Background: an optimization exercise with open tools, aiming at small area and a short achievable clock period. Do not read the settings as production practice.
Only simulation tests tie the RTL to the original design; equivalence was not proved.
Some runs may be left out. An edit can pass the tests and still lose a function that they never use.
Power is estimated from default activity; no workload was simulated.

### flow/constraint.sdc
create_clock -name core_clock -period 32.0 [get_ports {i_clk}]
set_input_delay 6.4000 -clock core_clock [delete_from_list [all_inputs] [get_ports {i_clk}]]
set_output_delay 6.4000 -clock core_clock [all_outputs]
set_load 0.01 [all_outputs]
### flow/run.sh
#!/bin/bash
# synth_recipe.tcl (not shown) runs the flow's synth.tcl, then flattens the netlist and writes it again
# the make line also repeats each setting of config.mk as NAME=value (left out here)
make -C /OpenROAD-flow-scripts/flow DESIGN_CONFIG=/design/flow/config.mk WORK_HOME=/design/flow/orfs CLKGATE_MAP_FILE= SYNTH_SCRIPT=/design/flow/synth_recipe.tcl finish
### flow/design.v
module FA(
    input  logic a,
    input  logic b,
    input  logic cin,
    output logic sum,
    output logic cout
);
    assign sum  = a ^ b ^ cin;
    assign cout = (a & b) | (cin & (a ^ b));
endmodule
module adder32bit(
  input  logic [31:0] a,
  input  logic [31:0] b,
  input  logic        cin,
  output logic [31:0] sum,
  output logic        cout
);
  logic [31:0] carry;
FA fa0  (.a(a[ 0]),.b(b[ 0]),.cin(cin),      .sum(sum[ 0]),.cout(carry[ 0]));
FA fa1  (.a(a[ 1]),.b(b[ 1]),.cin(carry[ 0]),.sum(sum[ 1]),.cout(carry[ 1]));
FA fa2  (.a(a[ 2]),.b(b[ 2]),.cin(carry[ 1]),.sum(sum[ 2]),.cout(carry[ 2]));
FA fa3  (.a(a[ 3]),.b(b[ 3]),.cin(carry[ 2]),.sum(sum[ 3]),.cout(carry[ 3]));
FA fa4  (.a(a[ 4]),.b(b[ 4]),.cin(carry[ 3]),.sum(sum[ 4]),.cout(carry[ 4]));
FA fa5  (.a(a[ 5]),.b(b[ 5]),.cin(carry[ 4]),.sum(sum[ 5]),.cout(carry[ 5]));
FA fa6  (.a(a[ 6]),.b(b[ 6]),.cin(carry[ 5]),.sum(sum[ 6]),.cout(carry[ 6]));
FA fa7  (.a(a[ 7]),.b(b[ 7]),.cin(carry[ 6]),.sum(sum[ 7]),.cout(carry[ 7]));
FA fa8  (.a(a[ 8]),.b(b[ 8]),.cin(carry[ 7]),.sum(sum[ 8]),.cout(carry[ 8]));
FA fa9  (.a(a[ 9]),.b(b[ 9]),.cin(carry[ 8]),.sum(sum[ 9]),.cout(carry[ 9]));
FA fa10 (.a(a[10]),.b(b[10]),.cin(carry[ 9]),.sum(sum[10]),.cout(carry[10]));
FA fa11 (.a(a[11]),.b(b[11]),.cin(carry[10]),.sum(sum[11]),.cout(carry[11]));
FA fa12 (.a(a[12]),.b(b[12]),.cin(carry[11]),.sum(sum[12]),.cout(carry[12]));
FA fa13 (.a(a[13]),.b(b[13]),.cin(carry[12]),.sum(sum[13]),.cout(carry[13]));
FA fa14 (.a(a[14]),.b(b[14]),.cin(carry[13]),.sum(sum[14]),.cout(carry[14]));
FA fa15 (.a(a[15]),.b(b[15]),.cin(carry[14]),.sum(sum[15]),.cout(carry[15]));
FA fa16 (.a(a[16]),.b(b[16]),.cin(carry[15]),.sum(sum[16]),.cout(carry[16]));
FA fa17 (.a(a[17]),.b(b[17]),.cin(carry[16]),.sum(sum[17]),.cout(carry[17]));
FA fa18 (.a(a[18]),.b(b[18]),.cin(carry[17]),.sum(sum[18]),.cout(carry[18]));
FA fa19 (.a(a[19]),.b(b[19]),.cin(carry[18]),.sum(sum[19]),.cout(carry[19]));
FA fa20 (.a(a[20]),.b(b[20]),.cin(carry[19]),.sum(sum[20]),.cout(carry[20]));
FA fa21 (.a(a[21]),.b(b[21]),.cin(carry[20]),.sum(sum[21]),.cout(carry[21]));
FA fa22 (.a(a[22]),.b(b[22]),.cin(carry[21]),.sum(sum[22]),.cout(carry[22]));
FA fa23 (.a(a[23]),.b(b[23]),.cin(carry[22]),.sum(sum[23]),.cout(carry[23]));
FA fa24 (.a(a[24]),.b(b[24]),.cin(carry[23]),.sum(sum[24]),.cout(carry[24]));
FA fa25 (.a(a[25]),.b(b[25]),.cin(carry[24]),.sum(sum[25]),.cout(carry[25]));
FA fa26 (.a(a[26]),.b(b[26]),.cin(carry[25]),.sum(sum[26]),.cout(carry[26]));
FA fa27 (.a(a[27]),.b(b[27]),.cin(carry[26]),.sum(sum[27]),.cout(carry[27]));
FA fa28 (.a(a[28]),.b(b[28]),.cin(carry[27]),.sum(sum[28]),.cout(carry[28]));
FA fa29 (.a(a[29]),.b(b[29]),.cin(carry[28]),.sum(sum[29]),.cout(carry[29]));
FA fa30 (.a(a[30]),.b(b[30]),.cin(carry[29]),.sum(sum[30]),.cout(carry[30]));
FA fa31 (.a(a[31]),.b(b[31]),.cin(carry[30]),.sum(sum[31]),.cout(carry[31]));
    assign cout = carry[31];
endmodule
module arithmetic_unit(
  input  logic [31:0] operand_a,
  input  logic [31:0] operand_b,
  input  logic [ 1:0] sel,  
  output logic [31:0] arithmetic_result
);
  logic        sub_flag;
  logic [31:0] w_operand_b;
  logic [31:0] sum;
  logic        co;
  logic        signed_less, unsigned_less;
  adder32bit u_adder (
    .a (operand_a),
    .b (w_operand_b),
    .cin(sub_flag),    
    .sum(sum),
    .cout(co)
  );
  always_comb begin
    case(sel)
      2'b00: arithmetic_result = sum;                         
      2'b01: arithmetic_result = sum;                         
      2'b10: arithmetic_result = {31'b0, signed_less};        
      2'b11: arithmetic_result = {31'b0, unsigned_less};      
      default: arithmetic_result = 32'b0;
    endcase
  end
  assign sub_flag      = sel[1] | sel[0];
  assign w_operand_b   = operand_b ^ {32{sub_flag}};
  assign unsigned_less = ~co;
  assign signed_less   = operand_a[31] ^ operand_b[31] ? operand_a[31] : sum[31];
endmodule
module logical_unit(
  input  logic [31:0] operand_a,
  input  logic [31:0] operand_b,
  input  logic [ 1:0] sel,  
  output logic [31:0] logical_result
);
  always_comb begin
    case(sel)
      2'b00:   logical_result = operand_a & operand_b;
      2'b01:   logical_result = operand_a | operand_b;
      2'b10:   logical_result = operand_a ^ operand_b;
      default: logical_result = 32'd0;
    endcase
  end
endmodule
module shift_unit(
  input  logic [31:0] operand_a,
  input  logic [31:0] operand_b,
  input  logic [ 1:0] sel,   
  output logic [31:0] shift_result
);
  logic [ 4:0] shamt;
  logic        fill;
  logic [31:0] stage [0:5];
  assign stage[0] = sel[0] ? operand_a : {
    operand_a[ 0], operand_a[ 1], operand_a[ 2], operand_a[ 3],
    operand_a[ 4], operand_a[ 5], operand_a[ 6], operand_a[ 7],
    operand_a[ 8], operand_a[ 9], operand_a[10], operand_a[11],
    operand_a[12], operand_a[13], operand_a[14], operand_a[15],
    operand_a[16], operand_a[17], operand_a[18], operand_a[19],
    operand_a[20], operand_a[21], operand_a[22], operand_a[23],
    operand_a[24], operand_a[25], operand_a[26], operand_a[27],
    operand_a[28], operand_a[29], operand_a[30], operand_a[31]
  };
  assign stage[1] = shamt[0] ? {fill,       stage[0][31:1]}   : stage[0];
  assign stage[2] = shamt[1] ? {{2{fill}},  stage[1][31:2]}   : stage[1];
  assign stage[3] = shamt[2] ? {{4{fill}},  stage[2][31:4]}   : stage[2];
  assign stage[4] = shamt[3] ? {{8{fill}},  stage[3][31:8]}   : stage[3];
  assign stage[5] = shamt[4] ? {{16{fill}}, stage[4][31:16]}  : stage[4];
  assign shift_result = sel[0] ? stage[5] : {
    stage[5][ 0], stage[5][ 1], stage[5][ 2], stage[5][ 3],
    stage[5][ 4], stage[5][ 5], stage[5][ 6], stage[5][ 7],
    stage[5][ 8], stage[5][ 9], stage[5][10], stage[5][11],
    stage[5][12], stage[5][13], stage[5][14], stage[5][15],
    stage[5][16], stage[5][17], stage[5][18], stage[5][19],
    stage[5][20], stage[5][21], stage[5][22], stage[5][23],
    stage[5][24], stage[5][25], stage[5][26], stage[5][27],
    stage[5][28], stage[5][29], stage[5][30], stage[5][31]
  };
  assign shamt = operand_b[4:0];
  assign fill  = sel[1] ? operand_a[31] : 1'b0;
endmodule
module mux4to1(
  input  logic [31:0] a,
  input  logic [31:0] b,
  input  logic [31:0] c,
  input  logic [31:0] d,
  input  logic [ 1:0] sel,
  output logic [31:0] s
);
  always_comb begin
    case(sel)
      2'b00: s = a;
      2'b01: s = b;
      2'b10: s = c;
      2'b11: s = d;
    endcase
  end
endmodule
module alu(
  input  logic [31:0] operand_a,
  input  logic [31:0] operand_b,
  input  logic [ 3:0] alu_op,  
  output logic [31:0] alu_data
);
  logic [31:0] arithmetic_result;
  logic [31:0] logical_result;
  logic [31:0] shift_result;
arithmetic_unit au(
  .operand_a(operand_a),
  .operand_b(operand_b),
  .sel(alu_op[1:0]),
  .arithmetic_result(arithmetic_result)
);
logical_unit lu(
  .operand_a(operand_a),
  .operand_b(operand_b),
  .sel(alu_op[1:0]),
  .logical_result(logical_result)
);
shift_unit su(
  .operand_a(operand_a),
  .operand_b(operand_b),
  .sel(alu_op[1:0]),
  .shift_result(shift_result)
);
mux4to1 alu_mux(
  .a(arithmetic_result),
  .b(logical_result),
  .c(shift_result),
  .d(32'd0),
  .sel(alu_op[3:2]),
  .s(alu_data)
);
endmodule
module brc(
  input  logic [31:0] rs1_data,
  input  logic [31:0] rs2_data,
  input  logic        br_un,
  output logic        br_less,
  output logic        br_equal
);
  logic [31:0] br_diff;
  logic        co;
  logic        br_less_s;
  logic        br_less_u;
adder32bit u_adder (
  .a (rs1_data),
  .b (~rs2_data),
  .cin(1'b1),
  .sum (br_diff),
  .cout(co)
);
  assign br_less_u = ~co;
  assign br_less_s = rs1_data[31] ^ rs2_data[31] ? rs1_data[31] : br_diff[31];
  assign br_less   = br_un ? br_less_u : br_less_s;
  assign br_equal  = ~(|br_diff);
endmodule
module immgen(
  input  logic [31:0] i_instr,
  output logic [31:0] o_imm
);
  localparam OP     = 7'h33;
  localparam OP_IMM = 7'h13;
  localparam LOAD   = 7'h03;
  localparam STORE  = 7'h23;
  localparam BRANCH = 7'h63;
  localparam JAL    = 7'h6F;
  localparam JALR   = 7'h67;
  localparam LUI    = 7'h37;
  localparam AUIPC  = 7'h17;
  localparam SYS    = 7'h73;
  logic [31:0] imm_r_type;
  logic [31:0] imm_i_type;
  logic [31:0] imm_s_type;
  logic [31:0] imm_b_type;
  logic [31:0] imm_u_type;
  logic [31:0] imm_j_type;
  always_comb begin
    imm_r_type = 32'd0;
    imm_i_type = {{20{i_instr[31]}},i_instr[31:20]};
    imm_s_type = {{20{i_instr[31]}},i_instr[31:25],i_instr[11:7]};
    imm_b_type = {{19{i_instr[31]}},i_instr[31],i_instr[7],i_instr[30:25],i_instr[11:8],1'b0};
    imm_u_type = {i_instr[31:12],12'd0};
    imm_j_type = {{11{i_instr[31]}},i_instr[31],i_instr[19:12],i_instr[20],i_instr[30:21],1'b0};
    case(i_instr[6:0])
      OP:         o_imm = imm_r_type;
      OP_IMM, LOAD, JALR, SYS: 
                  o_imm = imm_i_type;
      STORE:      o_imm = imm_s_type;
      BRANCH:     o_imm = imm_b_type;
      JAL:        o_imm = imm_j_type;
      LUI, AUIPC: o_imm = imm_u_type;
      default:    o_imm = 32'd0;
    endcase
  end
endmodule
module regfile(
  input  logic        i_clk,
  input  logic        i_rst,
  input  logic [ 4:0] i_rs1_addr,
  input  logic [ 4:0] i_rs2_addr,
  output logic [31:0] o_rs1_data,
  output logic [31:0] o_rs2_data,
  input  logic [ 4:0] i_rd_addr,
  input  logic [31:0] i_rd_data,
  input  logic        i_rd_wren
);
  logic [31:0] wren;
  logic [31:0][31:0] reg_mem;
wren_decoder u_wren_decoder (
  .rd_addr (i_rd_addr),
  .rd_wren (i_rd_wren),
  .wren    (wren)
);
regmem u_regmem (
  .i_clk    (i_clk),
  .i_rst    (i_rst),
  .i_rd_data(i_rd_data),
  .wren     (wren),
  .reg_mem  (reg_mem)
);
mux5to32 u_mux_rs1 (
  .rsx_addr (i_rs1_addr),
  .register (reg_mem),
  .rsx_data (o_rs1_data)
);
mux5to32 u_mux_rs2 (
  .rsx_addr (i_rs2_addr),
  .register (reg_mem),
  .rsx_data (o_rs2_data)
);
endmodule
module register
#(parameter N = 32)(
  input  logic        i_clk,
  input  logic        i_rst,
  input  logic [N-1:0] d,
  input  logic        wren,
  output logic [N-1:0] q
);
  always_ff @(posedge i_clk or negedge i_rst)
  begin
    if (!i_rst)
      q <= 'd0;
    else if (wren)
      q <= d;
  end
endmodule
module regmem(
  input  logic        i_clk,
  input  logic        i_rst,
  input  logic [31:0] i_rd_data,
  input  logic [31:0] wren,
  output logic [31:0][31:0] reg_mem
);
  register u_reg0  (.i_clk(i_clk), .i_rst(i_rst), .d(i_rd_data), .wren(wren[0]),  .q(reg_mem[0]));
  register u_reg1  (.i_clk(i_clk), .i_rst(i_rst), .d(i_rd_data), .wren(wren[1]),  .q(reg_mem[1]));
  register u_reg2  (.i_clk(i_clk), .i_rst(i_rst), .d(i_rd_data), .wren(wren[2]),  .q(reg_mem[2]));
  register u_reg3  (.i_clk(i_clk), .i_rst(i_rst), .d(i_rd_data), .wren(wren[3]),  .q(reg_mem[3]));
  register u_reg4  (.i_clk(i_clk), .i_rst(i_rst), .d(i_rd_data), .wren(wren[4]),  .q(reg_mem[4]));
  register u_reg5  (.i_clk(i_clk), .i_rst(i_rst), .d(i_rd_data), .wren(wren[5]),  .q(reg_mem[5]));
  register u_reg6  (.i_clk(i_clk), .i_rst(i_rst), .d(i_rd_data), .wren(wren[6]),  .q(reg_mem[6]));
  register u_reg7  (.i_clk(i_clk), .i_rst(i_rst), .d(i_rd_data), .wren(wren[7]),  .q(reg_mem[7]));
  register u_reg8  (.i_clk(i_clk), .i_rst(i_rst), .d(i_rd_data), .wren(wren[8]),  .q(reg_mem[8]));
  register u_reg9  (.i_clk(i_clk), .i_rst(i_rst), .d(i_rd_data), .wren(wren[9]),  .q(reg_mem[9]));
  register u_reg10 (.i_clk(i_clk), .i_rst(i_rst), .d(i_rd_data), .wren(wren[10]), .q(reg_mem[10]));
  register u_reg11 (.i_clk(i_clk), .i_rst(i_rst), .d(i_rd_data), .wren(wren[11]), .q(reg_mem[11]));
  register u_reg12 (.i_clk(i_clk), .i_rst(i_rst), .d(i_rd_data), .wren(wren[12]), .q(reg_mem[12]));
  register u_reg13 (.i_clk(i_clk), .i_rst(i_rst), .d(i_rd_data), .wren(wren[13]), .q(reg_mem[13]));
  register u_reg14 (.i_clk(i_clk), .i_rst(i_rst), .d(i_rd_data), .wren(wren[14]), .q(reg_mem[14]));
  register u_reg15 (.i_clk(i_clk), .i_rst(i_rst), .d(i_rd_data), .wren(wren[15]), .q(reg_mem[15]));
  register u_reg16 (.i_clk(i_clk), .i_rst(i_rst), .d(i_rd_data), .wren(wren[16]), .q(reg_mem[16]));
  register u_reg17 (.i_clk(i_clk), .i_rst(i_rst), .d(i_rd_data), .wren(wren[17]), .q(reg_mem[17]));
  register u_reg18 (.i_clk(i_clk), .i_rst(i_rst), .d(i_rd_data), .wren(wren[18]), .q(reg_mem[18]));
  register u_reg19 (.i_clk(i_clk), .i_rst(i_rst), .d(i_rd_data), .wren(wren[19]), .q(reg_mem[19]));
  register u_reg20 (.i_clk(i_clk), .i_rst(i_rst), .d(i_rd_data), .wren(wren[20]), .q(reg_mem[20]));
  register u_reg21 (.i_clk(i_clk), .i_rst(i_rst), .d(i_rd_data), .wren(wren[21]), .q(reg_mem[21]));
  register u_reg22 (.i_clk(i_clk), .i_rst(i_rst), .d(i_rd_data), .wren(wren[22]), .q(reg_mem[22]));
  register u_reg23 (.i_clk(i_clk), .i_rst(i_rst), .d(i_rd_data), .wren(wren[23]), .q(reg_mem[23]));
  register u_reg24 (.i_clk(i_clk), .i_rst(i_rst), .d(i_rd_data), .wren(wren[24]), .q(reg_mem[24]));
  register u_reg25 (.i_clk(i_clk), .i_rst(i_rst), .d(i_rd_data), .wren(wren[25]), .q(reg_mem[25]));
  register u_reg26 (.i_clk(i_clk), .i_rst(i_rst), .d(i_rd_data), .wren(wren[26]), .q(reg_mem[26]));
  register u_reg27 (.i_clk(i_clk), .i_rst(i_rst), .d(i_rd_data), .wren(wren[27]), .q(reg_mem[27]));
  register u_reg28 (.i_clk(i_clk), .i_rst(i_rst), .d(i_rd_data), .wren(wren[28]), .q(reg_mem[28]));
  register u_reg29 (.i_clk(i_clk), .i_rst(i_rst), .d(i_rd_data), .wren(wren[29]), .q(reg_mem[29]));
  register u_reg30 (.i_clk(i_clk), .i_rst(i_rst), .d(i_rd_data), .wren(wren[30]), .q(reg_mem[30]));
  register u_reg31 (.i_clk(i_clk), .i_rst(i_rst), .d(i_rd_data), .wren(wren[31]), .q(reg_mem[31]));
endmodule
module mux5to32(
  input  logic [ 4:0] rsx_addr,
  input  logic [31:0][31:0] register,
  output logic [31:0] rsx_data
);
  always_comb begin
    case (rsx_addr)
      5'd0:  rsx_data = register[0];
      5'd1:  rsx_data = register[1];
      5'd2:  rsx_data = register[2];
      5'd3:  rsx_data = register[3];
      5'd4:  rsx_data = register[4];
      5'd5:  rsx_data = register[5];
      5'd6:  rsx_data = register[6];
      5'd7:  rsx_data = register[7];
      5'd8:  rsx_data = register[8];
      5'd9:  rsx_data = register[9];
      5'd10: rsx_data = register[10];
      5'd11: rsx_data = register[11];
      5'd12: rsx_data = register[12];
      5'd13: rsx_data = register[13];
      5'd14: rsx_data = register[14];
      5'd15: rsx_data = register[15];
      5'd16: rsx_data = register[16];
      5'd17: rsx_data = register[17];
      5'd18: rsx_data = register[18];
      5'd19: rsx_data = register[19];
      5'd20: rsx_data = register[20];
      5'd21: rsx_data = register[21];
      5'd22: rsx_data = register[22];
      5'd23: rsx_data = register[23];
      5'd24: rsx_data = register[24];
      5'd25: rsx_data = register[25];
      5'd26: rsx_data = register[26];
      5'd27: rsx_data = register[27];
      5'd28: rsx_data = register[28];
      5'd29: rsx_data = register[29];
      5'd30: rsx_data = register[30];
      5'd31: rsx_data = register[31];
      default: rsx_data = 32'b0;
    endcase
  end
endmodule
module wren_decoder(
  input  logic [ 4:0] rd_addr,
  input  logic        rd_wren,
  output logic [31:0] wren
);
  always_comb begin
    case(rd_addr)
      5'd0:  wren = 32'd0;
      5'd1:  wren = rd_wren ? 32'h0000_0002 : 32'd0;
      5'd2:  wren = rd_wren ? 32'h0000_0004 : 32'd0;
      5'd3:  wren = rd_wren ? 32'h0000_0008 : 32'd0;
      5'd4:  wren = rd_wren ? 32'h0000_0010 : 32'd0;
      5'd5:  wren = rd_wren ? 32'h0000_0020 : 32'd0;
      5'd6:  wren = rd_wren ? 32'h0000_0040 : 32'd0;
      5'd7:  wren = rd_wren ? 32'h0000_0080 : 32'd0;
      5'd8:  wren = rd_wren ? 32'h0000_0100 : 32'd0;
      5'd9:  wren = rd_wren ? 32'h0000_0200 : 32'd0;
      5'd10: wren = rd_wren ? 32'h0000_0400 : 32'd0;
      5'd11: wren = rd_wren ? 32'h0000_0800 : 32'd0;
      5'd12: wren = rd_wren ? 32'h0000_1000 : 32'd0;
      5'd13: wren = rd_wren ? 32'h0000_2000 : 32'd0;
      5'd14: wren = rd_wren ? 32'h0000_4000 : 32'd0;
      5'd15: wren = rd_wren ? 32'h0000_8000 : 32'd0;
      5'd16: wren = rd_wren ? 32'h0001_0000 : 32'd0;
      5'd17: wren = rd_wren ? 32'h0002_0000 : 32'd0;
      5'd18: wren = rd_wren ? 32'h0004_0000 : 32'd0;
      5'd19: wren = rd_wren ? 32'h0008_0000 : 32'd0;
      5'd20: wren = rd_wren ? 32'h0010_0000 : 32'd0;
      5'd21: wren = rd_wren ? 32'h0020_0000 : 32'd0;
      5'd22: wren = rd_wren ? 32'h0040_0000 : 32'd0;
      5'd23: wren = rd_wren ? 32'h0080_0000 : 32'd0;
      5'd24: wren = rd_wren ? 32'h0100_0000 : 32'd0;
      5'd25: wren = rd_wren ? 32'h0200_0000 : 32'd0;
      5'd26: wren = rd_wren ? 32'h0400_0000 : 32'd0;
      5'd27: wren = rd_wren ? 32'h0800_0000 : 32'd0;
      5'd28: wren = rd_wren ? 32'h1000_0000 : 32'd0;
      5'd29: wren = rd_wren ? 32'h2000_0000 : 32'd0;
      5'd30: wren = rd_wren ? 32'h4000_0000 : 32'd0;
      5'd31: wren = rd_wren ? 32'h8000_0000 : 32'd0;
      default: wren = 32'd0;
    endcase
  end
endmodule
module rv32i_datapath(
  input  logic        i_clk,
  input  logic        i_rst_n,     
  input  logic [31:0] i_instr,
  input  logic [31:0] i_pc,
  input  logic [31:0] i_ld_data,
  input  logic        i_rd_wren,
  input  logic        i_opa_sel,   
  input  logic        i_opb_sel,   
  input  logic [ 3:0] i_alu_op,
  input  logic        i_br_un,
  input  logic        i_wb_sel,    
  output logic [31:0] o_alu_data,
  output logic [31:0] o_rs2_data,
  output logic        o_br_less,
  output logic        o_br_equal
);
  logic [31:0] rs1_data;
  logic [31:0] rs2_data;
  logic [31:0] imm;
  logic [31:0] operand_a;
  logic [31:0] operand_b;
  logic [31:0] alu_data;
  logic [31:0] wb_data;
regfile u_regfile (
  .i_clk      (i_clk),
  .i_rst      (i_rst_n),
  .i_rs1_addr (i_instr[19:15]),
  .i_rs2_addr (i_instr[24:20]),
  .o_rs1_data (rs1_data),
  .o_rs2_data (rs2_data),
  .i_rd_addr  (i_instr[11:7]),
  .i_rd_data  (wb_data),
  .i_rd_wren  (i_rd_wren)
);
immgen u_immgen (
  .i_instr (i_instr),
  .o_imm   (imm)
);
brc u_brc (
  .rs1_data (rs1_data),
  .rs2_data (rs2_data),
  .br_un    (i_br_un),
  .br_less  (o_br_less),
  .br_equal (o_br_equal)
);
  assign operand_a = i_opa_sel ? i_pc : rs1_data;
  assign operand_b = i_opb_sel ? imm  : rs2_data;
alu u_alu (
  .operand_a (operand_a),
  .operand_b (operand_b),
  .alu_op    (i_alu_op),
  .alu_data  (alu_data)
);
  assign wb_data    = i_wb_sel ? i_ld_data : alu_data;
  assign o_alu_data = alu_data;
  assign o_rs2_data = rs2_data;
endmodule
### flow/config.mk
export PLATFORM = sky130hd
export DESIGN_NAME = rv32i_datapath
export DESIGN_NICKNAME = rv32i_datapath
export VERILOG_FILES = /design/flow/design.v
export SDC_FILE = /design/flow/constraint.sdc
export NUM_CORES = 4
export LEC_CHECK = 0
export CAP_MARGIN = 20
export CORE_MARGIN = 2
export CORE_UTILIZATION = 30
export PLACE_DENSITY = 0.35
export SLEW_MARGIN = 20
Figure 1. Wires at chosen ports, followed through buffers (run 1).
Drawn at 1 px/micron.
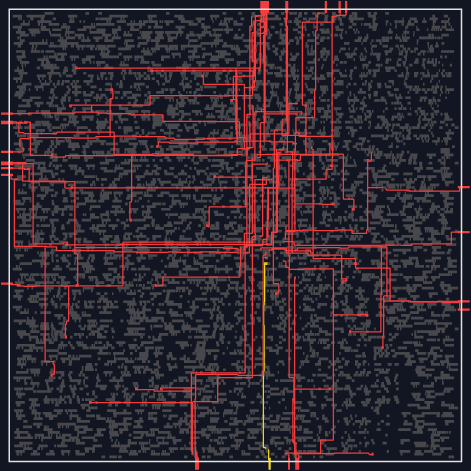
Key: red = `o_rs2_data` [bits 32, direction output, edge 13 top, 9 left, 6 bottom, 4 right, end cells 32, buffers 38, wire 11200 microns]; yellow = `o_br_less` [bits 1, direction output, edge bottom, end cells 1, buffers 1, wire 201 microns]

Figure 2. Cell classes on the final placement (run 1).
Drawn at 1 px/micron. Fill, decap, tap and diode cells in gray.
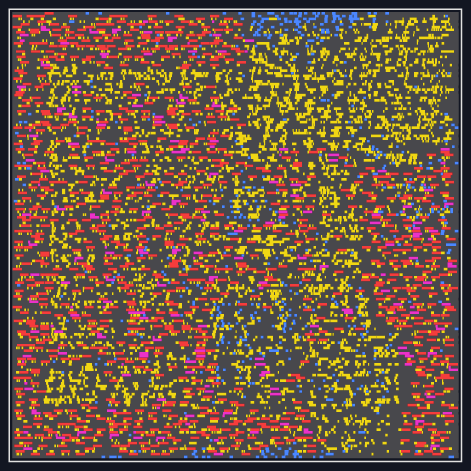
Key: magenta = clock drivers and dummy loads [cells 235]; yellow = combinational and other logic [cells 5282]; blue = remaining buffers and delay cells [cells 528]; red = sequential cells [cells 992]

==> impl_metrics.json, run 1 <==
{
  "die_height_microns": 450.9,
  "register_area_sq_um": 24820,
  "syn_inst": 6943,
  "worst-slew-pin-transition_ps": 1263,
  "final_nets": 7169,
  "worstSetupPathType": "input port to output port",
  "hold_viol_final": 0,
  "drt_wl_total_microns": 448400,
  "p_per_area_nw_per_um2": 66.65,
  "yosys_warnings": 9,
  "slowest_delay_ps": 520,
  "cts_buffers": 130,
  "clkSinkCount": 992,
  "place_congestion": 1.006,
  "yosys_most_used_dff": "dfrtp_1",
  "rsz0062_at_grt": "false",
  "grt_max_degree": 99,
  "worst-endpoint-arrival_ps": 24730,
  "synthTopCellsByArea": "dfrtp_1 (41%), nand2_1 (5.8%), o21ai_0 (5.2%)",
  "syn-num-nets": 7178,
  "grt_pass1_vias": 59252,
  "min_period_ps": 31130,
  "skew_ps": 58.24,
  "grt_use_total_pct": 42.98,
  "avgSynthCellArea_sq_um": 8.628,
  "area_growth_pct": 17.24,
  "tritoncts": "built",
  "ctsHoldBuffers": 0,
  "synth-edff-count": 0,
  "htreeDepth": 4,
  "num-fill-cells": 20688,
  "fin_setup_tns_ps": 0,
  "critPathLaunchType": "input port",
  "start_util_pct": 30.10,
  "cts_root_buf": "clkbuf_16",
  "vias": 64524,
  "first_pass_iters": 12,
  "critPathMaxFanout": 22,
  "max_clock_freq_mhz": 32.13,
  "drtIter0Drc": 10780,
  "overflow": 0,
  "max_slew_margin_pct": 15.50,
  "p_total_uw": 4681,
  "ys_ff_latch": 992,
  "io_buffers": 172,
  "clk_pin_slew_ps": 60,
  "routedWlPerCell_microns": 46.11,
  "postRouteAntennaNets": 0,
  "synth_top_area_share_pct": 41.44,
  "slew_viol_final": 0,
  "grt_pass1_wl_microns": 588200,
  "yosys.area.top_type": "dfrtp_1",
  "p_leak_uw": 0.02982,
  "die_x_microns": 450.9,
  "cp_common_cell": "fa_1",
  "finalSetupViolCount": 0,
  "dp_hpwl_microns": 312400,
  "die_area_sq_um": 203300,
  "outcome": "complete, no violations",
  "ys_seq_area_share_pct": 41.44,
  "io_pins": 173,
  "viasPerCell": 6.635,
  "rows": 164,
  "synthArstFlopShare_pct": 100.0,
  "whs_ps": 498.1,
  "fin_crit_sh_pct": 97.27,
  "end_kind": "output port",
  "multi_input_area_sq_um": 32750,
  "critPathRequiredTime_ps": 25600,
  "clock_latency_ps": 850,
  "layout-drive-gt1-share_pct": 12.56,
  "synthesis.area_sq_um": 59900,
  "hold_path.class": "register to register",
  "ys_types": 124,
  "cap_violations": 0,
  "drc_errors": 0,
  "cp_slowest_cell": "clkdlybuf4s50_1",
  "ir_worst_vdd_uv": 59.05,
  "antenna_found_initial": 57,
  "core_sq_um": 199000,
  "clock_path_buffers": 3
}
Figure 3. Signal wires on met2 (run 1).
Drawn at 1 px/micron.
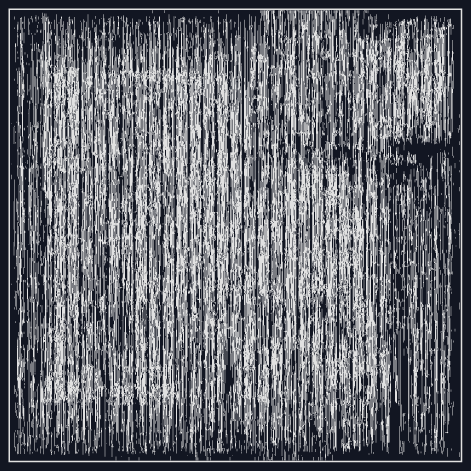
The layer carries 185 mm of wire. The wires run mostly vertical. The longest straight run is 196 microns. 5465 nets have wire on it. The layer holds 41% of the routed length.

==> run 1: area by class of cell <==
class	count	share of cell area (%)
clock inverters	45	0.8783
multi-input cells	5184	46.63
clock buffers	190	5.443
diodes	32	0.1140
flip-flops and latches	992	35.35
well taps	2656	4.732
inverters	98	0.5273
repair buffers	528	6.333
==> run 1: power by group <==
part | switching (uW) | internal [uW] | total (uW) | leakage (uW)
Combinational | 794 | 390 | 1180 | 0.0149
Sequential | 425 | 1520 | 1940 | 0.0127
Clock | 649 | 903 | 1550 | 0.00218
==> run 1: worst max-delay path, delay by kind of cell <==
family                   cells  cell delay, ps
buffers and inverters        8            2010
adder cells (fa/ha/maj)     31           13950
multiplexers                 1             280
AND/OR/NAND/NOR              5             880
AO/OA/AOI/OAI                6            1160
==> run 1: per-stage QoR <==
| stage | instance area [sq um] | worst slack (ps) | util (%) | std cells |
|---|---|---|---|---|
| global route | 70160 | 95.54 | 35.25 | 9698 |
| finish | 70230 | 873.1 | 35.28 | 9725 |
| floorplan | 59900 | 2605 | - | 6943 |
| CTS | 70060 | 480.1 | 35.20 | 9690 |
| detailed placement | 65630 | 483.3 | 32.97 | 9455 |
| global placement | 65570 | 427.3 | 32.94 | 9452 |
==> run 1: Yosys cell counts (16+ instances only) <==
master       n
a2111o_1    16
a2111oi_0   54
a211o_1     21
a21oi_1    416
a221oi_1   114
a222oi_1    30
a22o_1     128
a22oi_1    367
a31oi_1     68
and2_1      33
and3_1     210
and4_1      17
buf_1       39
buf_2      114
buf_4       27
buf_6       22
clkbuf_1   465
dfrtp_1    992
fa_1        62
ha_1        66
inv_1       85
mux2_2      26
mux2i_1    101
mux4_2      16
nand2_1    932
nand2b_1    35
nand3_1    318
nand3b_1    63
nand4_1    122
nor2_1     556
nor2b_1     16
nor3_1      55
nor3b_1     20
nor4_1      31
o211ai_1    23
o21ai_0    625
o21ai_1    130
o221ai_1    16
o22ai_1     30
o31ai_1     71
o31ai_2     31
or3_1       21
or4_1       21
xor2_1      17
==> run 1: kinds of logic after synthesis <==
kind of cell / after synthesis / share of synthesized area (%)
xor+xnor: 31 / 0.4532
fa+ha+maj: 128 / 3.451
compound gates: 2331 / 25.94
mux: 147 / 2.864
buf+inv: 767 / 5.537
flops: 992 / 41.44
simple gates: 2547 / 20.31
==> run 1: routing by layer <==
layer	global-route usage (%)	vias up	wire length, microns	share of wire (%)
met5	0	-	119	0.027
met4	25.81	18	31700	7.1
met3	12.92	1323	48400	11
met2	61.05	4800	184800	41
met1	57.13	32665	183400	41
li1	-	25718	-	-
==> run 1: cell usage in the layout (no fill, tap or decap), types with 26 or more instances in the layout <==
| cell type | n |
|---|---|
| mux2i_1 | 98 |
| nor2_4 | 41 |
| o21ai_1 | 131 |
| nand3_1 | 313 |
| a31oi_1 | 65 |
| a21oi_1 | 409 |
| a22o_1 | 128 |
| a2111oi_0 | 51 |
| o21ai_0 | 624 |
| fa_1 | 62 |
| nor2_1 | 499 |
| a222oi_1 | 30 |
| and2_1 | 32 |
| dfrtp_1 | 992 |
| nand4_1 | 122 |
| a221oi_1 | 114 |
| o31ai_1 | 71 |
| nand2b_1 | 35 |
| clkbuf_16 | 133 |
| diode_2 | 32 |
| and3_1 | 209 |
| a22oi_1 | 367 |
| buf_4 | 352 |
| clkbuf_1 | 29 |
| clkbuf_8 | 28 |
| o31ai_2 | 31 |
| mux2_2 | 26 |
| nand3b_1 | 63 |
| nor4_1 | 28 |
| o22ai_1 | 26 |
| nand2_1 | 905 |
| inv_1 | 84 |
| ha_1 | 66 |
| clkdlybuf4s50_1 | 156 |
| nor3_1 | 47 |
==> run 1: worst paths after layout <==
path	endpoint	cells after the start	start	slack, ps
min in group asynchronous	u_regfile.u_regmem.u_reg15.q[4]	1	i_rst_n	5590
min reg2reg	u_regfile.u_regmem.u_reg27.q[0]	2	u_regfile.u_regmem.u_reg27.q[0]	500
max reg2reg	u_regfile.u_regmem.u_reg3.q[0]	47	u_regfile.u_regmem.u_reg29.q[0]	13500
min	u_regfile.u_regmem.u_reg27.q[0]	2	u_regfile.u_regmem.u_reg27.q[0]	500
max	o_alu_data[0]	51	i_instr[18]	870
max in group asynchronous	u_regfile.u_regmem.u_reg17.q[16]	7	i_rst_n	21320
==> run 1: timing repair <==
item	4_1_cts	5_1_grt
setup endpoints to repair	0	1
setup buffers	0	0
resized for setup	0	5
## Run 2: files that changed since run 1, shown whole
removed: flow/run.sh
==> flow/design.v <==
module FA(
    input  logic a,
    input  logic b,
    input  logic cin,
    output logic sum,
    output logic cout
);
    assign sum  = a ^ b ^ cin;
    assign cout = (a & b) | (cin & (a ^ b));
endmodule
module adder32bit(
  input  logic [31:0] a,
  input  logic [31:0] b,
  input  logic        cin,
  output logic [31:0] sum,
  output logic        cout
);
  logic [31:0] carry;
FA fa0  (.a(a[ 0]),.b(b[ 0]),.cin(cin),      .sum(sum[ 0]),.cout(carry[ 0]));
FA fa1  (.a(a[ 1]),.b(b[ 1]),.cin(carry[ 0]),.sum(sum[ 1]),.cout(carry[ 1]));
FA fa2  (.a(a[ 2]),.b(b[ 2]),.cin(carry[ 1]),.sum(sum[ 2]),.cout(carry[ 2]));
FA fa3  (.a(a[ 3]),.b(b[ 3]),.cin(carry[ 2]),.sum(sum[ 3]),.cout(carry[ 3]));
FA fa4  (.a(a[ 4]),.b(b[ 4]),.cin(carry[ 3]),.sum(sum[ 4]),.cout(carry[ 4]));
FA fa5  (.a(a[ 5]),.b(b[ 5]),.cin(carry[ 4]),.sum(sum[ 5]),.cout(carry[ 5]));
FA fa6  (.a(a[ 6]),.b(b[ 6]),.cin(carry[ 5]),.sum(sum[ 6]),.cout(carry[ 6]));
FA fa7  (.a(a[ 7]),.b(b[ 7]),.cin(carry[ 6]),.sum(sum[ 7]),.cout(carry[ 7]));
FA fa8  (.a(a[ 8]),.b(b[ 8]),.cin(carry[ 7]),.sum(sum[ 8]),.cout(carry[ 8]));
FA fa9  (.a(a[ 9]),.b(b[ 9]),.cin(carry[ 8]),.sum(sum[ 9]),.cout(carry[ 9]));
FA fa10 (.a(a[10]),.b(b[10]),.cin(carry[ 9]),.sum(sum[10]),.cout(carry[10]));
FA fa11 (.a(a[11]),.b(b[11]),.cin(carry[10]),.sum(sum[11]),.cout(carry[11]));
FA fa12 (.a(a[12]),.b(b[12]),.cin(carry[11]),.sum(sum[12]),.cout(carry[12]));
FA fa13 (.a(a[13]),.b(b[13]),.cin(carry[12]),.sum(sum[13]),.cout(carry[13]));
FA fa14 (.a(a[14]),.b(b[14]),.cin(carry[13]),.sum(sum[14]),.cout(carry[14]));
FA fa15 (.a(a[15]),.b(b[15]),.cin(carry[14]),.sum(sum[15]),.cout(carry[15]));
FA fa16 (.a(a[16]),.b(b[16]),.cin(carry[15]),.sum(sum[16]),.cout(carry[16]));
FA fa17 (.a(a[17]),.b(b[17]),.cin(carry[16]),.sum(sum[17]),.cout(carry[17]));
FA fa18 (.a(a[18]),.b(b[18]),.cin(carry[17]),.sum(sum[18]),.cout(carry[18]));
FA fa19 (.a(a[19]),.b(b[19]),.cin(carry[18]),.sum(sum[19]),.cout(carry[19]));
FA fa20 (.a(a[20]),.b(b[20]),.cin(carry[19]),.sum(sum[20]),.cout(carry[20]));
FA fa21 (.a(a[21]),.b(b[21]),.cin(carry[20]),.sum(sum[21]),.cout(carry[21]));
FA fa22 (.a(a[22]),.b(b[22]),.cin(carry[21]),.sum(sum[22]),.cout(carry[22]));
FA fa23 (.a(a[23]),.b(b[23]),.cin(carry[22]),.sum(sum[23]),.cout(carry[23]));
FA fa24 (.a(a[24]),.b(b[24]),.cin(carry[23]),.sum(sum[24]),.cout(carry[24]));
FA fa25 (.a(a[25]),.b(b[25]),.cin(carry[24]),.sum(sum[25]),.cout(carry[25]));
FA fa26 (.a(a[26]),.b(b[26]),.cin(carry[25]),.sum(sum[26]),.cout(carry[26]));
FA fa27 (.a(a[27]),.b(b[27]),.cin(carry[26]),.sum(sum[27]),.cout(carry[27]));
FA fa28 (.a(a[28]),.b(b[28]),.cin(carry[27]),.sum(sum[28]),.cout(carry[28]));
FA fa29 (.a(a[29]),.b(b[29]),.cin(carry[28]),.sum(sum[29]),.cout(carry[29]));
FA fa30 (.a(a[30]),.b(b[30]),.cin(carry[29]),.sum(sum[30]),.cout(carry[30]));
FA fa31 (.a(a[31]),.b(b[31]),.cin(carry[30]),.sum(sum[31]),.cout(carry[31]));
    assign cout = carry[31];
endmodule
module arithmetic_unit(
  input  logic [31:0] operand_a,
  input  logic [31:0] operand_b,
  input  logic [ 1:0] sel,  
  output logic [31:0] arithmetic_result
);
  logic        sub_flag;
  logic        signed_less, unsigned_less;
  assign sub_flag = sel[1] | sel[0];
  logic co;
  logic [31:0] res;
  always_comb begin
    {co, res} = {1'b0, operand_a} + {1'b0, operand_b ^ {32{sub_flag}}} + {32'd0, sub_flag};
  end
  assign unsigned_less = ~co;
  assign signed_less   = operand_a[31] ^ operand_b[31] ? operand_a[31] : res[31];
  always_comb begin
    case(sel)
      2'b00, 2'b01: arithmetic_result = res;
      2'b10:        arithmetic_result = {31'b0, signed_less};
      default:      arithmetic_result = {31'b0, unsigned_less};
    endcase
  end
endmodule
module logical_unit(
  input  logic [31:0] operand_a,
  input  logic [31:0] operand_b,
  input  logic [ 1:0] sel,  
  output logic [31:0] logical_result
);
  always_comb begin
    case(sel)
      2'b00:   logical_result = operand_a & operand_b;
      2'b01:   logical_result = operand_a | operand_b;
      2'b10:   logical_result = operand_a ^ operand_b;
      default: logical_result = 32'd0;
    endcase
  end
endmodule
module shift_unit(
  input  logic [31:0] operand_a,
  input  logic [31:0] operand_b,
  input  logic [ 1:0] sel,   
  output logic [31:0] shift_result
);
  logic [ 4:0] shamt;
  logic        fill;
  logic [31:0] rev_a, shifted, rev_s;
  assign shamt = operand_b[4:0];
  assign fill  = sel[1] & operand_a[31];
  always_comb
    for (int i = 0; i < 32; i++) begin
      rev_a[i] = operand_a[31-i];
      rev_s[i] = shifted[31-i];
    end
  logic [63:0] wide;
  assign wide    = {{32{fill}}, sel[0] ? operand_a : rev_a} >> shamt;
  assign shifted = wide[31:0];
  assign shift_result = sel[0] ? shifted : rev_s;
endmodule
module mux4to1(
  input  logic [31:0] a,
  input  logic [31:0] b,
  input  logic [31:0] c,
  input  logic [31:0] d,
  input  logic [ 1:0] sel,
  output logic [31:0] s
);
  always_comb begin
    case(sel)
      2'b00: s = a;
      2'b01: s = b;
      2'b10: s = c;
      2'b11: s = d;
    endcase
  end
endmodule
module alu(
  input  logic [31:0] operand_a,
  input  logic [31:0] operand_b,
  input  logic [ 3:0] alu_op,  
  output logic [31:0] alu_data
);
  logic        is_arith, is_logic, is_shift;
  logic        sub;
  logic [31:0] bx;
  logic [33:0] sum;
  logic        lt_u, lt_s;
  logic [31:0] arith, logic_r, shift_r;
  assign is_arith = alu_op[3:2] == 2'b00;
  assign is_logic = alu_op[3:2] == 2'b01;
  assign is_shift = alu_op[3:2] == 2'b10;
  assign sub = alu_op[1] | alu_op[0];
  assign bx  = operand_b ^ {32{sub}};
  assign sum = {1'b0, operand_a, 1'b1} + {1'b0, bx, sub};
  assign lt_u = ~sum[33];
  assign lt_s = (operand_a[31] ^ operand_b[31]) ? operand_a[31] : sum[32];
  always_comb begin
    case (alu_op[1:0])
      2'b00, 2'b01: arith = sum[32:1];
      2'b10:        arith = {31'b0, lt_s};
      default:      arith = {31'b0, lt_u};
    endcase
    case (alu_op[1:0])
      2'b00:   logic_r = operand_a & operand_b;
      2'b01:   logic_r = operand_a | operand_b;
      2'b10:   logic_r = operand_a ^ operand_b;
      default: logic_r = 32'd0;
    endcase
  end
  logic        fill;
  logic [31:0] st0, st1, st2, st3, st4, st5;
  assign fill = alu_op[1] & operand_a[31];
  always_comb
    for (int i = 0; i < 32; i++)
      st0[i] = alu_op[0] ? operand_a[i] : operand_a[31-i];
  assign st1 = operand_b[0] ? {fill,       st0[31:1]}  : st0;
  assign st2 = operand_b[1] ? {{2{fill}},  st1[31:2]}  : st1;
  assign st3 = operand_b[2] ? {{4{fill}},  st2[31:4]}  : st2;
  assign st4 = operand_b[3] ? {{8{fill}},  st3[31:8]}  : st3;
  assign st5 = operand_b[4] ? {{16{fill}}, st4[31:16]} : st4;
  logic is_shr, is_shl;
  assign is_shr = is_shift & alu_op[0];
  assign is_shl = is_shift & ~alu_op[0];
  always_comb
    for (int i = 0; i < 32; i++)
      shift_r[i] = (is_shr & st5[i]) | (is_shl & st5[31-i]);
  assign alu_data = ({32{is_arith}} & arith)
                  | ({32{is_logic}} & logic_r)
                  | shift_r;
endmodule
module brc(
  input  logic [31:0] rs1_data,
  input  logic [31:0] rs2_data,
  input  logic        br_un,
  output logic        br_less,
  output logic        br_equal
);
  assign br_less  = {rs1_data[31] ^ ~br_un, rs1_data[30:0]} < {rs2_data[31] ^ ~br_un, rs2_data[30:0]};
  assign br_equal = rs1_data == rs2_data;
endmodule
module immgen(
  input  logic [31:0] i_instr,
  output logic [31:0] o_imm
);
  localparam OP     = 7'h33;
  localparam OP_IMM = 7'h13;
  localparam LOAD   = 7'h03;
  localparam STORE  = 7'h23;
  localparam BRANCH = 7'h63;
  localparam JAL    = 7'h6F;
  localparam JALR   = 7'h67;
  localparam LUI    = 7'h37;
  localparam AUIPC  = 7'h17;
  localparam SYS    = 7'h73;
  logic [31:0] imm_r_type;
  logic [31:0] imm_i_type;
  logic [31:0] imm_s_type;
  logic [31:0] imm_b_type;
  logic [31:0] imm_u_type;
  logic [31:0] imm_j_type;
  always_comb begin
    imm_r_type = 32'd0;
    imm_i_type = {{20{i_instr[31]}},i_instr[31:20]};
    imm_s_type = {{20{i_instr[31]}},i_instr[31:25],i_instr[11:7]};
    imm_b_type = {{19{i_instr[31]}},i_instr[31],i_instr[7],i_instr[30:25],i_instr[11:8],1'b0};
    imm_u_type = {i_instr[31:12],12'd0};
    imm_j_type = {{11{i_instr[31]}},i_instr[31],i_instr[19:12],i_instr[20],i_instr[30:21],1'b0};
    case(i_instr[6:0])
      OP:         o_imm = imm_r_type;
      OP_IMM, LOAD, JALR, SYS: 
                  o_imm = imm_i_type;
      STORE:      o_imm = imm_s_type;
      BRANCH:     o_imm = imm_b_type;
      JAL:        o_imm = imm_j_type;
      LUI, AUIPC: o_imm = imm_u_type;
      default:    o_imm = 32'd0;
    endcase
  end
endmodule
module regfile(
  input  logic        i_clk,
  input  logic        i_rst,
  input  logic [ 4:0] i_rs1_addr,
  input  logic [ 4:0] i_rs2_addr,
  output logic [31:0] o_rs1_data,
  output logic [31:0] o_rs2_data,
  input  logic [ 4:0] i_rd_addr,
  input  logic [31:0] i_rd_data,
  input  logic        i_rd_wren
);
  logic [31:1][31:0] mem;
  logic [31:1]       valid;
  logic [31:1]       wren;
  logic [31:1]       sel1, sel2;
  genvar r;
  generate
    for (r = 1; r < 32; r = r + 1) begin : g_reg
      assign wren[r] = i_rd_wren & (i_rd_addr == r);
      always_ff @(posedge i_clk)
        if (wren[r]) mem[r] <= i_rd_data;
      always_ff @(posedge i_clk or negedge i_rst)
        if (!i_rst)       valid[r] <= 1'b0;
        else if (wren[r]) valid[r] <= 1'b1;
      assign sel1[r] = (i_rs1_addr == r) & valid[r];
      assign sel2[r] = (i_rs2_addr == r) & valid[r];
    end
  endgenerate
  rdport u_rd1 (.sel(sel1), .mem(mem), .q(o_rs1_data));
  rdport u_rd2 (.sel(sel2), .mem(mem), .q(o_rs2_data));
endmodule
module rdport(
  input  logic [31:1]       sel,
  input  logic [31:1][31:0] mem,
  output logic [31:0]       q
);
  genvar b, g;
  generate
    for (b = 0; b < 32; b = b + 1) begin : g_bit
      logic [10:0] n;   
      for (g = 0; g < 10; g = g + 1) begin : g_grp
        aoi222 u_aoi (
          .a1(sel[3*g+1]), .a2(mem[3*g+1][b]),
          .b1(sel[3*g+2]), .b2(mem[3*g+2][b]),
          .c1(sel[3*g+3]), .c2(mem[3*g+3][b]),
          .y(n[g]));
      end
      nand2g u_last (.a(sel[31]), .b(mem[31][b]), .y(n[10]));
      logic [2:0] p;    
      nand4g u_n0 (.a(n[0]), .b(n[1]), .c(n[2]), .d(n[3]), .y(p[0]));
      nand4g u_n1 (.a(n[4]), .b(n[5]), .c(n[6]), .d(n[7]), .y(p[1]));
      nand3g u_n2 (.a(n[8]), .b(n[9]), .c(n[10]), .y(p[2]));
      or3g   u_or (.a(p[0]), .b(p[1]), .c(p[2]), .y(q[b]));
    end
  endgenerate
endmodule
module aoi222(
  input  logic a1, a2, b1, b2, c1, c2,
  output logic y
);
  assign y = ~((a1 & a2) | (b1 & b2) | (c1 & c2));
endmodule
module nand2g(input logic a, b, output logic y);
  assign y = ~(a & b);
endmodule
module nand3g(input logic a, b, c, output logic y);
  assign y = ~(a & b & c);
endmodule
module nand4g(input logic a, b, c, d, output logic y);
  assign y = ~(a & b & c & d);
endmodule
module or3g(input logic a, b, c, output logic y);
  assign y = a | b | c;
endmodule
module rv32i_datapath(
  input  logic        i_clk,
  input  logic        i_rst_n,     
  input  logic [31:0] i_instr,
  input  logic [31:0] i_pc,
  input  logic [31:0] i_ld_data,
  input  logic        i_rd_wren,
  input  logic        i_opa_sel,   
  input  logic        i_opb_sel,   
  input  logic [ 3:0] i_alu_op,
  input  logic        i_br_un,
  input  logic        i_wb_sel,    
  output logic [31:0] o_alu_data,
  output logic [31:0] o_rs2_data,
  output logic        o_br_less,
  output logic        o_br_equal
);
  logic [31:0] rs1_data;
  logic [31:0] rs2_data;
  logic [31:0] imm;
  logic [31:0] operand_a;
  logic [31:0] operand_b;
  logic [31:0] alu_data;
  logic [31:0] wb_data;
regfile u_regfile (
  .i_clk      (i_clk),
  .i_rst      (i_rst_n),
  .i_rs1_addr (i_instr[19:15]),
  .i_rs2_addr (i_instr[24:20]),
  .o_rs1_data (rs1_data),
  .o_rs2_data (rs2_data),
  .i_rd_addr  (i_instr[11:7]),
  .i_rd_data  (wb_data),
  .i_rd_wren  (i_rd_wren)
);
immgen u_immgen (
  .i_instr (i_instr),
  .o_imm   (imm)
);
brc u_brc (
  .rs1_data (rs1_data),
  .rs2_data (rs2_data),
  .br_un    (i_br_un),
  .br_less  (o_br_less),
  .br_equal (o_br_equal)
);
  assign operand_a = i_opa_sel ? i_pc : rs1_data;
  assign operand_b = i_opb_sel ? imm  : rs2_data;
alu u_alu (
  .operand_a (operand_a),
  .operand_b (operand_b),
  .alu_op    (i_alu_op),
  .alu_data  (alu_data)
);
  assign wb_data    = i_wb_sel ? i_ld_data : alu_data;
  assign o_alu_data = alu_data;
  assign o_rs2_data = rs2_data;
endmodule
==> flow/flow/run.sh <==
#!/bin/bash
# Standard ORFS layout with: plain buffers on the ports, a clock tree
# without dummy loads and with larger sink clusters, and a setup margin
# that makes repair_timing work on the slowest paths.
set -euo pipefail
bash standard.sh \
  "CTS_ARGS=-sink_clustering_enable -repair_clock_nets -dont_use_dummy_load -sink_clustering_size 30 -sink_clustering_max_diameter 100" \
  "BUFFER_PORTS_ARGS=-buffer_cell sky130_fd_sc_hd__buf_4" \
  SETUP_SLACK_MARGIN=14 \
  finish > flow_make.log 2>&1
==> flow/standard.sh <==
#!/bin/bash
# synth_recipe.tcl (not shown) runs the flow's synth.tcl, then flattens the netlist and writes it again
# the make line also repeats each setting of config.mk as NAME=value (left out here)
make -C /OpenROAD-flow-scripts/flow DESIGN_CONFIG=/design/flow/config.mk WORK_HOME=/design/flow/orfs CLKGATE_MAP_FILE= SYNTH_SCRIPT=/design/flow/synth_recipe.tcl "${@:-finish}"
==> flow/config.mk <==
export PLATFORM = sky130hd
export DESIGN_NAME = rv32i_datapath
export DESIGN_NICKNAME = rv32i_datapath
export VERILOG_FILES = /design/flow/design.v
export SDC_FILE = /design/flow/constraint.sdc
export NUM_CORES = 4
export LEC_CHECK = 0
export CAP_MARGIN = 20
export CORE_MARGIN = 2
export CORE_UTILIZATION = 55
export PLACE_DENSITY = 0.65
export SLEW_MARGIN = 20
export SYNTH_HIERARCHICAL = 1
export SYNTH_MINIMUM_KEEP_SIZE = 0
Figure 4. Sequential cells grouped by signal name (run 2).
Drawn at 2 px/micron.
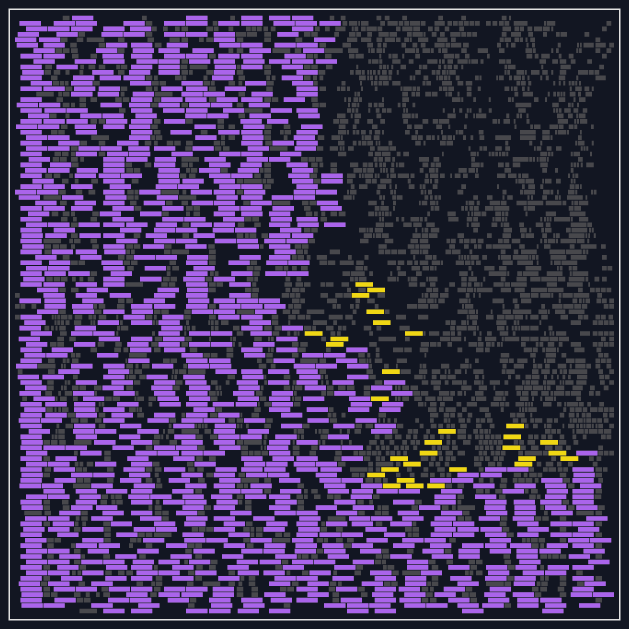
Key: purple = `u_regfile.mem` [flops 992, where widely spread]; yellow = `u_regfile.valid` [flops 31]

==> impl_metrics.json, run 2 <==
{
  "ctsHoldBuffers": 0,
  "reg2regPathDepth": 16,
  "crit_cells": 17,
  "clock_path_buffers": 3,
  "cp_slowest_cell": "or3_1",
  "drt_wl_total_microns": 207700,
  "synth_top_area_share_pct": 59.96,
  "skew_ps": 157.4,
  "synth_commonest_cells": "edfxtp_1 (992), a222oi_1 (643), nand2_1 (191)",
  "antenna_found_initial": 18,
  "hold_path.class": "register to register",
  "io_pins": 173,
  "overflow": 0,
  "num-fill-cells": 6758,
  "dp_hpwl_microns": 135300,
  "postRouteAntennaNets": 0,
  "layout-drive-gt1-share_pct": 17.78,
  "vias": 40243,
  "grt_pass1_wl_microns": 283800,
  "fin_crit_sh_pct": 56.60,
  "switching_share_pct": 31.20,
  "post-route-util_pct": 61.24,
  "ys_types": 88,
  "max_slew_margin_pct": 23.55,
  "seqPwrFrac_pct": 52.9,
  "outcome": "complete, no violations",
  "area_growth_pct": 10.61,
  "worst-endpoint-arrival_ps": 11710,
  "drtIter0Drc": 10888,
  "yosysMostFrequentCell": "edfxtp_1",
  "avgSynthCellArea_sq_um": 14.57,
  "rows": 110,
  "cap_violations": 0,
  "syn-num-nets": 3644,
  "end_kind": "output port",
  "timing.rr.start": "u_regfile.valid[19]",
  "synth-edff-count": 992,
  "clock_power_share_pct": 21.0,
  "hold_viol_final": 0,
  "cp_common_cell": "buf_4",
  "final_nets": 3898,
  "clock_latency_ps": 660,
  "htreeDepth": 2,
  "drc_errors": 0,
  "grt_max_degree": 49,
  "syn_inst": 3410,
  "fin_setup_tns_ps": 0,
  "yosys_warnings": 9,
  "grt_pass1_vias": 36425,
  "p_total_uw": 2917,
  "finalSetupViolCount": 0
}
Figure 5. Sizing map (run 2).
Drawn at 2 px/micron.
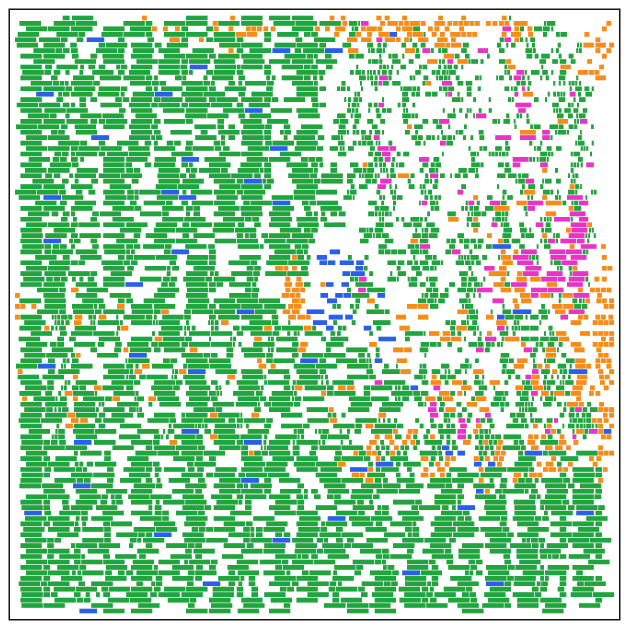
Key: magenta = _2 cells [cells 114, most used mux4_2]; orange = _3 and _4 cells [cells 459, most used buf_4]; blue = _6 and larger [cells 78, most used clkbuf_16]; green = _0 and _1 cells [cells 3011, most used edfxtp_1]
Buffers excl. clock: 307
Post-Layout Inst Area: 54960 sq um

-- run 2: cell count changes after synthesis, moves of 346 or more --
cell / delta
dfrtp_1: -961
edfxtp_1: +992
a222oi_1: +613
nand2_1: -741
o21ai_0: -559
nor2_1: -454
a21oi_1: -346
a22oi_1: -349
clkbuf_1: -417
-- run 2: per-module statistics from Yosys (local to each module, per instance), a selection --
module	flops+latches	area, sq um	cells	times used
regfile	1023	31670	1202	1
alu	0	6922	962	1
rv32i_datapath	0	1633	108	1
brc	0	858.3	116	1
immgen	0	434.2	62	1
aoi222	0	10.01	1	640
nand4g	0	6.256	1	128
or3g	0	6.256	1	64
nand3g	0	5.005	1	64
nand2g	0	3.754	1	64
-- run 2: power by group through the flow --
stage	Clock, uW	Sequential, uW	Combinational, uW
4_1_cts	610	1540	700
6_report	613	1540	760
2_1_floorplan	0	1570	384
5_1_grt	655	1550	781
3_3_place_gp	0	1570	674
3_5_place_dp	0	1570	682
-- run 2: worst min path at each step --
| stage | start | endpoint | slack (ps) | cells past startpoint |
|---|---|---|---|---|
| final | u_regfile.valid[24] | u_regfile.valid[24] | 510 | 1 |
| after floorplan | u_regfile.valid[1] | u_regfile.valid[1] | 450 | 1 |
| after global placement | u_regfile.valid[24] | u_regfile.valid[24] | 470 | 1 |
| after detailed placement | u_regfile.valid[24] | u_regfile.valid[24] | 470 | 1 |
| after global routing | u_regfile.valid[8] | u_regfile.valid[8] | 520 | 1 |
| after CTS | u_regfile.valid[24] | u_regfile.valid[24] | 500 | 1 |
-- run 2: routing by layer --
metal  up-vias  share of wire [%]  track usage, %
li1      15717                  -               -
met1     19993                 35           59.60
met2      3973                 43           63.21
met3       552                 17           12.81
met4         8                6.0           19.53
met5         -              0.025               0
-- run 2: logic make-up after synthesis --
family,share of synthesized area (%)
AND/OR/NAND/NOR,8.102
XOR/XNOR,1.020
flip-flops,61.52
adder cells (fa/ha/maj),3.198
buffers and inverters,2.032
AO/OA/AOI/OAI,18.06
multiplexers,6.072
-- run 2: timing repair --
action / in CTS / in global routing
setup endpoints to repair: 32 / 27
resized for setup: 72 / 104
buffers inserted: 7 / 20
cloned: 4 / 4
pin swaps: 48 / 86
-- run 2: through the flow --
stage               cells  setup WS [ps]  area (sq um)  hold slack [ps]
floorplan            3410          14460         49680            448.4
finish               4843          13890         54960            505.6
global placement     4762          13400         52890            470.1
CTS                  4814          13940         54310            501.8
global route         4838          13940         54940            516.4
detailed placement   4762          13400         52890            471.7
-- run 2: layout make-up --
| type | instances | area, sq um | area share, % |
|---|---|---|---|
| Sequential cell | 1023 | 30560 | 55.62 |
| Multi-Input combinational cell | 2185 | 18970 | 34.52 |
| Timing Repair Buffer | 307 | 2506 | 4.560 |
| Tap cell | 1176 | 1471 | 2.677 |
| Clock buffer | 41 | 1026 | 1.867 |
| Inverter | 105 | 399.1 | 0.7263 |
| Antenna cell | 5 | 12.51 | 0.02277 |
| Timing Repair inverter | 1 | 7.507 | 0.01366 |
Figure 6. Cell classes on the final placement (run 2).
Drawn at 2 px/micron. Fill, decap, tap and diode cells in gray.
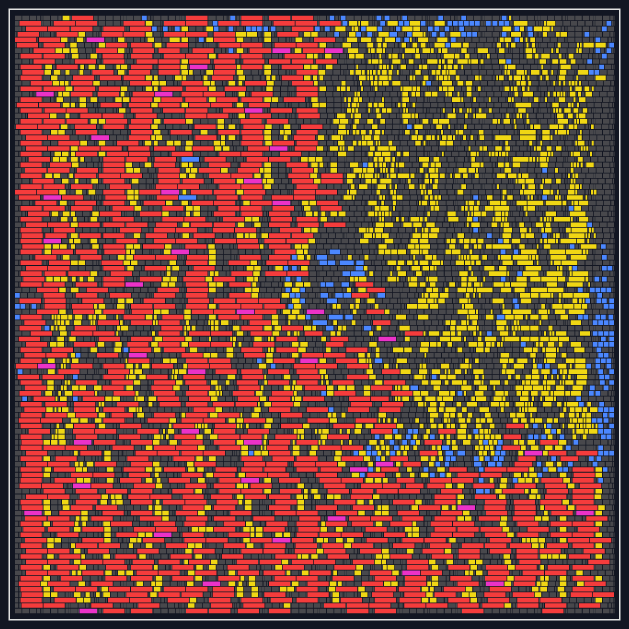

==> run 3: too many edits to list; what changed since run 2 <==
flow/design.v: 364 -> 948 lines; modules unchanged: 6
  adder32bit: edited, 42 -> 12 lines
  shift_unit: edited, 21 -> 27 lines
  mux2ig: new, 3 lines
  alu: edited, 54 -> 762 lines
  nor2g: new, 3 lines
  invg: new, 3 lines
  xor2g: new, 3 lines
  xnor2g: new, 3 lines
  hag: new, 4 lines
  aoi21g: new, 3 lines
  oai21g: new, 3 lines
  aoi22g: new, 3 lines
  rv32i_datapath: edited, 58 -> 76 lines
  removed: FA, arithmetic_unit, logical_unit, mux4to1, brc, immgen, regfile
==> module oai21g as of run 3 <==
module oai21g(input logic a1, a2, b1, output logic y);
  assign y = ~((a1 | a2) & b1);
endmodule
==> module aoi22g as of run 3 <==
module aoi22g(input logic a1, a2, b1, b2, output logic y);
  assign y = ~((a1 & a2) | (b1 & b2));
endmodule
==> module invg as of run 3 <==
module invg(input logic a, output logic y);
  assign y = ~a;
endmodule
==> module rv32i_datapath as of run 3 <==
module rv32i_datapath(
  input  logic        i_clk,
  input  logic        i_rst_n,     
  input  logic [31:0] i_instr,
  input  logic [31:0] i_pc,
  input  logic [31:0] i_ld_data,
  input  logic        i_rd_wren,
  input  logic        i_opa_sel,   
  input  logic        i_opb_sel,   
  input  logic [ 3:0] i_alu_op,
  input  logic        i_br_un,
  input  logic        i_wb_sel,    
  output logic [31:0] o_alu_data,
  output logic [31:0] o_rs2_data,
  output logic        o_br_less,
  output logic        o_br_equal
);
  logic [ 4:0]       rs1_addr, rs2_addr, rd_addr;
  logic [31:1][31:0] mem;
  logic [31:1]       valid;
  logic [31:1]       wren;
  logic [31:1]       sel1, sel2;
  logic [31:0]       rs1_data, rs2_data;
  logic [31:0]       wb_data;
  assign rs1_addr = i_instr[19:15];
  assign rs2_addr = i_instr[24:20];
  assign rd_addr  = i_instr[11:7];
  genvar r;
  generate
    for (r = 1; r < 32; r = r + 1) begin : g_reg
      assign wren[r] = i_rd_wren & (rd_addr == r);
      always_ff @(posedge i_clk)
        if (wren[r]) mem[r] <= wb_data;
      always_ff @(posedge i_clk or negedge i_rst_n)
        if (!i_rst_n)     valid[r] <= 1'b0;
        else if (wren[r]) valid[r] <= 1'b1;
      assign sel1[r] = (rs1_addr == r) & valid[r];
      assign sel2[r] = (rs2_addr == r) & valid[r];
    end
  endgenerate
  rdport u_rd1 (.sel(sel1), .mem(mem), .q(rs1_data));
  rdport u_rd2 (.sel(sel2), .mem(mem), .q(rs2_data));
  logic [31:0] imm;
  always_comb begin
    case (i_instr[6:0])
      7'h13, 7'h03, 7'h67, 7'h73:
        imm = {{20{i_instr[31]}}, i_instr[31:20]};
      7'h23:
        imm = {{20{i_instr[31]}}, i_instr[31:25], i_instr[11:7]};
      7'h63:
        imm = {{20{i_instr[31]}}, i_instr[7], i_instr[30:25], i_instr[11:8], 1'b0};
      7'h6F:
        imm = {{12{i_instr[31]}}, i_instr[19:12], i_instr[20], i_instr[30:21], 1'b0};
      7'h37, 7'h17:
        imm = {i_instr[31:12], 12'd0};
      default:
        imm = 32'd0;
    endcase
  end
  logic [31:0] a, b;
  assign a = i_opa_sel ? i_pc : rs1_data;
  assign b = i_opb_sel ? imm  : rs2_data;
  logic [31:0] alu_data;
alu u_alu (
  .operand_a (a),
  .operand_b (b),
  .alu_op    (i_alu_op),
  .alu_data  (alu_data)
);
  assign o_br_less  = {rs1_data[31] ^ ~i_br_un, rs1_data[30:0]}
                    < {rs2_data[31] ^ ~i_br_un, rs2_data[30:0]};
  assign o_br_equal = rs1_data == rs2_data;
  assign wb_data    = i_wb_sel ? i_ld_data : alu_data;
  assign o_alu_data = alu_data;
  assign o_rs2_data = rs2_data;
endmodule
==> module xor2g as of run 3 <==
module xor2g(input logic a, b, output logic y);
  assign y = a ^ b;
endmodule
==> module shift_unit as of run 3 <==
module shift_unit(
  input  logic [31:0] operand_a,
  input  logic [ 4:0] shamt,
  input  logic        right,    
  input  logic        fill,
  output logic [31:0] shifted
);
  logic [31:0] st [0:5];
  logic        fill_n;
  assign fill_n = ~fill;
  genvar i, k;
  generate
    for (i = 0; i < 32; i = i + 1) begin : g_rev
      mux2ig u_m (.a(operand_a[31-i]), .b(operand_a[i]), .s(right), .y(st[0][i]));
    end
    for (k = 0; k < 5; k = k + 1) begin : g_lvl
      for (i = 0; i < 32; i = i + 1) begin : g_bit
        if (i + (1 << k) < 32) begin : g_in
          mux2ig u_m (.a(st[k][i]), .b(st[k][i + (1 << k)]), .s(shamt[k]), .y(st[k+1][i]));
        end else begin : g_fill
          mux2ig u_m (.a(st[k][i]), .b((k % 2 == 0) ? fill_n : fill), .s(shamt[k]), .y(st[k+1][i]));
        end
      end
    end
  endgenerate
  assign shifted = st[5];
endmodule
==> module aoi21g as of run 3 <==
module aoi21g(input logic a1, a2, b1, output logic y);
  assign y = ~((a1 & a2) | b1);
endmodule
==> module hag as of run 3 <==
module hag(input logic a, b, output logic s, c);
  assign s = a ^ b;
  assign c = a & b;
endmodule
==> module xnor2g as of run 3 <==
module xnor2g(input logic a, b, output logic y);
  assign y = ~(a ^ b);
endmodule
==> module adder32bit as of run 3 <==
module adder32bit(
  input  logic [31:0] a,
  input  logic [31:0] b,
  input  logic        cin,
  output logic [31:0] sum,
  output logic        cout
);
  logic [33:0] s;
  assign s    = {1'b0, a, 1'b1} + {1'b0, b, cin};
  assign sum  = s[32:1];
  assign cout = s[33];
endmodule
==> module mux2ig as of run 3 <==
module mux2ig(input logic a, b, s, output logic y);
  assign y = ~(s ? b : a);
endmodule
==> module nor2g as of run 3 <==
module nor2g(input logic a, b, output logic y);
  assign y = ~(a | b);
endmodule
--- a/flow/flow/run.sh
+++ b/flow/flow/run.sh
@@ -6,5 +6,5 @@
 bash standard.sh \
   "CTS_ARGS=-sink_clustering_enable -repair_clock_nets -dont_use_dummy_load -sink_clustering_size 30 -sink_clustering_max_diameter 100" \
-  "BUFFER_PORTS_ARGS=-buffer_cell sky130_fd_sc_hd__buf_4" \
+  "BUFFER_PORTS_ARGS=-buffer_cell sky130_fd_sc_hd__buf_1" \
   SETUP_SLACK_MARGIN=14 \
   finish > flow_make.log 2>&1
Figure 7. Cell classes on the final placement (run 3).
Drawn at 2 px/micron. Fill, decap, tap and diode cells in gray.
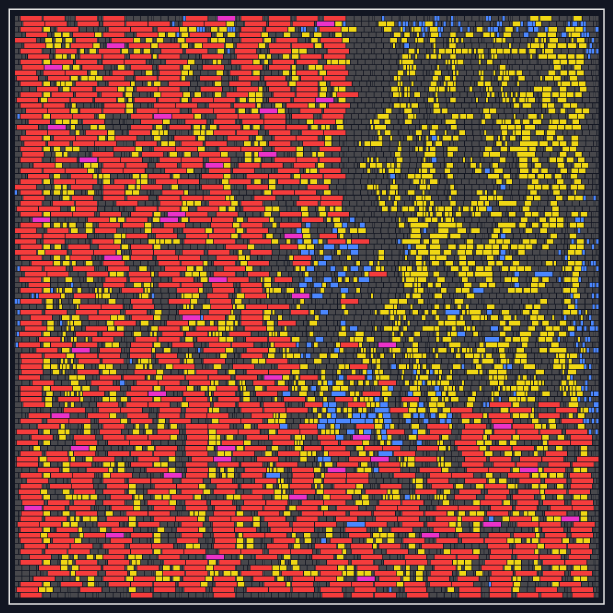
Key: yellow = combinational and other logic [cells 2042]; magenta = clock drivers [cells 41]; red = sequential cells [cells 1023]; blue = remaining buffers and delay cells [cells 296]
Post-Layout Inst Area: 52500 sq um
placeable core region: 85010 sq um

Figure 8. Sizing map (run 3).
Drawn at 2 px/micron.
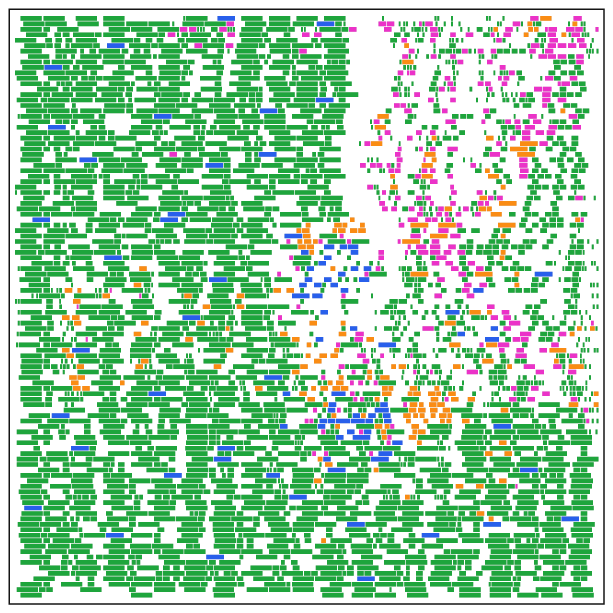
Key: magenta = _2 cells [cells 292, most used a21oi_2]; blue = _6 and larger [cells 94, most used clkbuf_16]; orange = _3 and _4 cells [cells 206, most used buf_4]; green = _0 and _1 cells [cells 2810, most used edfxtp_1]
Layout area overhead: 11.49%
Buffers excl. clock: 296
setup ws final: 13910 ps

==> impl_metrics.json, run 3 <==
{
  "worstSetupPathType": "input port to output port",
  "final_nets": 3575,
  "io_pins": 173,
  "min_period_ps": 18090,
  "clock_power_share_pct": 22.3,
  "dp_hpwl_microns": 125900,
  "drt_wl_total_microns": 195300,
  "wl_met3_microns": 30900,
  "cp_common_cell": "mux2i_1",
  "postRouteAntennaNets": 0,
  "finalSetupViolCount": 0,
  "max_slew_margin_pct": 26.98,
  "seqPwrFrac_pct": 55.8,
  "hold_viol_final": 0,
  "clock_path_buffers": 3,
  "placed_cell_area_sq_um": 50180,
  "drc_errors": 0,
  "dr.max_layer_used": "met5",
  "yosysMostFrequentCell": "edfxtp_1",
  "syn_inst": 3085,
  "layout_common_cells": "edfxtp_1 (992), a222oi_1 (673), mux2i_1 (192)",
  "share_comb_of_total_power_pct": 22.0,
  "crit_buf_inv": 3,
  "synth_commonest_cells": "edfxtp_1 (992), a222oi_1 (673), mux2i_1 (192)",
  "grt_pass1_wl_microns": 262800,
  "top_regs": "mem x992, valid x31",
  "outcome": "complete, no violations",
  "routedWlPerCell_microns": 42.92,
  "antenna_found_initial": 11,
  "vias": 37535,
  "end_kind": "output port",
  "cp_slowest_cell": "or3_4",
  "clock_latency_ps": 660,
  "route.met2.wl_microns": 85480,
  "synthArstFlopShare_pct": 3.030,
  "grt_pass1_vias": 34358,
  "avgSynthCellArea_sq_um": 15.27,
  "fin_crit_sh_pct": 56.55,
  "m1WireLength_microns": 66240,
  "ys_types": 55,
  "syn-num-nets": 3256,
  "switching_share_pct": 29.74,
  "synth_top_area_share_pct": 63.25,
  "layout-drive-gt1-share_pct": 17.40,
  "ctsHoldBuffers": 0,
  "yosys_warnings": 9,
  "synth-edff-count": 992,
  "synthesis.area_sq_um": 47100,
  "rows": 107,
  "cap_violations": 0,
  "drtIter0Drc": 9452,
  "grt_max_degree": 37,
  "post-route-util_pct": 61.76,
  "overflow": 0,
  "dp_slack_ps": 13170,
  "htreeDepth": 2,
  "skew_ps": 140.4,
  "worst-endpoint-arrival_ps": 11690,
  "die_height_microns": 296.6,
  "hold_path.class": "register to register",
  "fin_setup_tns_ps": 0
}
run 3: final timing paths:
check | from | depth (start not counted) | endpoint
max | i_instr[18] | 18 | o_alu_data[15]
min | valid[27] | 1 | valid[27]
max reg2reg | valid[4] | 19 | mem[32]
min reg2reg | valid[27] | 1 | valid[27]
max in group asynchronous | i_rst_n | 1 | valid[19]
min in group asynchronous | i_rst_n | 1 | valid[12]
run 3: final cells by class:
class                      instances  area [sq um]
fill                            6409         32510
inverter                          50         200.2
timing repair inverter             1         5.005
multi-input combinational       1991         17340
tap                             1144          1431
clock buffer                      41          1026
sequential                      1023         30560
antenna                            4         10.01
timing repair buffer             296          1929
run 3: power by group through the flow:
stage                     registers (uW)  clock network [uW]  logic (uW)
after floorplan                     1560                   0         303
after global placement              1570                   0         532
after detailed placement            1570                   0         537
after CTS                           1540                 608         557
after global routing                1540                 653         621
final                               1540                 614         607
run 3: through the flow:
stage                     hold slack (ps)  instances  power [uW]
after detailed placement            461.9       4483        2104
after global placement              459.9       4483        2099
after floorplan                     445.5       3085        1865
after CTS                           485.3       4530        2702
after global routing                507.0       4546        2814
final                               495.0       4550        2759
run 3: Yosys stat by module (local to each module, per instance), a selection:
module | copies in the design | cell area [sq um]
aoi21g | 76 | 8.758
aoi222 | 672 | 10.01
aoi22g | 33 | 12.51
hag | 32 | 12.51
mux2ig | 192 | 10.01
nand4g | 128 | 6.256
oai21g | 54 | 5.005
or3g | 64 | 6.256
rv32i_datapath | 1 | 33760
shift_unit | 1 | 3.754
run 3: timing repair:
action                                  in CTS  in global routing
pin swaps                                   64                111
buffers inserted                             5                 12
resized for setup                          121                163
endpoints found under the setup margin      32                 32
cloned                                       1                  2
run 3: layer usage:
layer,track usage (%),vias to the layer above
met5,1.109,-
met4,21.04,18
met3,11.91,563
met2,65.07,3595
met1,57.50,18618
li1,-,14741
run 3: kinds of logic (layout without fill, tap and decap cells):
group | count (synthesis) | count (layout) | share of synthesized area, %
AND/OR/NAND/NOR | 698 | 698 | 7.723
XOR/XNOR | 64 | 64 | 1.190
adder cells (fa/ha/maj) | 65 | 65 | 1.722
multiplexers | 256 | 256 | 5.611
AO/OA/AOI/OAI | 908 | 908 | 18.25
buffers and inverters | 71 | 388 | 0.6031
flip-flops | 1023 | 1023 | 64.90
other | 0 | 4 | 0
run 3: worst register-to-register path: stages, from the launching register on:
cell and delay (ps):
dfrtp_1 400, and3_1 160, buf_6 220, a222oi_1 450, nand4_1 510, or3_4 600, inv_1 100, o221ai_1 180
xor2_2 360, ha_2 410, nand2_1 160, o21ai_1 140, a21oi_2 160, o21ai_2 90, a21oi_4 170, xnor2_1 130
maj3_1 400, a22oi_2 160, nand3_1 130, mux2_2 600
Figure 9. Sequential cells grouped by signal name (run 3).
Drawn at 2 px/micron.
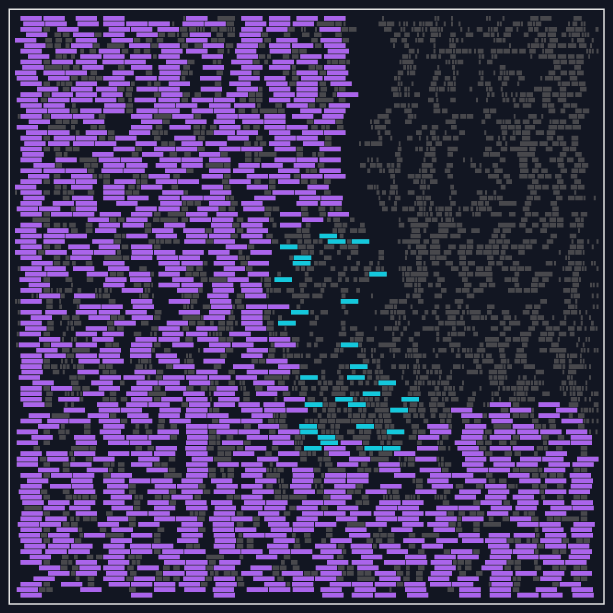

## Run 4: large edit since run 3, in outline
flow/design.v: 948 -> 973 lines; modules unchanged: 15
  opmux5: new, 8 lines
  alu: edited, 762 -> 763 lines
  rdport: edited, 25 -> 25 lines
  nor3g: new, 3 lines
  rv32i_datapath: edited, 76 -> 92 lines
  removed: or3g
==> module opmux5 as of run 4 <==
module opmux5(
  input  logic       sel,
  input  logic [4:0] a,
  input  logic [4:0] b,
  output logic [4:0] y
);
  assign y = sel ? b : a;
endmodule
==> module rdport as of run 4 <==
module rdport(
  input  logic [31:1]       sel,
  input  logic [31:1][31:0] mem,
  output logic [31:0]       qn
);
  genvar b, g;
  generate
    for (b = 0; b < 32; b = b + 1) begin : g_bit
      logic [10:0] n;   
      for (g = 0; g < 10; g = g + 1) begin : g_grp
        aoi222 u_aoi (
          .a1(sel[3*g+1]), .a2(mem[3*g+1][b]),
          .b1(sel[3*g+2]), .b2(mem[3*g+2][b]),
          .c1(sel[3*g+3]), .c2(mem[3*g+3][b]),
          .y(n[g]));
      end
      nand2g u_last (.a(sel[31]), .b(mem[31][b]), .y(n[10]));
      logic [2:0] p;    
      nand4g u_n0 (.a(n[0]), .b(n[1]), .c(n[2]), .d(n[3]), .y(p[0]));
      nand4g u_n1 (.a(n[4]), .b(n[5]), .c(n[6]), .d(n[7]), .y(p[1]));
      nand3g u_n2 (.a(n[8]), .b(n[9]), .c(n[10]), .y(p[2]));
      nor3g  u_or (.a(p[0]), .b(p[1]), .c(p[2]), .y(qn[b]));
    end
  endgenerate
endmodule
==> module nor3g as of run 4 <==
module nor3g(input logic a, b, c, output logic y);
  assign y = ~(a | b | c);
endmodule
==> module rv32i_datapath as of run 4 <==
module rv32i_datapath(
  input  logic        i_clk,
  input  logic        i_rst_n,     
  input  logic [31:0] i_instr,
  input  logic [31:0] i_pc,
  input  logic [31:0] i_ld_data,
  input  logic        i_rd_wren,
  input  logic        i_opa_sel,   
  input  logic        i_opb_sel,   
  input  logic [ 3:0] i_alu_op,
  input  logic        i_br_un,
  input  logic        i_wb_sel,    
  output logic [31:0] o_alu_data,
  output logic [31:0] o_rs2_data,
  output logic        o_br_less,
  output logic        o_br_equal
);
  logic [ 4:0]       rs1_addr, rs2_addr, rd_addr;
  logic [31:1][31:0] mem;
  logic [31:1]       valid;
  logic [31:1]       wren;
  logic [31:1]       sel1, sel2;
  logic [31:0]       rs1_n, rs2_n;        
  logic [31:0]       wb_data;
  assign rs1_addr = i_instr[19:15];
  assign rs2_addr = i_instr[24:20];
  assign rd_addr  = i_instr[11:7];
  genvar r;
  generate
    for (r = 1; r < 32; r = r + 1) begin : g_reg
      assign wren[r] = i_rd_wren & (rd_addr == r);
      always_ff @(posedge i_clk)
        if (wren[r]) mem[r] <= wb_data;
      always_ff @(posedge i_clk or negedge i_rst_n)
        if (!i_rst_n)     valid[r] <= 1'b0;
        else if (wren[r]) valid[r] <= 1'b1;
      assign sel1[r] = (rs1_addr == r) & valid[r];
      assign sel2[r] = (rs2_addr == r) & valid[r];
    end
  endgenerate
  rdport u_rd1 (.sel(sel1), .mem(mem), .qn(rs1_n));
  rdport u_rd2 (.sel(sel2), .mem(mem), .qn(rs2_n));
  logic [31:0] imm;
  always_comb begin
    case (i_instr[6:0])
      7'h13, 7'h03, 7'h67, 7'h73:
        imm = {{20{i_instr[31]}}, i_instr[31:20]};
      7'h23:
        imm = {{20{i_instr[31]}}, i_instr[31:25], i_instr[11:7]};
      7'h63:
        imm = {{20{i_instr[31]}}, i_instr[7], i_instr[30:25], i_instr[11:8], 1'b0};
      7'h6F:
        imm = {{12{i_instr[31]}}, i_instr[19:12], i_instr[20], i_instr[30:21], 1'b0};
      7'h37, 7'h17:
        imm = {i_instr[31:12], 12'd0};
      default:
        imm = 32'd0;
    endcase
  end
  logic [31:0] a, b;
  logic [31:0] pc_n, imm_n;
  assign pc_n  = ~i_pc;
  assign imm_n = ~imm;
  genvar k;
  generate
    for (k = 0; k < 32; k = k + 1) begin : g_opmux
      mux2ig u_a (.a(rs1_n[k]), .b(pc_n[k]),  .s(i_opa_sel), .y(a[k]));
      mux2ig u_b (.a(rs2_n[k]), .b(imm_n[k]), .s(i_opb_sel), .y(b[k]));
    end
  endgenerate
  logic [4:0] shamt;
opmux5 u_shamt (
  .sel (i_opb_sel),
  .a   (~rs2_n[4:0]),
  .b   (imm[4:0]),
  .y   (shamt)
);
  logic [31:0] alu_data;
alu u_alu (
  .operand_a (a),
  .operand_b (b),
  .alu_op    (i_alu_op),
  .shamt     (shamt),
  .alu_data  (alu_data)
);
  assign o_br_less  = {rs2_n[31] ^ ~i_br_un, rs2_n[30:0]}
                    < {rs1_n[31] ^ ~i_br_un, rs1_n[30:0]};
  assign o_br_equal = rs1_n == rs2_n;
  assign wb_data    = i_wb_sel ? i_ld_data : alu_data;
  assign o_alu_data = alu_data;
  assign o_rs2_data = ~rs2_n;
endmodule
==> flow/flow/run.sh (replaced) <==
#!/bin/bash
# Standard ORFS layout with: synthesis's sized-up gates set back to their
# smallest size before floorplan (downsize.tcl), plain buffers on the ports,
# a clock tree without dummy loads and with larger sink clusters, and a
# setup margin that makes repair_timing work on the slowest paths.
set -euo pipefail
bash standard.sh \
  "PRE_FLOORPLAN_TCL=$PWD/flow/downsize.tcl" \
  "CTS_ARGS=-sink_clustering_enable -repair_clock_nets -dont_use_dummy_load -sink_clustering_size 24 -sink_clustering_max_diameter 70" \
  "BUFFER_PORTS_ARGS=-buffer_cell sky130_fd_sc_hd__buf_1" \
  SETUP_SLACK_MARGIN=14 \
  finish > flow_make.log 2>&1
==> flow/flow/downsize.tcl (new file) <==
# Before floorplan: each combinational cell that synthesis sized up is
# swapped for the smallest cell of its footprint; the resizer sizes up
# again the cells whose timing needs it.
set downsize_map {
  sky130_fd_sc_hd__a2111o_2 sky130_fd_sc_hd__a2111o_1
  sky130_fd_sc_hd__a2111o_4 sky130_fd_sc_hd__a2111o_1
  sky130_fd_sc_hd__a2111oi_1 sky130_fd_sc_hd__a2111oi_0
  sky130_fd_sc_hd__a2111oi_2 sky130_fd_sc_hd__a2111oi_0
  sky130_fd_sc_hd__a2111oi_4 sky130_fd_sc_hd__a2111oi_0
  sky130_fd_sc_hd__a211o_2 sky130_fd_sc_hd__a211o_1
  sky130_fd_sc_hd__a211o_4 sky130_fd_sc_hd__a211o_1
  sky130_fd_sc_hd__a211oi_2 sky130_fd_sc_hd__a211oi_1
  sky130_fd_sc_hd__a211oi_4 sky130_fd_sc_hd__a211oi_1
  sky130_fd_sc_hd__a21bo_4 sky130_fd_sc_hd__a21bo_1
  sky130_fd_sc_hd__a21boi_2 sky130_fd_sc_hd__a21boi_0
  sky130_fd_sc_hd__a21boi_4 sky130_fd_sc_hd__a21boi_0
  sky130_fd_sc_hd__a21o_2 sky130_fd_sc_hd__a21o_1
  sky130_fd_sc_hd__a21o_4 sky130_fd_sc_hd__a21o_1
  sky130_fd_sc_hd__a21oi_2 sky130_fd_sc_hd__a21oi_1
  sky130_fd_sc_hd__a21oi_4 sky130_fd_sc_hd__a21oi_1
  sky130_fd_sc_hd__a221o_2 sky130_fd_sc_hd__a221o_1
  sky130_fd_sc_hd__a221o_4 sky130_fd_sc_hd__a221o_1
  sky130_fd_sc_hd__a221oi_2 sky130_fd_sc_hd__a221oi_1
  sky130_fd_sc_hd__a221oi_4 sky130_fd_sc_hd__a221oi_1
  sky130_fd_sc_hd__a22o_2 sky130_fd_sc_hd__a22o_1
  sky130_fd_sc_hd__a22o_4 sky130_fd_sc_hd__a22o_1
  sky130_fd_sc_hd__a22oi_2 sky130_fd_sc_hd__a22oi_1
  sky130_fd_sc_hd__a22oi_4 sky130_fd_sc_hd__a22oi_1
  sky130_fd_sc_hd__a2bb2o_2 sky130_fd_sc_hd__a2bb2o_1
  sky130_fd_sc_hd__a2bb2o_4 sky130_fd_sc_hd__a2bb2o_1
  sky130_fd_sc_hd__a2bb2oi_2 sky130_fd_sc_hd__a2bb2oi_1
  sky130_fd_sc_hd__a2bb2oi_4 sky130_fd_sc_hd__a2bb2oi_1
  sky130_fd_sc_hd__a311o_2 sky130_fd_sc_hd__a311o_1
  sky130_fd_sc_hd__a311o_4 sky130_fd_sc_hd__a311o_1
  sky130_fd_sc_hd__a311oi_2 sky130_fd_sc_hd__a311oi_1
  sky130_fd_sc_hd__a311oi_4 sky130_fd_sc_hd__a311oi_1
  sky130_fd_sc_hd__a31o_4 sky130_fd_sc_hd__a31o_1
  sky130_fd_sc_hd__a31oi_2 sky130_fd_sc_hd__a31oi_1
  sky130_fd_sc_hd__a31oi_4 sky130_fd_sc_hd__a31oi_1
  sky130_fd_sc_hd__a32o_2 sky130_fd_sc_hd__a32o_1
  sky130_fd_sc_hd__a32o_4 sky130_fd_sc_hd__a32o_1
  sky130_fd_sc_hd__a32oi_2 sky130_fd_sc_hd__a32oi_1
  sky130_fd_sc_hd__a32oi_4 sky130_fd_sc_hd__a32oi_1
  sky130_fd_sc_hd__a41o_2 sky130_fd_sc_hd__a41o_1
  sky130_fd_sc_hd__a41o_4 sky130_fd_sc_hd__a41o_1
  sky130_fd_sc_hd__a41oi_2 sky130_fd_sc_hd__a41oi_1
  sky130_fd_sc_hd__a41oi_4 sky130_fd_sc_hd__a41oi_1
  sky130_fd_sc_hd__and2_2 sky130_fd_sc_hd__and2_0
  sky130_fd_sc_hd__and2_4 sky130_fd_sc_hd__and2_0
  sky130_fd_sc_hd__and2b_2 sky130_fd_sc_hd__and2b_1
  sky130_fd_sc_hd__and2b_4 sky130_fd_sc_hd__and2b_1
  sky130_fd_sc_hd__and3_2 sky130_fd_sc_hd__and3_1
  sky130_fd_sc_hd__and3_4 sky130_fd_sc_hd__and3_1
  sky130_fd_sc_hd__and3b_2 sky130_fd_sc_hd__and3b_1
  sky130_fd_sc_hd__and3b_4 sky130_fd_sc_hd__and3b_1
  sky130_fd_sc_hd__and4_2 sky130_fd_sc_hd__and4_1
  sky130_fd_sc_hd__and4_4 sky130_fd_sc_hd__and4_1
  sky130_fd_sc_hd__and4b_2 sky130_fd_sc_hd__and4b_1
  sky130_fd_sc_hd__and4b_4 sky130_fd_sc_hd__and4b_1
  sky130_fd_sc_hd__and4bb_4 sky130_fd_sc_hd__and4bb_1
  sky130_fd_sc_hd__buf_12 sky130_fd_sc_hd__buf_2
  sky130_fd_sc_hd__buf_16 sky130_fd_sc_hd__buf_2
  sky130_fd_sc_hd__buf_6 sky130_fd_sc_hd__buf_2
  sky130_fd_sc_hd__buf_8 sky130_fd_sc_hd__buf_2
  sky130_fd_sc_hd__fa_2 sky130_fd_sc_hd__fa_1
  sky130_fd_sc_hd__fa_4 sky130_fd_sc_hd__fa_1
  sky130_fd_sc_hd__ha_2 sky130_fd_sc_hd__ha_1
  sky130_fd_sc_hd__ha_4 sky130_fd_sc_hd__ha_1
  sky130_fd_sc_hd__inv_12 sky130_fd_sc_hd__inv_1
  sky130_fd_sc_hd__inv_16 sky130_fd_sc_hd__inv_1
  sky130_fd_sc_hd__inv_4 sky130_fd_sc_hd__inv_1
  sky130_fd_sc_hd__inv_6 sky130_fd_sc_hd__inv_1
  sky130_fd_sc_hd__inv_8 sky130_fd_sc_hd__inv_1
  sky130_fd_sc_hd__maj3_2 sky130_fd_sc_hd__maj3_1
  sky130_fd_sc_hd__maj3_4 sky130_fd_sc_hd__maj3_1
  sky130_fd_sc_hd__mux2_4 sky130_fd_sc_hd__mux2_1
  sky130_fd_sc_hd__mux2_8 sky130_fd_sc_hd__mux2_1
  sky130_fd_sc_hd__mux2i_2 sky130_fd_sc_hd__mux2i_1
  sky130_fd_sc_hd__mux2i_4 sky130_fd_sc_hd__mux2i_1
  sky130_fd_sc_hd__mux4_1 sky130_fd_sc_hd__mux4_2
  sky130_fd_sc_hd__mux4_4 sky130_fd_sc_hd__mux4_2
  sky130_fd_sc_hd__nand2_2 sky130_fd_sc_hd__nand2_1
  sky130_fd_sc_hd__nand2_4 sky130_fd_sc_hd__nand2_1
  sky130_fd_sc_hd__nand2_8 sky130_fd_sc_hd__nand2_1
  sky130_fd_sc_hd__nand2b_2 sky130_fd_sc_hd__nand2b_1
  sky130_fd_sc_hd__nand2b_4 sky130_fd_sc_hd__nand2b_1
  sky130_fd_sc_hd__nand3_2 sky130_fd_sc_hd__nand3_1
  sky130_fd_sc_hd__nand3_4 sky130_fd_sc_hd__nand3_1
  sky130_fd_sc_hd__nand3b_2 sky130_fd_sc_hd__nand3b_1
  sky130_fd_sc_hd__nand3b_4 sky130_fd_sc_hd__nand3b_1
  sky130_fd_sc_hd__nand4_2 sky130_fd_sc_hd__nand4_1
  sky130_fd_sc_hd__nand4_4 sky130_fd_sc_hd__nand4_1
  sky130_fd_sc_hd__nand4b_2 sky130_fd_sc_hd__nand4b_1
  sky130_fd_sc_hd__nand4b_4 sky130_fd_sc_hd__nand4b_1
  sky130_fd_sc_hd__nand4bb_2 sky130_fd_sc_hd__nand4bb_1
  sky130_fd_sc_hd__nand4bb_4 sky130_fd_sc_hd__nand4bb_1
  sky130_fd_sc_hd__nor2_2 sky130_fd_sc_hd__nor2_1
  sky130_fd_sc_hd__nor2_4 sky130_fd_sc_hd__nor2_1
  sky130_fd_sc_hd__nor2_8 sky130_fd_sc_hd__nor2_1
  sky130_fd_sc_hd__nor2b_2 sky130_fd_sc_hd__nor2b_1
  sky130_fd_sc_hd__nor2b_4 sky130_fd_sc_hd__nor2b_1
  sky130_fd_sc_hd__nor3_2 sky130_fd_sc_hd__nor3_1
  sky130_fd_sc_hd__nor3_4 sky130_fd_sc_hd__nor3_1
  sky130_fd_sc_hd__nor3b_2 sky130_fd_sc_hd__nor3b_1
  sky130_fd_sc_hd__nor3b_4 sky130_fd_sc_hd__nor3b_1
  sky130_fd_sc_hd__nor4_2 sky130_fd_sc_hd__nor4_1
  sky130_fd_sc_hd__nor4_4 sky130_fd_sc_hd__nor4_1
  sky130_fd_sc_hd__nor4b_2 sky130_fd_sc_hd__nor4b_1
  sky130_fd_sc_hd__nor4b_4 sky130_fd_sc_hd__nor4b_1
  sky130_fd_sc_hd__nor4bb_2 sky130_fd_sc_hd__nor4bb_1
  sky130_fd_sc_hd__nor4bb_4 sky130_fd_sc_hd__nor4bb_1
  sky130_fd_sc_hd__o2111a_2 sky130_fd_sc_hd__o2111a_1
  sky130_fd_sc_hd__o2111a_4 sky130_fd_sc_hd__o2111a_1
  sky130_fd_sc_hd__o2111ai_2 sky130_fd_sc_hd__o2111ai_1
  sky130_fd_sc_hd__o2111ai_4 sky130_fd_sc_hd__o2111ai_1
  sky130_fd_sc_hd__o211a_4 sky130_fd_sc_hd__o211a_1
  sky130_fd_sc_hd__o211ai_2 sky130_fd_sc_hd__o211ai_1
  sky130_fd_sc_hd__o211ai_4 sky130_fd_sc_hd__o211ai_1
  sky130_fd_sc_hd__o21a_2 sky130_fd_sc_hd__o21a_1
  sky130_fd_sc_hd__o21a_4 sky130_fd_sc_hd__o21a_1
  sky130_fd_sc_hd__o21ai_2 sky130_fd_sc_hd__o21ai_0
  sky130_fd_sc_hd__o21ai_4 sky130_fd_sc_hd__o21ai_0
  sky130_fd_sc_hd__o21ba_4 sky130_fd_sc_hd__o21ba_1
  sky130_fd_sc_hd__o21bai_2 sky130_fd_sc_hd__o21bai_1
  sky130_fd_sc_hd__o21bai_4 sky130_fd_sc_hd__o21bai_1
  sky130_fd_sc_hd__o221a_4 sky130_fd_sc_hd__o221a_1
  sky130_fd_sc_hd__o221ai_2 sky130_fd_sc_hd__o221ai_1
  sky130_fd_sc_hd__o221ai_4 sky130_fd_sc_hd__o221ai_1
  sky130_fd_sc_hd__o22a_2 sky130_fd_sc_hd__o22a_1
  sky130_fd_sc_hd__o22a_4 sky130_fd_sc_hd__o22a_1
  sky130_fd_sc_hd__o22ai_2 sky130_fd_sc_hd__o22ai_1
  sky130_fd_sc_hd__o22ai_4 sky130_fd_sc_hd__o22ai_1
  sky130_fd_sc_hd__o2bb2a_2 sky130_fd_sc_hd__o2bb2a_1
  sky130_fd_sc_hd__o2bb2a_4 sky130_fd_sc_hd__o2bb2a_1
  sky130_fd_sc_hd__o2bb2ai_2 sky130_fd_sc_hd__o2bb2ai_1
  sky130_fd_sc_hd__o2bb2ai_4 sky130_fd_sc_hd__o2bb2ai_1
  sky130_fd_sc_hd__o311a_2 sky130_fd_sc_hd__o311a_1
  sky130_fd_sc_hd__o311a_4 sky130_fd_sc_hd__o311a_1
  sky130_fd_sc_hd__o311ai_2 sky130_fd_sc_hd__o311ai_0
  sky130_fd_sc_hd__o311ai_4 sky130_fd_sc_hd__o311ai_0
  sky130_fd_sc_hd__o31a_2 sky130_fd_sc_hd__o31a_1
  sky130_fd_sc_hd__o31a_4 sky130_fd_sc_hd__o31a_1
  sky130_fd_sc_hd__o31ai_2 sky130_fd_sc_hd__o31ai_1
  sky130_fd_sc_hd__o31ai_4 sky130_fd_sc_hd__o31ai_1
  sky130_fd_sc_hd__o32a_2 sky130_fd_sc_hd__o32a_1
  sky130_fd_sc_hd__o32a_4 sky130_fd_sc_hd__o32a_1
  sky130_fd_sc_hd__o32ai_2 sky130_fd_sc_hd__o32ai_1
  sky130_fd_sc_hd__o32ai_4 sky130_fd_sc_hd__o32ai_1
  sky130_fd_sc_hd__o41a_2 sky130_fd_sc_hd__o41a_1
  sky130_fd_sc_hd__o41a_4 sky130_fd_sc_hd__o41a_1
  sky130_fd_sc_hd__o41ai_2 sky130_fd_sc_hd__o41ai_1
  sky130_fd_sc_hd__o41ai_4 sky130_fd_sc_hd__o41ai_1
  sky130_fd_sc_hd__or2_4 sky130_fd_sc_hd__or2_0
  sky130_fd_sc_hd__or2b_2 sky130_fd_sc_hd__or2b_1
  sky130_fd_sc_hd__or2b_4 sky130_fd_sc_hd__or2b_1
  sky130_fd_sc_hd__or3_2 sky130_fd_sc_hd__or3_1
  sky130_fd_sc_hd__or3_4 sky130_fd_sc_hd__or3_1
  sky130_fd_sc_hd__or3b_4 sky130_fd_sc_hd__or3b_1
  sky130_fd_sc_hd__or4_2 sky130_fd_sc_hd__or4_1
  sky130_fd_sc_hd__or4_4 sky130_fd_sc_hd__or4_1
  sky130_fd_sc_hd__or4b_4 sky130_fd_sc_hd__or4b_1
  sky130_fd_sc_hd__or4bb_2 sky130_fd_sc_hd__or4bb_1
  sky130_fd_sc_hd__or4bb_4 sky130_fd_sc_hd__or4bb_1
  sky130_fd_sc_hd__xnor2_2 sky130_fd_sc_hd__xnor2_1
  sky130_fd_sc_hd__xnor2_4 sky130_fd_sc_hd__xnor2_1
  sky130_fd_sc_hd__xnor3_2 sky130_fd_sc_hd__xnor3_1
  sky130_fd_sc_hd__xnor3_4 sky130_fd_sc_hd__xnor3_1
  sky130_fd_sc_hd__xor2_2 sky130_fd_sc_hd__xor2_1
  sky130_fd_sc_hd__xor2_4 sky130_fd_sc_hd__xor2_1
  sky130_fd_sc_hd__xor3_2 sky130_fd_sc_hd__xor3_1
  sky130_fd_sc_hd__xor3_4 sky130_fd_sc_hd__xor3_1
}
set db [ord::get_db]
set n 0
foreach inst [[ord::get_db_block] getInsts] {
  set name [[$inst getMaster] getName]
  if { [dict exists $downsize_map $name] } {
    set new [$db findMaster [dict get $downsize_map $name]]
    if { $new != "NULL" } {
      $inst swapMaster $new
      incr n
    }
  }
}
puts "downsize: swapped $n cells"
Figure 10. Sequential cells grouped by signal name (run 4).
Drawn at 2 px/micron.
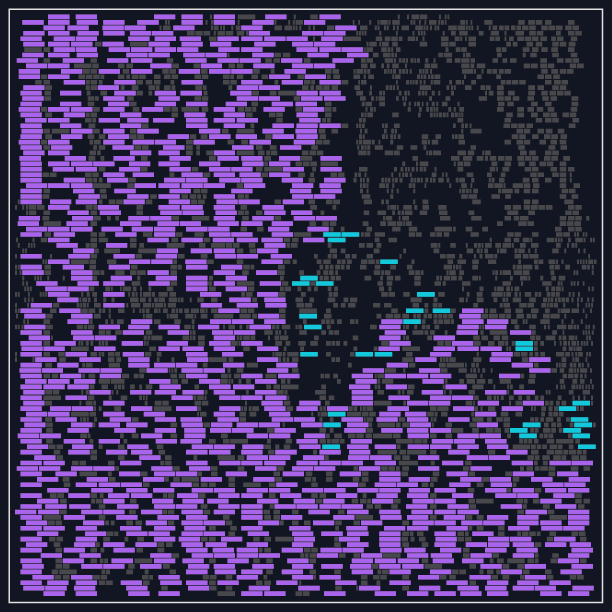
Key: purple = `mem` [flops 992, where widely spread]; cyan = `valid` [flops 31]
Core Util, Final: 61.88%
FF/Latch Area: 30560 sq um
sequential power: 1540 uW
fraction of area in registers: 58.29%

Figure 11. Sizing map (run 4).
Drawn at 2 px/micron.
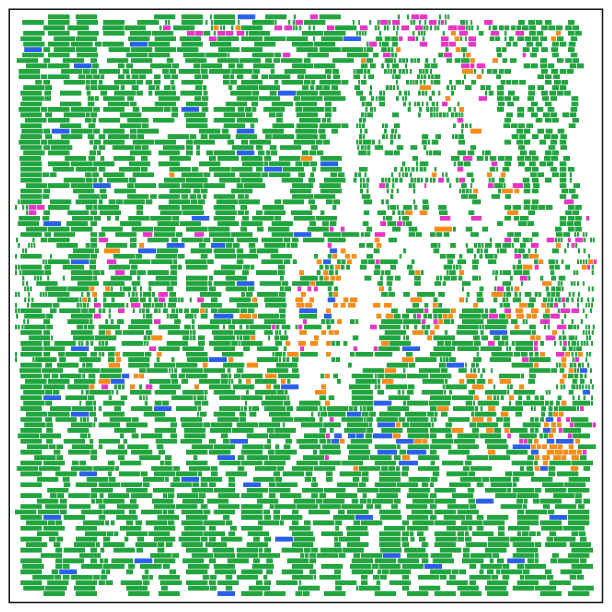
Key: green = _0 and _1 cells [cells 3095, most used edfxtp_1]; blue = _6 and larger [cells 75, most used clkbuf_16]; magenta = _2 cells [cells 142, most used mux2_2]; orange = _3 and _4 cells [cells 211, most used buf_4]
Post-Layout Inst Area: 52440 sq um
setup ws final: 13860 ps
Buffers excl. clock: 340

==> impl_metrics.json, run 4 <==
{
  "skew_ps": 114.2,
  "largest_reg_flops": 992,
  "io_buffers": 172,
  "cp_slowest_cell": "a222oi_1",
  "layout-drive-gt1-share_pct": 12.15,
  "crit_buf_inv": 6,
  "top_regs": "mem x992, valid x31",
  "syn-num-nets": 3321,
  "core_sq_um": 84750,
  "p_leak_uw": 0.01750,
  "tritoncts": "built",
  "outcome": "complete, no violations",
  "routedWlPerCell_microns": 40.90,
  "rsz0062_at_grt": "true",
  "slowest_delay_ps": 710,
  "startpoint": "i_instr[21]",
  "die_x_microns": 295.9,
  "final_common_cell": "edfxtp_1",
  "viasPerCell": 8.116,
  "end_kind": "output port",
  "max_slew_margin_pct": 19.55,
  "cts_buffers": 51,
  "regMostFlops": "mem",
  "p_per_area_nw_per_um2": 53.56,
  "clkSinkCount": 1023,
  "drt_wl_total_microns": 190900,
  "io_pins": 173,
  "worst-slew-pin-transition_ps": 1204,
  "rows": 107,
  "fin_setup_tns_ps": 0,
  "max_clock_freq_mhz": 55.13,
  "first_pass_iters": 17,
  "ir_worst_vdd_uv": 59.77,
  "postRouteAntennaNets": 0,
  "grt_pass1_vias": 35051,
  "crit_chain": "buf_2 > and2_0 > buf_4 > and3_1 > buf_6 > a222oi_1 > nand4_1 > nor3_4 > mux2i_2 > xor2_1 > ha_1 > a21oi_4 > inv_2 > a21oi_4 > o21ai_4 > a21oi_2 > o21ai_4 > xor2_1 > a222oi_1 > nand2_1 > buf_4 > buf_1",
  "place_congestion": 1.068,
  "num_antenna_cells": 0,
  "layout_common_cells": "edfxtp_1 (992), a222oi_1 (672), mux2i_1 (240)",
  "hp-start": "valid[30]",
  "dp_slack_ps": 12380,
  "syn_inst": 3150,
  "final_nets": 3696,
  "finalSetupViolCount": 0,
  "htreeDepth": 2,
  "drc_errors": 0,
  "fin_crit_sh_pct": 56.68,
  "clk_pin_slew_ps": 70,
  "cts_root_buf": "clkbuf_16",
  "die_area_sq_um": 87540,
  "clock_latency_ps": 660,
  "overflow": 0,
  "start_util_pct": 55.29,
  "critPathLaunchType": "input port",
  "die_height_microns": 295.9,
  "hold_path.class": "register to register",
  "antenna_found_initial": 6,
  "vias": 37878,
  "critPathRequiredTime_ps": 25600,
  "grt_max_degree": 38,
  "min_period_ps": 18140,
  "critPathMaxFanout": 32,
  "clock_path_buffers": 3,
  "cap_violations": 0,
  "worst-endpoint-arrival_ps": 11740,
  "cpLargestDelayFamily": "compound AO/OA/AOI/OAI gates",
  "yosys_warnings": 9,
  "grt_use_total_pct": 42.46,
  "dp_hpwl_microns": 126600,
  "timing.rr.start": "valid[4]",
  "grt_pass1_wl_microns": 261300,
  "hold_viol_final": 0,
  "slew_viol_final": 0,
  "drtIter0Drc": 9344,
  "worstSetupPathType": "input port to output port"
}
## run 4: layer usage
| layer | vias up | part of all wire [%] | GRT usage [%] |
|---|---|---|---|
| li1 | 14964 | - | - |
| met1 | 18646 | 34 | 56.05 |
| met2 | 3633 | 43 | 63.19 |
| met3 | 623 | 16 | 13.27 |
| met4 | 12 | 6.9 | 22.43 |
| met5 | - | 0.13 | 0.2217 |
## run 4: what timing repair did
action	in CTS	in global routing
pin swaps	16	77
buffers inserted	4	24
hold buffers	0	0
gates cloned	1	0
resized for setup	59	79
setup endpoints to repair	32	29
## run 4: cell type report
| type | instances | area (sq um) |
|---|---|---|
| Fill cell | 6391 | 32310 |
| Sequential cell | 1023 | 30560 |
| Multi-Input combinational cell | 1995 | 16620 |
| Timing Repair Buffer | 340 | 2117 |
| Tap cell | 1144 | 1431 |
| Clock buffer | 51 | 1276 |
| Inverter | 113 | 427.9 |
| Timing Repair inverter | 1 | 5.005 |
## run 4: through the flow
| step | cell area, sq um | std cells | hold slack, ps | util [%] | power [uW] |
|---|---|---|---|---|---|
| 2_1_floorplan | 46860 | 3150 | 445.5 | - | 1856 |
| 3_3_place_gp | 50110 | 4579 | 460.8 | 59.13 | 2094 |
| 3_5_place_dp | 50300 | 4586 | 462.0 | 59.35 | 2103 |
| 4_1_cts | 51850 | 4642 | 480.2 | 61.19 | 2759 |
| 5_1_grt | 52440 | 4667 | 517.6 | 61.88 | 2869 |
| 6_report | 52440 | 4667 | 481.1 | 61.88 | 2809 |
## run 4: power by group
part	internal, uW	total, uW	switching, uW
Clock	284	677	393
Combinational	171	590	419
Sequential	1530	1540	11.9
Total	1980	2810	824
## run 4: final timing paths
check	end	slack, ps	cells past startpoint
worst min register to register	valid[30]	480	1
worst max-delay path	o_alu_data[16]	13860	22
max in group asynchronous	valid[6]	25420	1
worst max register to register	mem[304]	25760	20
min in group asynchronous	valid[14]	5920	1
worst min-delay path	valid[30]	480	1
## run 4: worst reg2reg max path, delay by kind of cell, from the launching register on
family / cells / cell delay (ps)
multiplexers: 2 / 670
AO/OA/AOI/OAI: 7 / 2200
flip-flops: 1 / 410
adder cells (fa/ha/maj): 1 / 400
AND/OR/NAND/NOR: 4 / 1020
buffers and inverters: 4 / 740
XOR/XNOR: 2 / 380
Figure 12. Cell classes on the final placement (run 4).
Drawn at 2 px/micron. Fill, decap, tap and diode cells in gray.
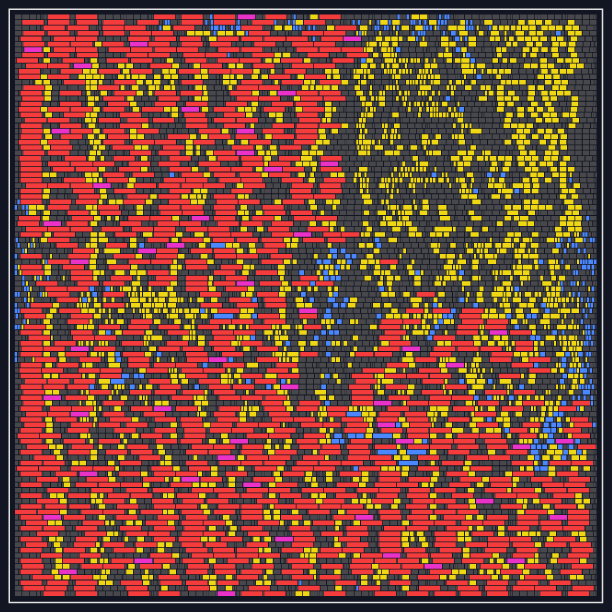

==> run 4 -> run 5 <==
--- a/flow/config.mk
+++ b/flow/config.mk
@@ -7,8 +7,8 @@
 export LEC_CHECK = 0
 export CAP_MARGIN = 20
 export CORE_MARGIN = 2
-export CORE_UTILIZATION = 55
-export PLACE_DENSITY = 0.65
+export CORE_UTILIZATION = 62
+export PLACE_DENSITY = 0.72
 export SLEW_MARGIN = 20
 export SYNTH_HIERARCHICAL = 1
 export SYNTH_MINIMUM_KEEP_SIZE = 0
Figure 13. Cell classes on the final placement (run 5).
Drawn at 2 px/micron. Fill, decap, tap and diode cells in gray.
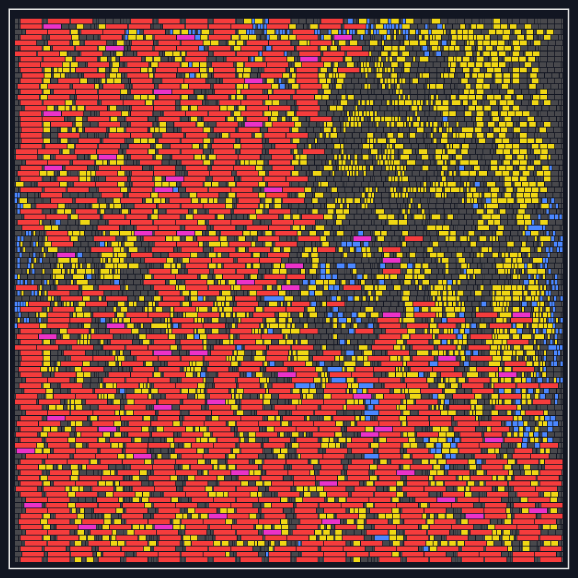
Key: yellow = combinational and other logic [cells 2109]; blue = remaining buffers and delay cells [cells 321]; red = sequential cells [cells 1023]; magenta = clock drivers [cells 53]
Post-Layout Inst Area: 52100 sq um
placeable core region: 74570 sq um
Core Util, Final: 69.86%
fraction of area in registers: 58.67%

Figure 14. Sequential cells grouped by signal name (run 5).
Drawn at 3 px/micron.
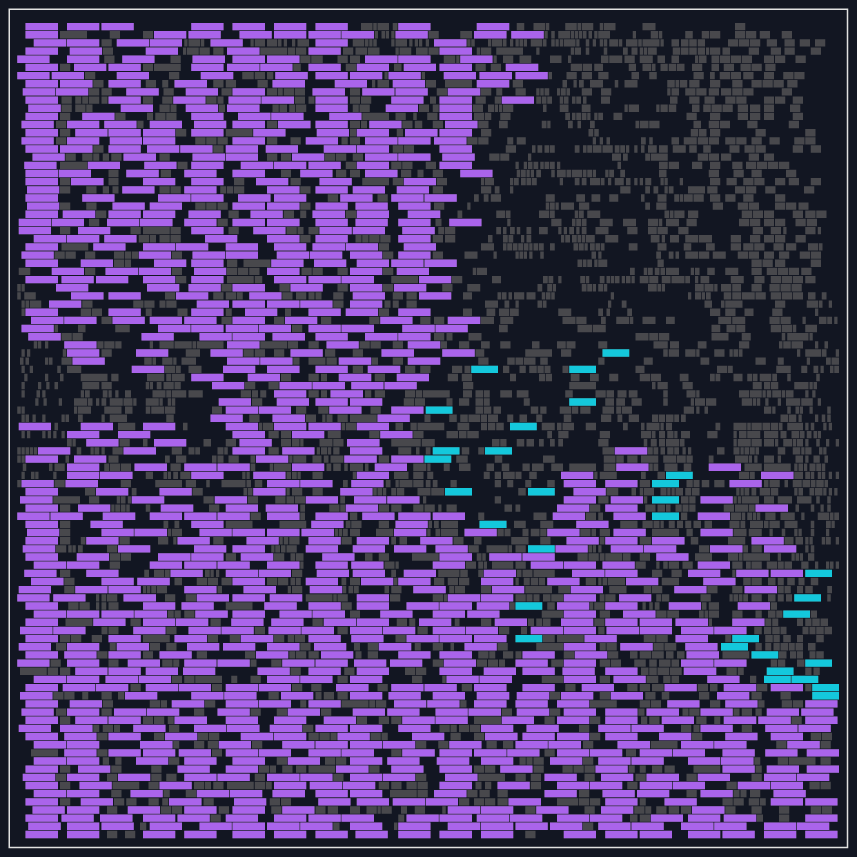
Key: cyan = `valid` [flops 31]; purple = `mem` [flops 992, where widely spread]

==> impl_metrics.json, run 5 <==
{
  "clock_path_buffers": 3,
  "cts_root_buf": "clkbuf_16",
  "hold_viol_final": 0,
  "place_congestion": 1.027,
  "met3_usage_pct": 14.86,
  "final_common_cell": "edfxtp_1",
  "syn-num-nets": 3321,
  "htreeDepth": 2,
  "grt_use_total_pct": 46.04,
  "whs_ps": 492.7,
  "layout-drive-gt1-share_pct": 11.95,
  "met2_usage_pct": 67.42,
  "fin_crit_sh_pct": 56.61,
  "num-fill-cells": 4984,
  "largest_reg_flops": 992,
  "drt_wl_total_microns": 184600,
  "first_pass_iters": 14,
  "vias": 38429,
  "max_clock_freq_mhz": 55.20,
  "io_pins": 173,
  "routedWlPerCell_microns": 41.24,
  "finalSetupViolCount": 0,
  "hold_path.class": "register to register",
  "worst-slew-pin-transition_ps": 1086,
  "die_x_microns": 278.9,
  "worstSetupPathType": "input port to output port",
  "slew_viol_final": 0,
  "grt_pass1_vias": 35247,
  "worst-endpoint-arrival_ps": 11720,
  "cap_violations": 0,
  "overflow": 0,
  "final_nets": 3679,
  "grt_pass1_wl_microns": 255500,
  "dp_hpwl_microns": 119900,
  "cts_buffers": 53,
  "layout_common_cells": "edfxtp_1 (992), a222oi_1 (672), mux2i_1 (241)",
  "postRouteAntennaNets": 0,
  "place_inst": 4394,
  "regMostFlops": "mem",
  "clkSinkCount": 1023,
  "end_kind": "output port",
  "drc_errors": 0,
  "clk_pin_slew_ps": 70,
  "die_height_microns": 278.9,
  "viasPerCell": 8.586,
  "grt_max_degree": 38,
  "top_regs": "mem x992, valid x31",
  "syn_inst": 3150,
  "p_per_area_nw_per_um2": 53.99,
  "outcome": "complete, no violations",
  "fin_setup_tns_ps": 0,
  "die_area_sq_um": 77790,
  "use_met1_pct": 61.00,
  "finalNonFillerCells": 4476,
  "p_leak_uw": 0.01747,
  "start_util_pct": 62.83,
  "tritoncts": "built",
  "critPathRequiredTime_ps": 25600,
  "min_period_ps": 18120,
  "max_slew_margin_pct": 27.04,
  "ir_worst_vdd_uv": 65.60,
  "critPathMaxFanout": 32,
  "grt-busiest-layer": "met2",
  "critPathLaunchType": "input port",
  "rsz0062_at_grt": "true",
  "io_buffers": 172,
  "skew_ps": 129.1,
  "drtIter0Drc": 11401
}
[run 5: where the power goes]
group | total, uW | switching, uW | internal [uW]
clock network | 695 | 401 | 294
logic | 576 | 411 | 165
registers | 1540 | 11.9 | 1530
total | 2810 | 824 | 1990
[run 5: area by class of cell]
type	instances	area (sq um)	share of cell area (%)
multi-input combinational	1995	16630	31.92
clock buffer	53	1326	2.546
timing repair buffer	321	1929	3.703
sequential	1023	30560	58.67
antenna	1	2.502	0.004803
timing repair inverter	1	5.005	0.009606
inverter	113	430.4	0.8261
tap	969	1212	2.327
[run 5: critical path: stages]
cell      delay (ps)
buf_2            210
nor3b_2          230
and3_1           200
buf_4            290
a222oi_1         550
nand4_1          580
nor3_4           460
mux2i_1          150
xor2_1           190
ha_1             420
a21oi_1          250
o21ai_1          130
a21oi_1          240
o21ai_1          110
a21oi_1          190
xnor2_1          100
a222oi_1         500
nand2_1          280
buf_1            200
[run 5: what timing repair did]
| action | 4_1_cts | 5_1_grt |
|---|---|---|
| hold buffers | 0 | 0 |
| cloned | 1 | 1 |
| resized for setup | 63 | 89 |
| setup buffers | 4 | 19 |
| endpoints found under the setup margin | 32 | 28 |
| pin swaps | 14 | 63 |
[run 5: worst paths after layout]
path	end	start	slack, ps	cells after the start
min in group asynchronous	valid[16]	i_rst_n	5920	1
max in group asynchronous	valid[2]	i_rst_n	25360	1
max	o_alu_data[23]	i_instr[23]	13880	19
max reg2reg	mem[756]	valid[10]	25810	19
min reg2reg	valid[28]	valid[28]	490	1
min	valid[28]	valid[28]	490	1
[run 5: routing by layer]
| layer | share of wire [%] | up-vias |
|---|---|---|
| met3 | 18 | 770 |
| li1 | - | 14936 |
| met4 | 8.1 | 6 |
| met2 | 42 | 4451 |
| met1 | 32 | 18266 |
| met5 | 0.022 | - |
[run 5: through the flow]
stage                     setup WS (ps)  power, uW  area [sq um]
after detailed placement          12610       2088         49870
after global routing              13930       2862         52100
after CTS                         13960       2752         51500
after floorplan                   14890       1856         46860
after global placement            12560       2077         49780
final                             13880       2813         52100

==> notes/layouts.md <==
Pictures saved along the way, in no particular order.

Signal wires on met2.
shot_01.png
Drawn at 1 px/micron.
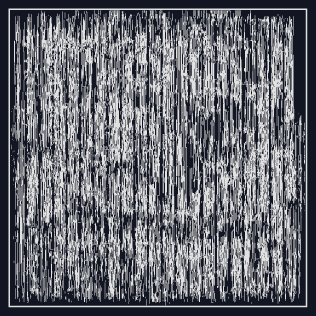
shot_02.png
Drawn at 1 px/micron.
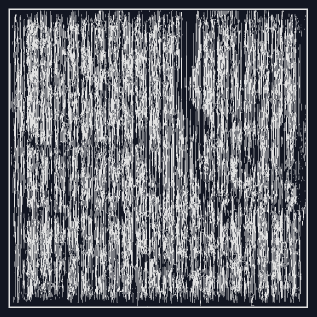
shot_03.png
Drawn at 1.5 px/micron.
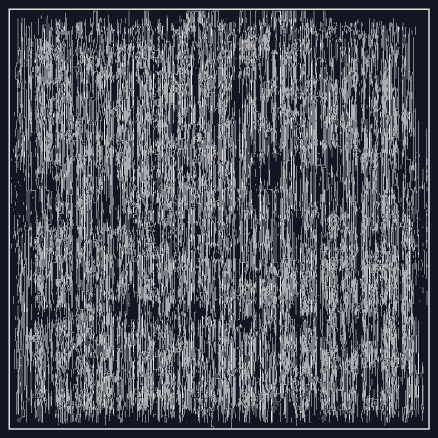
shot_04.png
Drawn at 1 px/micron.
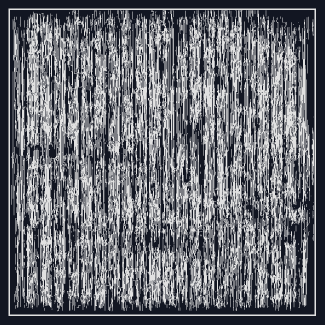
- shot_01.png = run 4
- shot_02.png = run 3
- shot_03.png = run 5
- shot_04.png = run 2

[what the ideal ports hide]
The results above use ideal ports. As a check the final layouts listed here were re-extracted and re-timed, cells and wires unchanged. Step 1 assumes that a clkbuf_16 drives the clock port and a buf_2 every other input. Step 2 moves the port delays by t, midway between the first and last clock arrival at a register: inputs arrive t later, outputs are due t later. That takes back most of the time a late clock gives input paths. a / b / c = ideal ports / drivers / drivers and shift; a / b = the first two.
run	shift t [ns]	setup WS [ns]	worst setup path after step 2	worst data-port slew with drivers (ns)
run 1	0.910	0.873 / 0.847 / 0.847	input to output	0.08
run 2	0.660	13.889 / 13.850 / 13.850	input to output	0.07
run 3	0.662	13.906 / 13.826 / 13.826	input to output	0.13
run 4	0.682	13.861 / 13.829 / 13.829	input to output	0.07
run 5	0.709	13.883 / 13.861 / 13.861	input to output	0.07
After both steps every run listed still meets setup and hold. For run 3, which loses most, drivers alone change the setup slack by -0.080 ns; drivers and shift together by -0.080 ns.
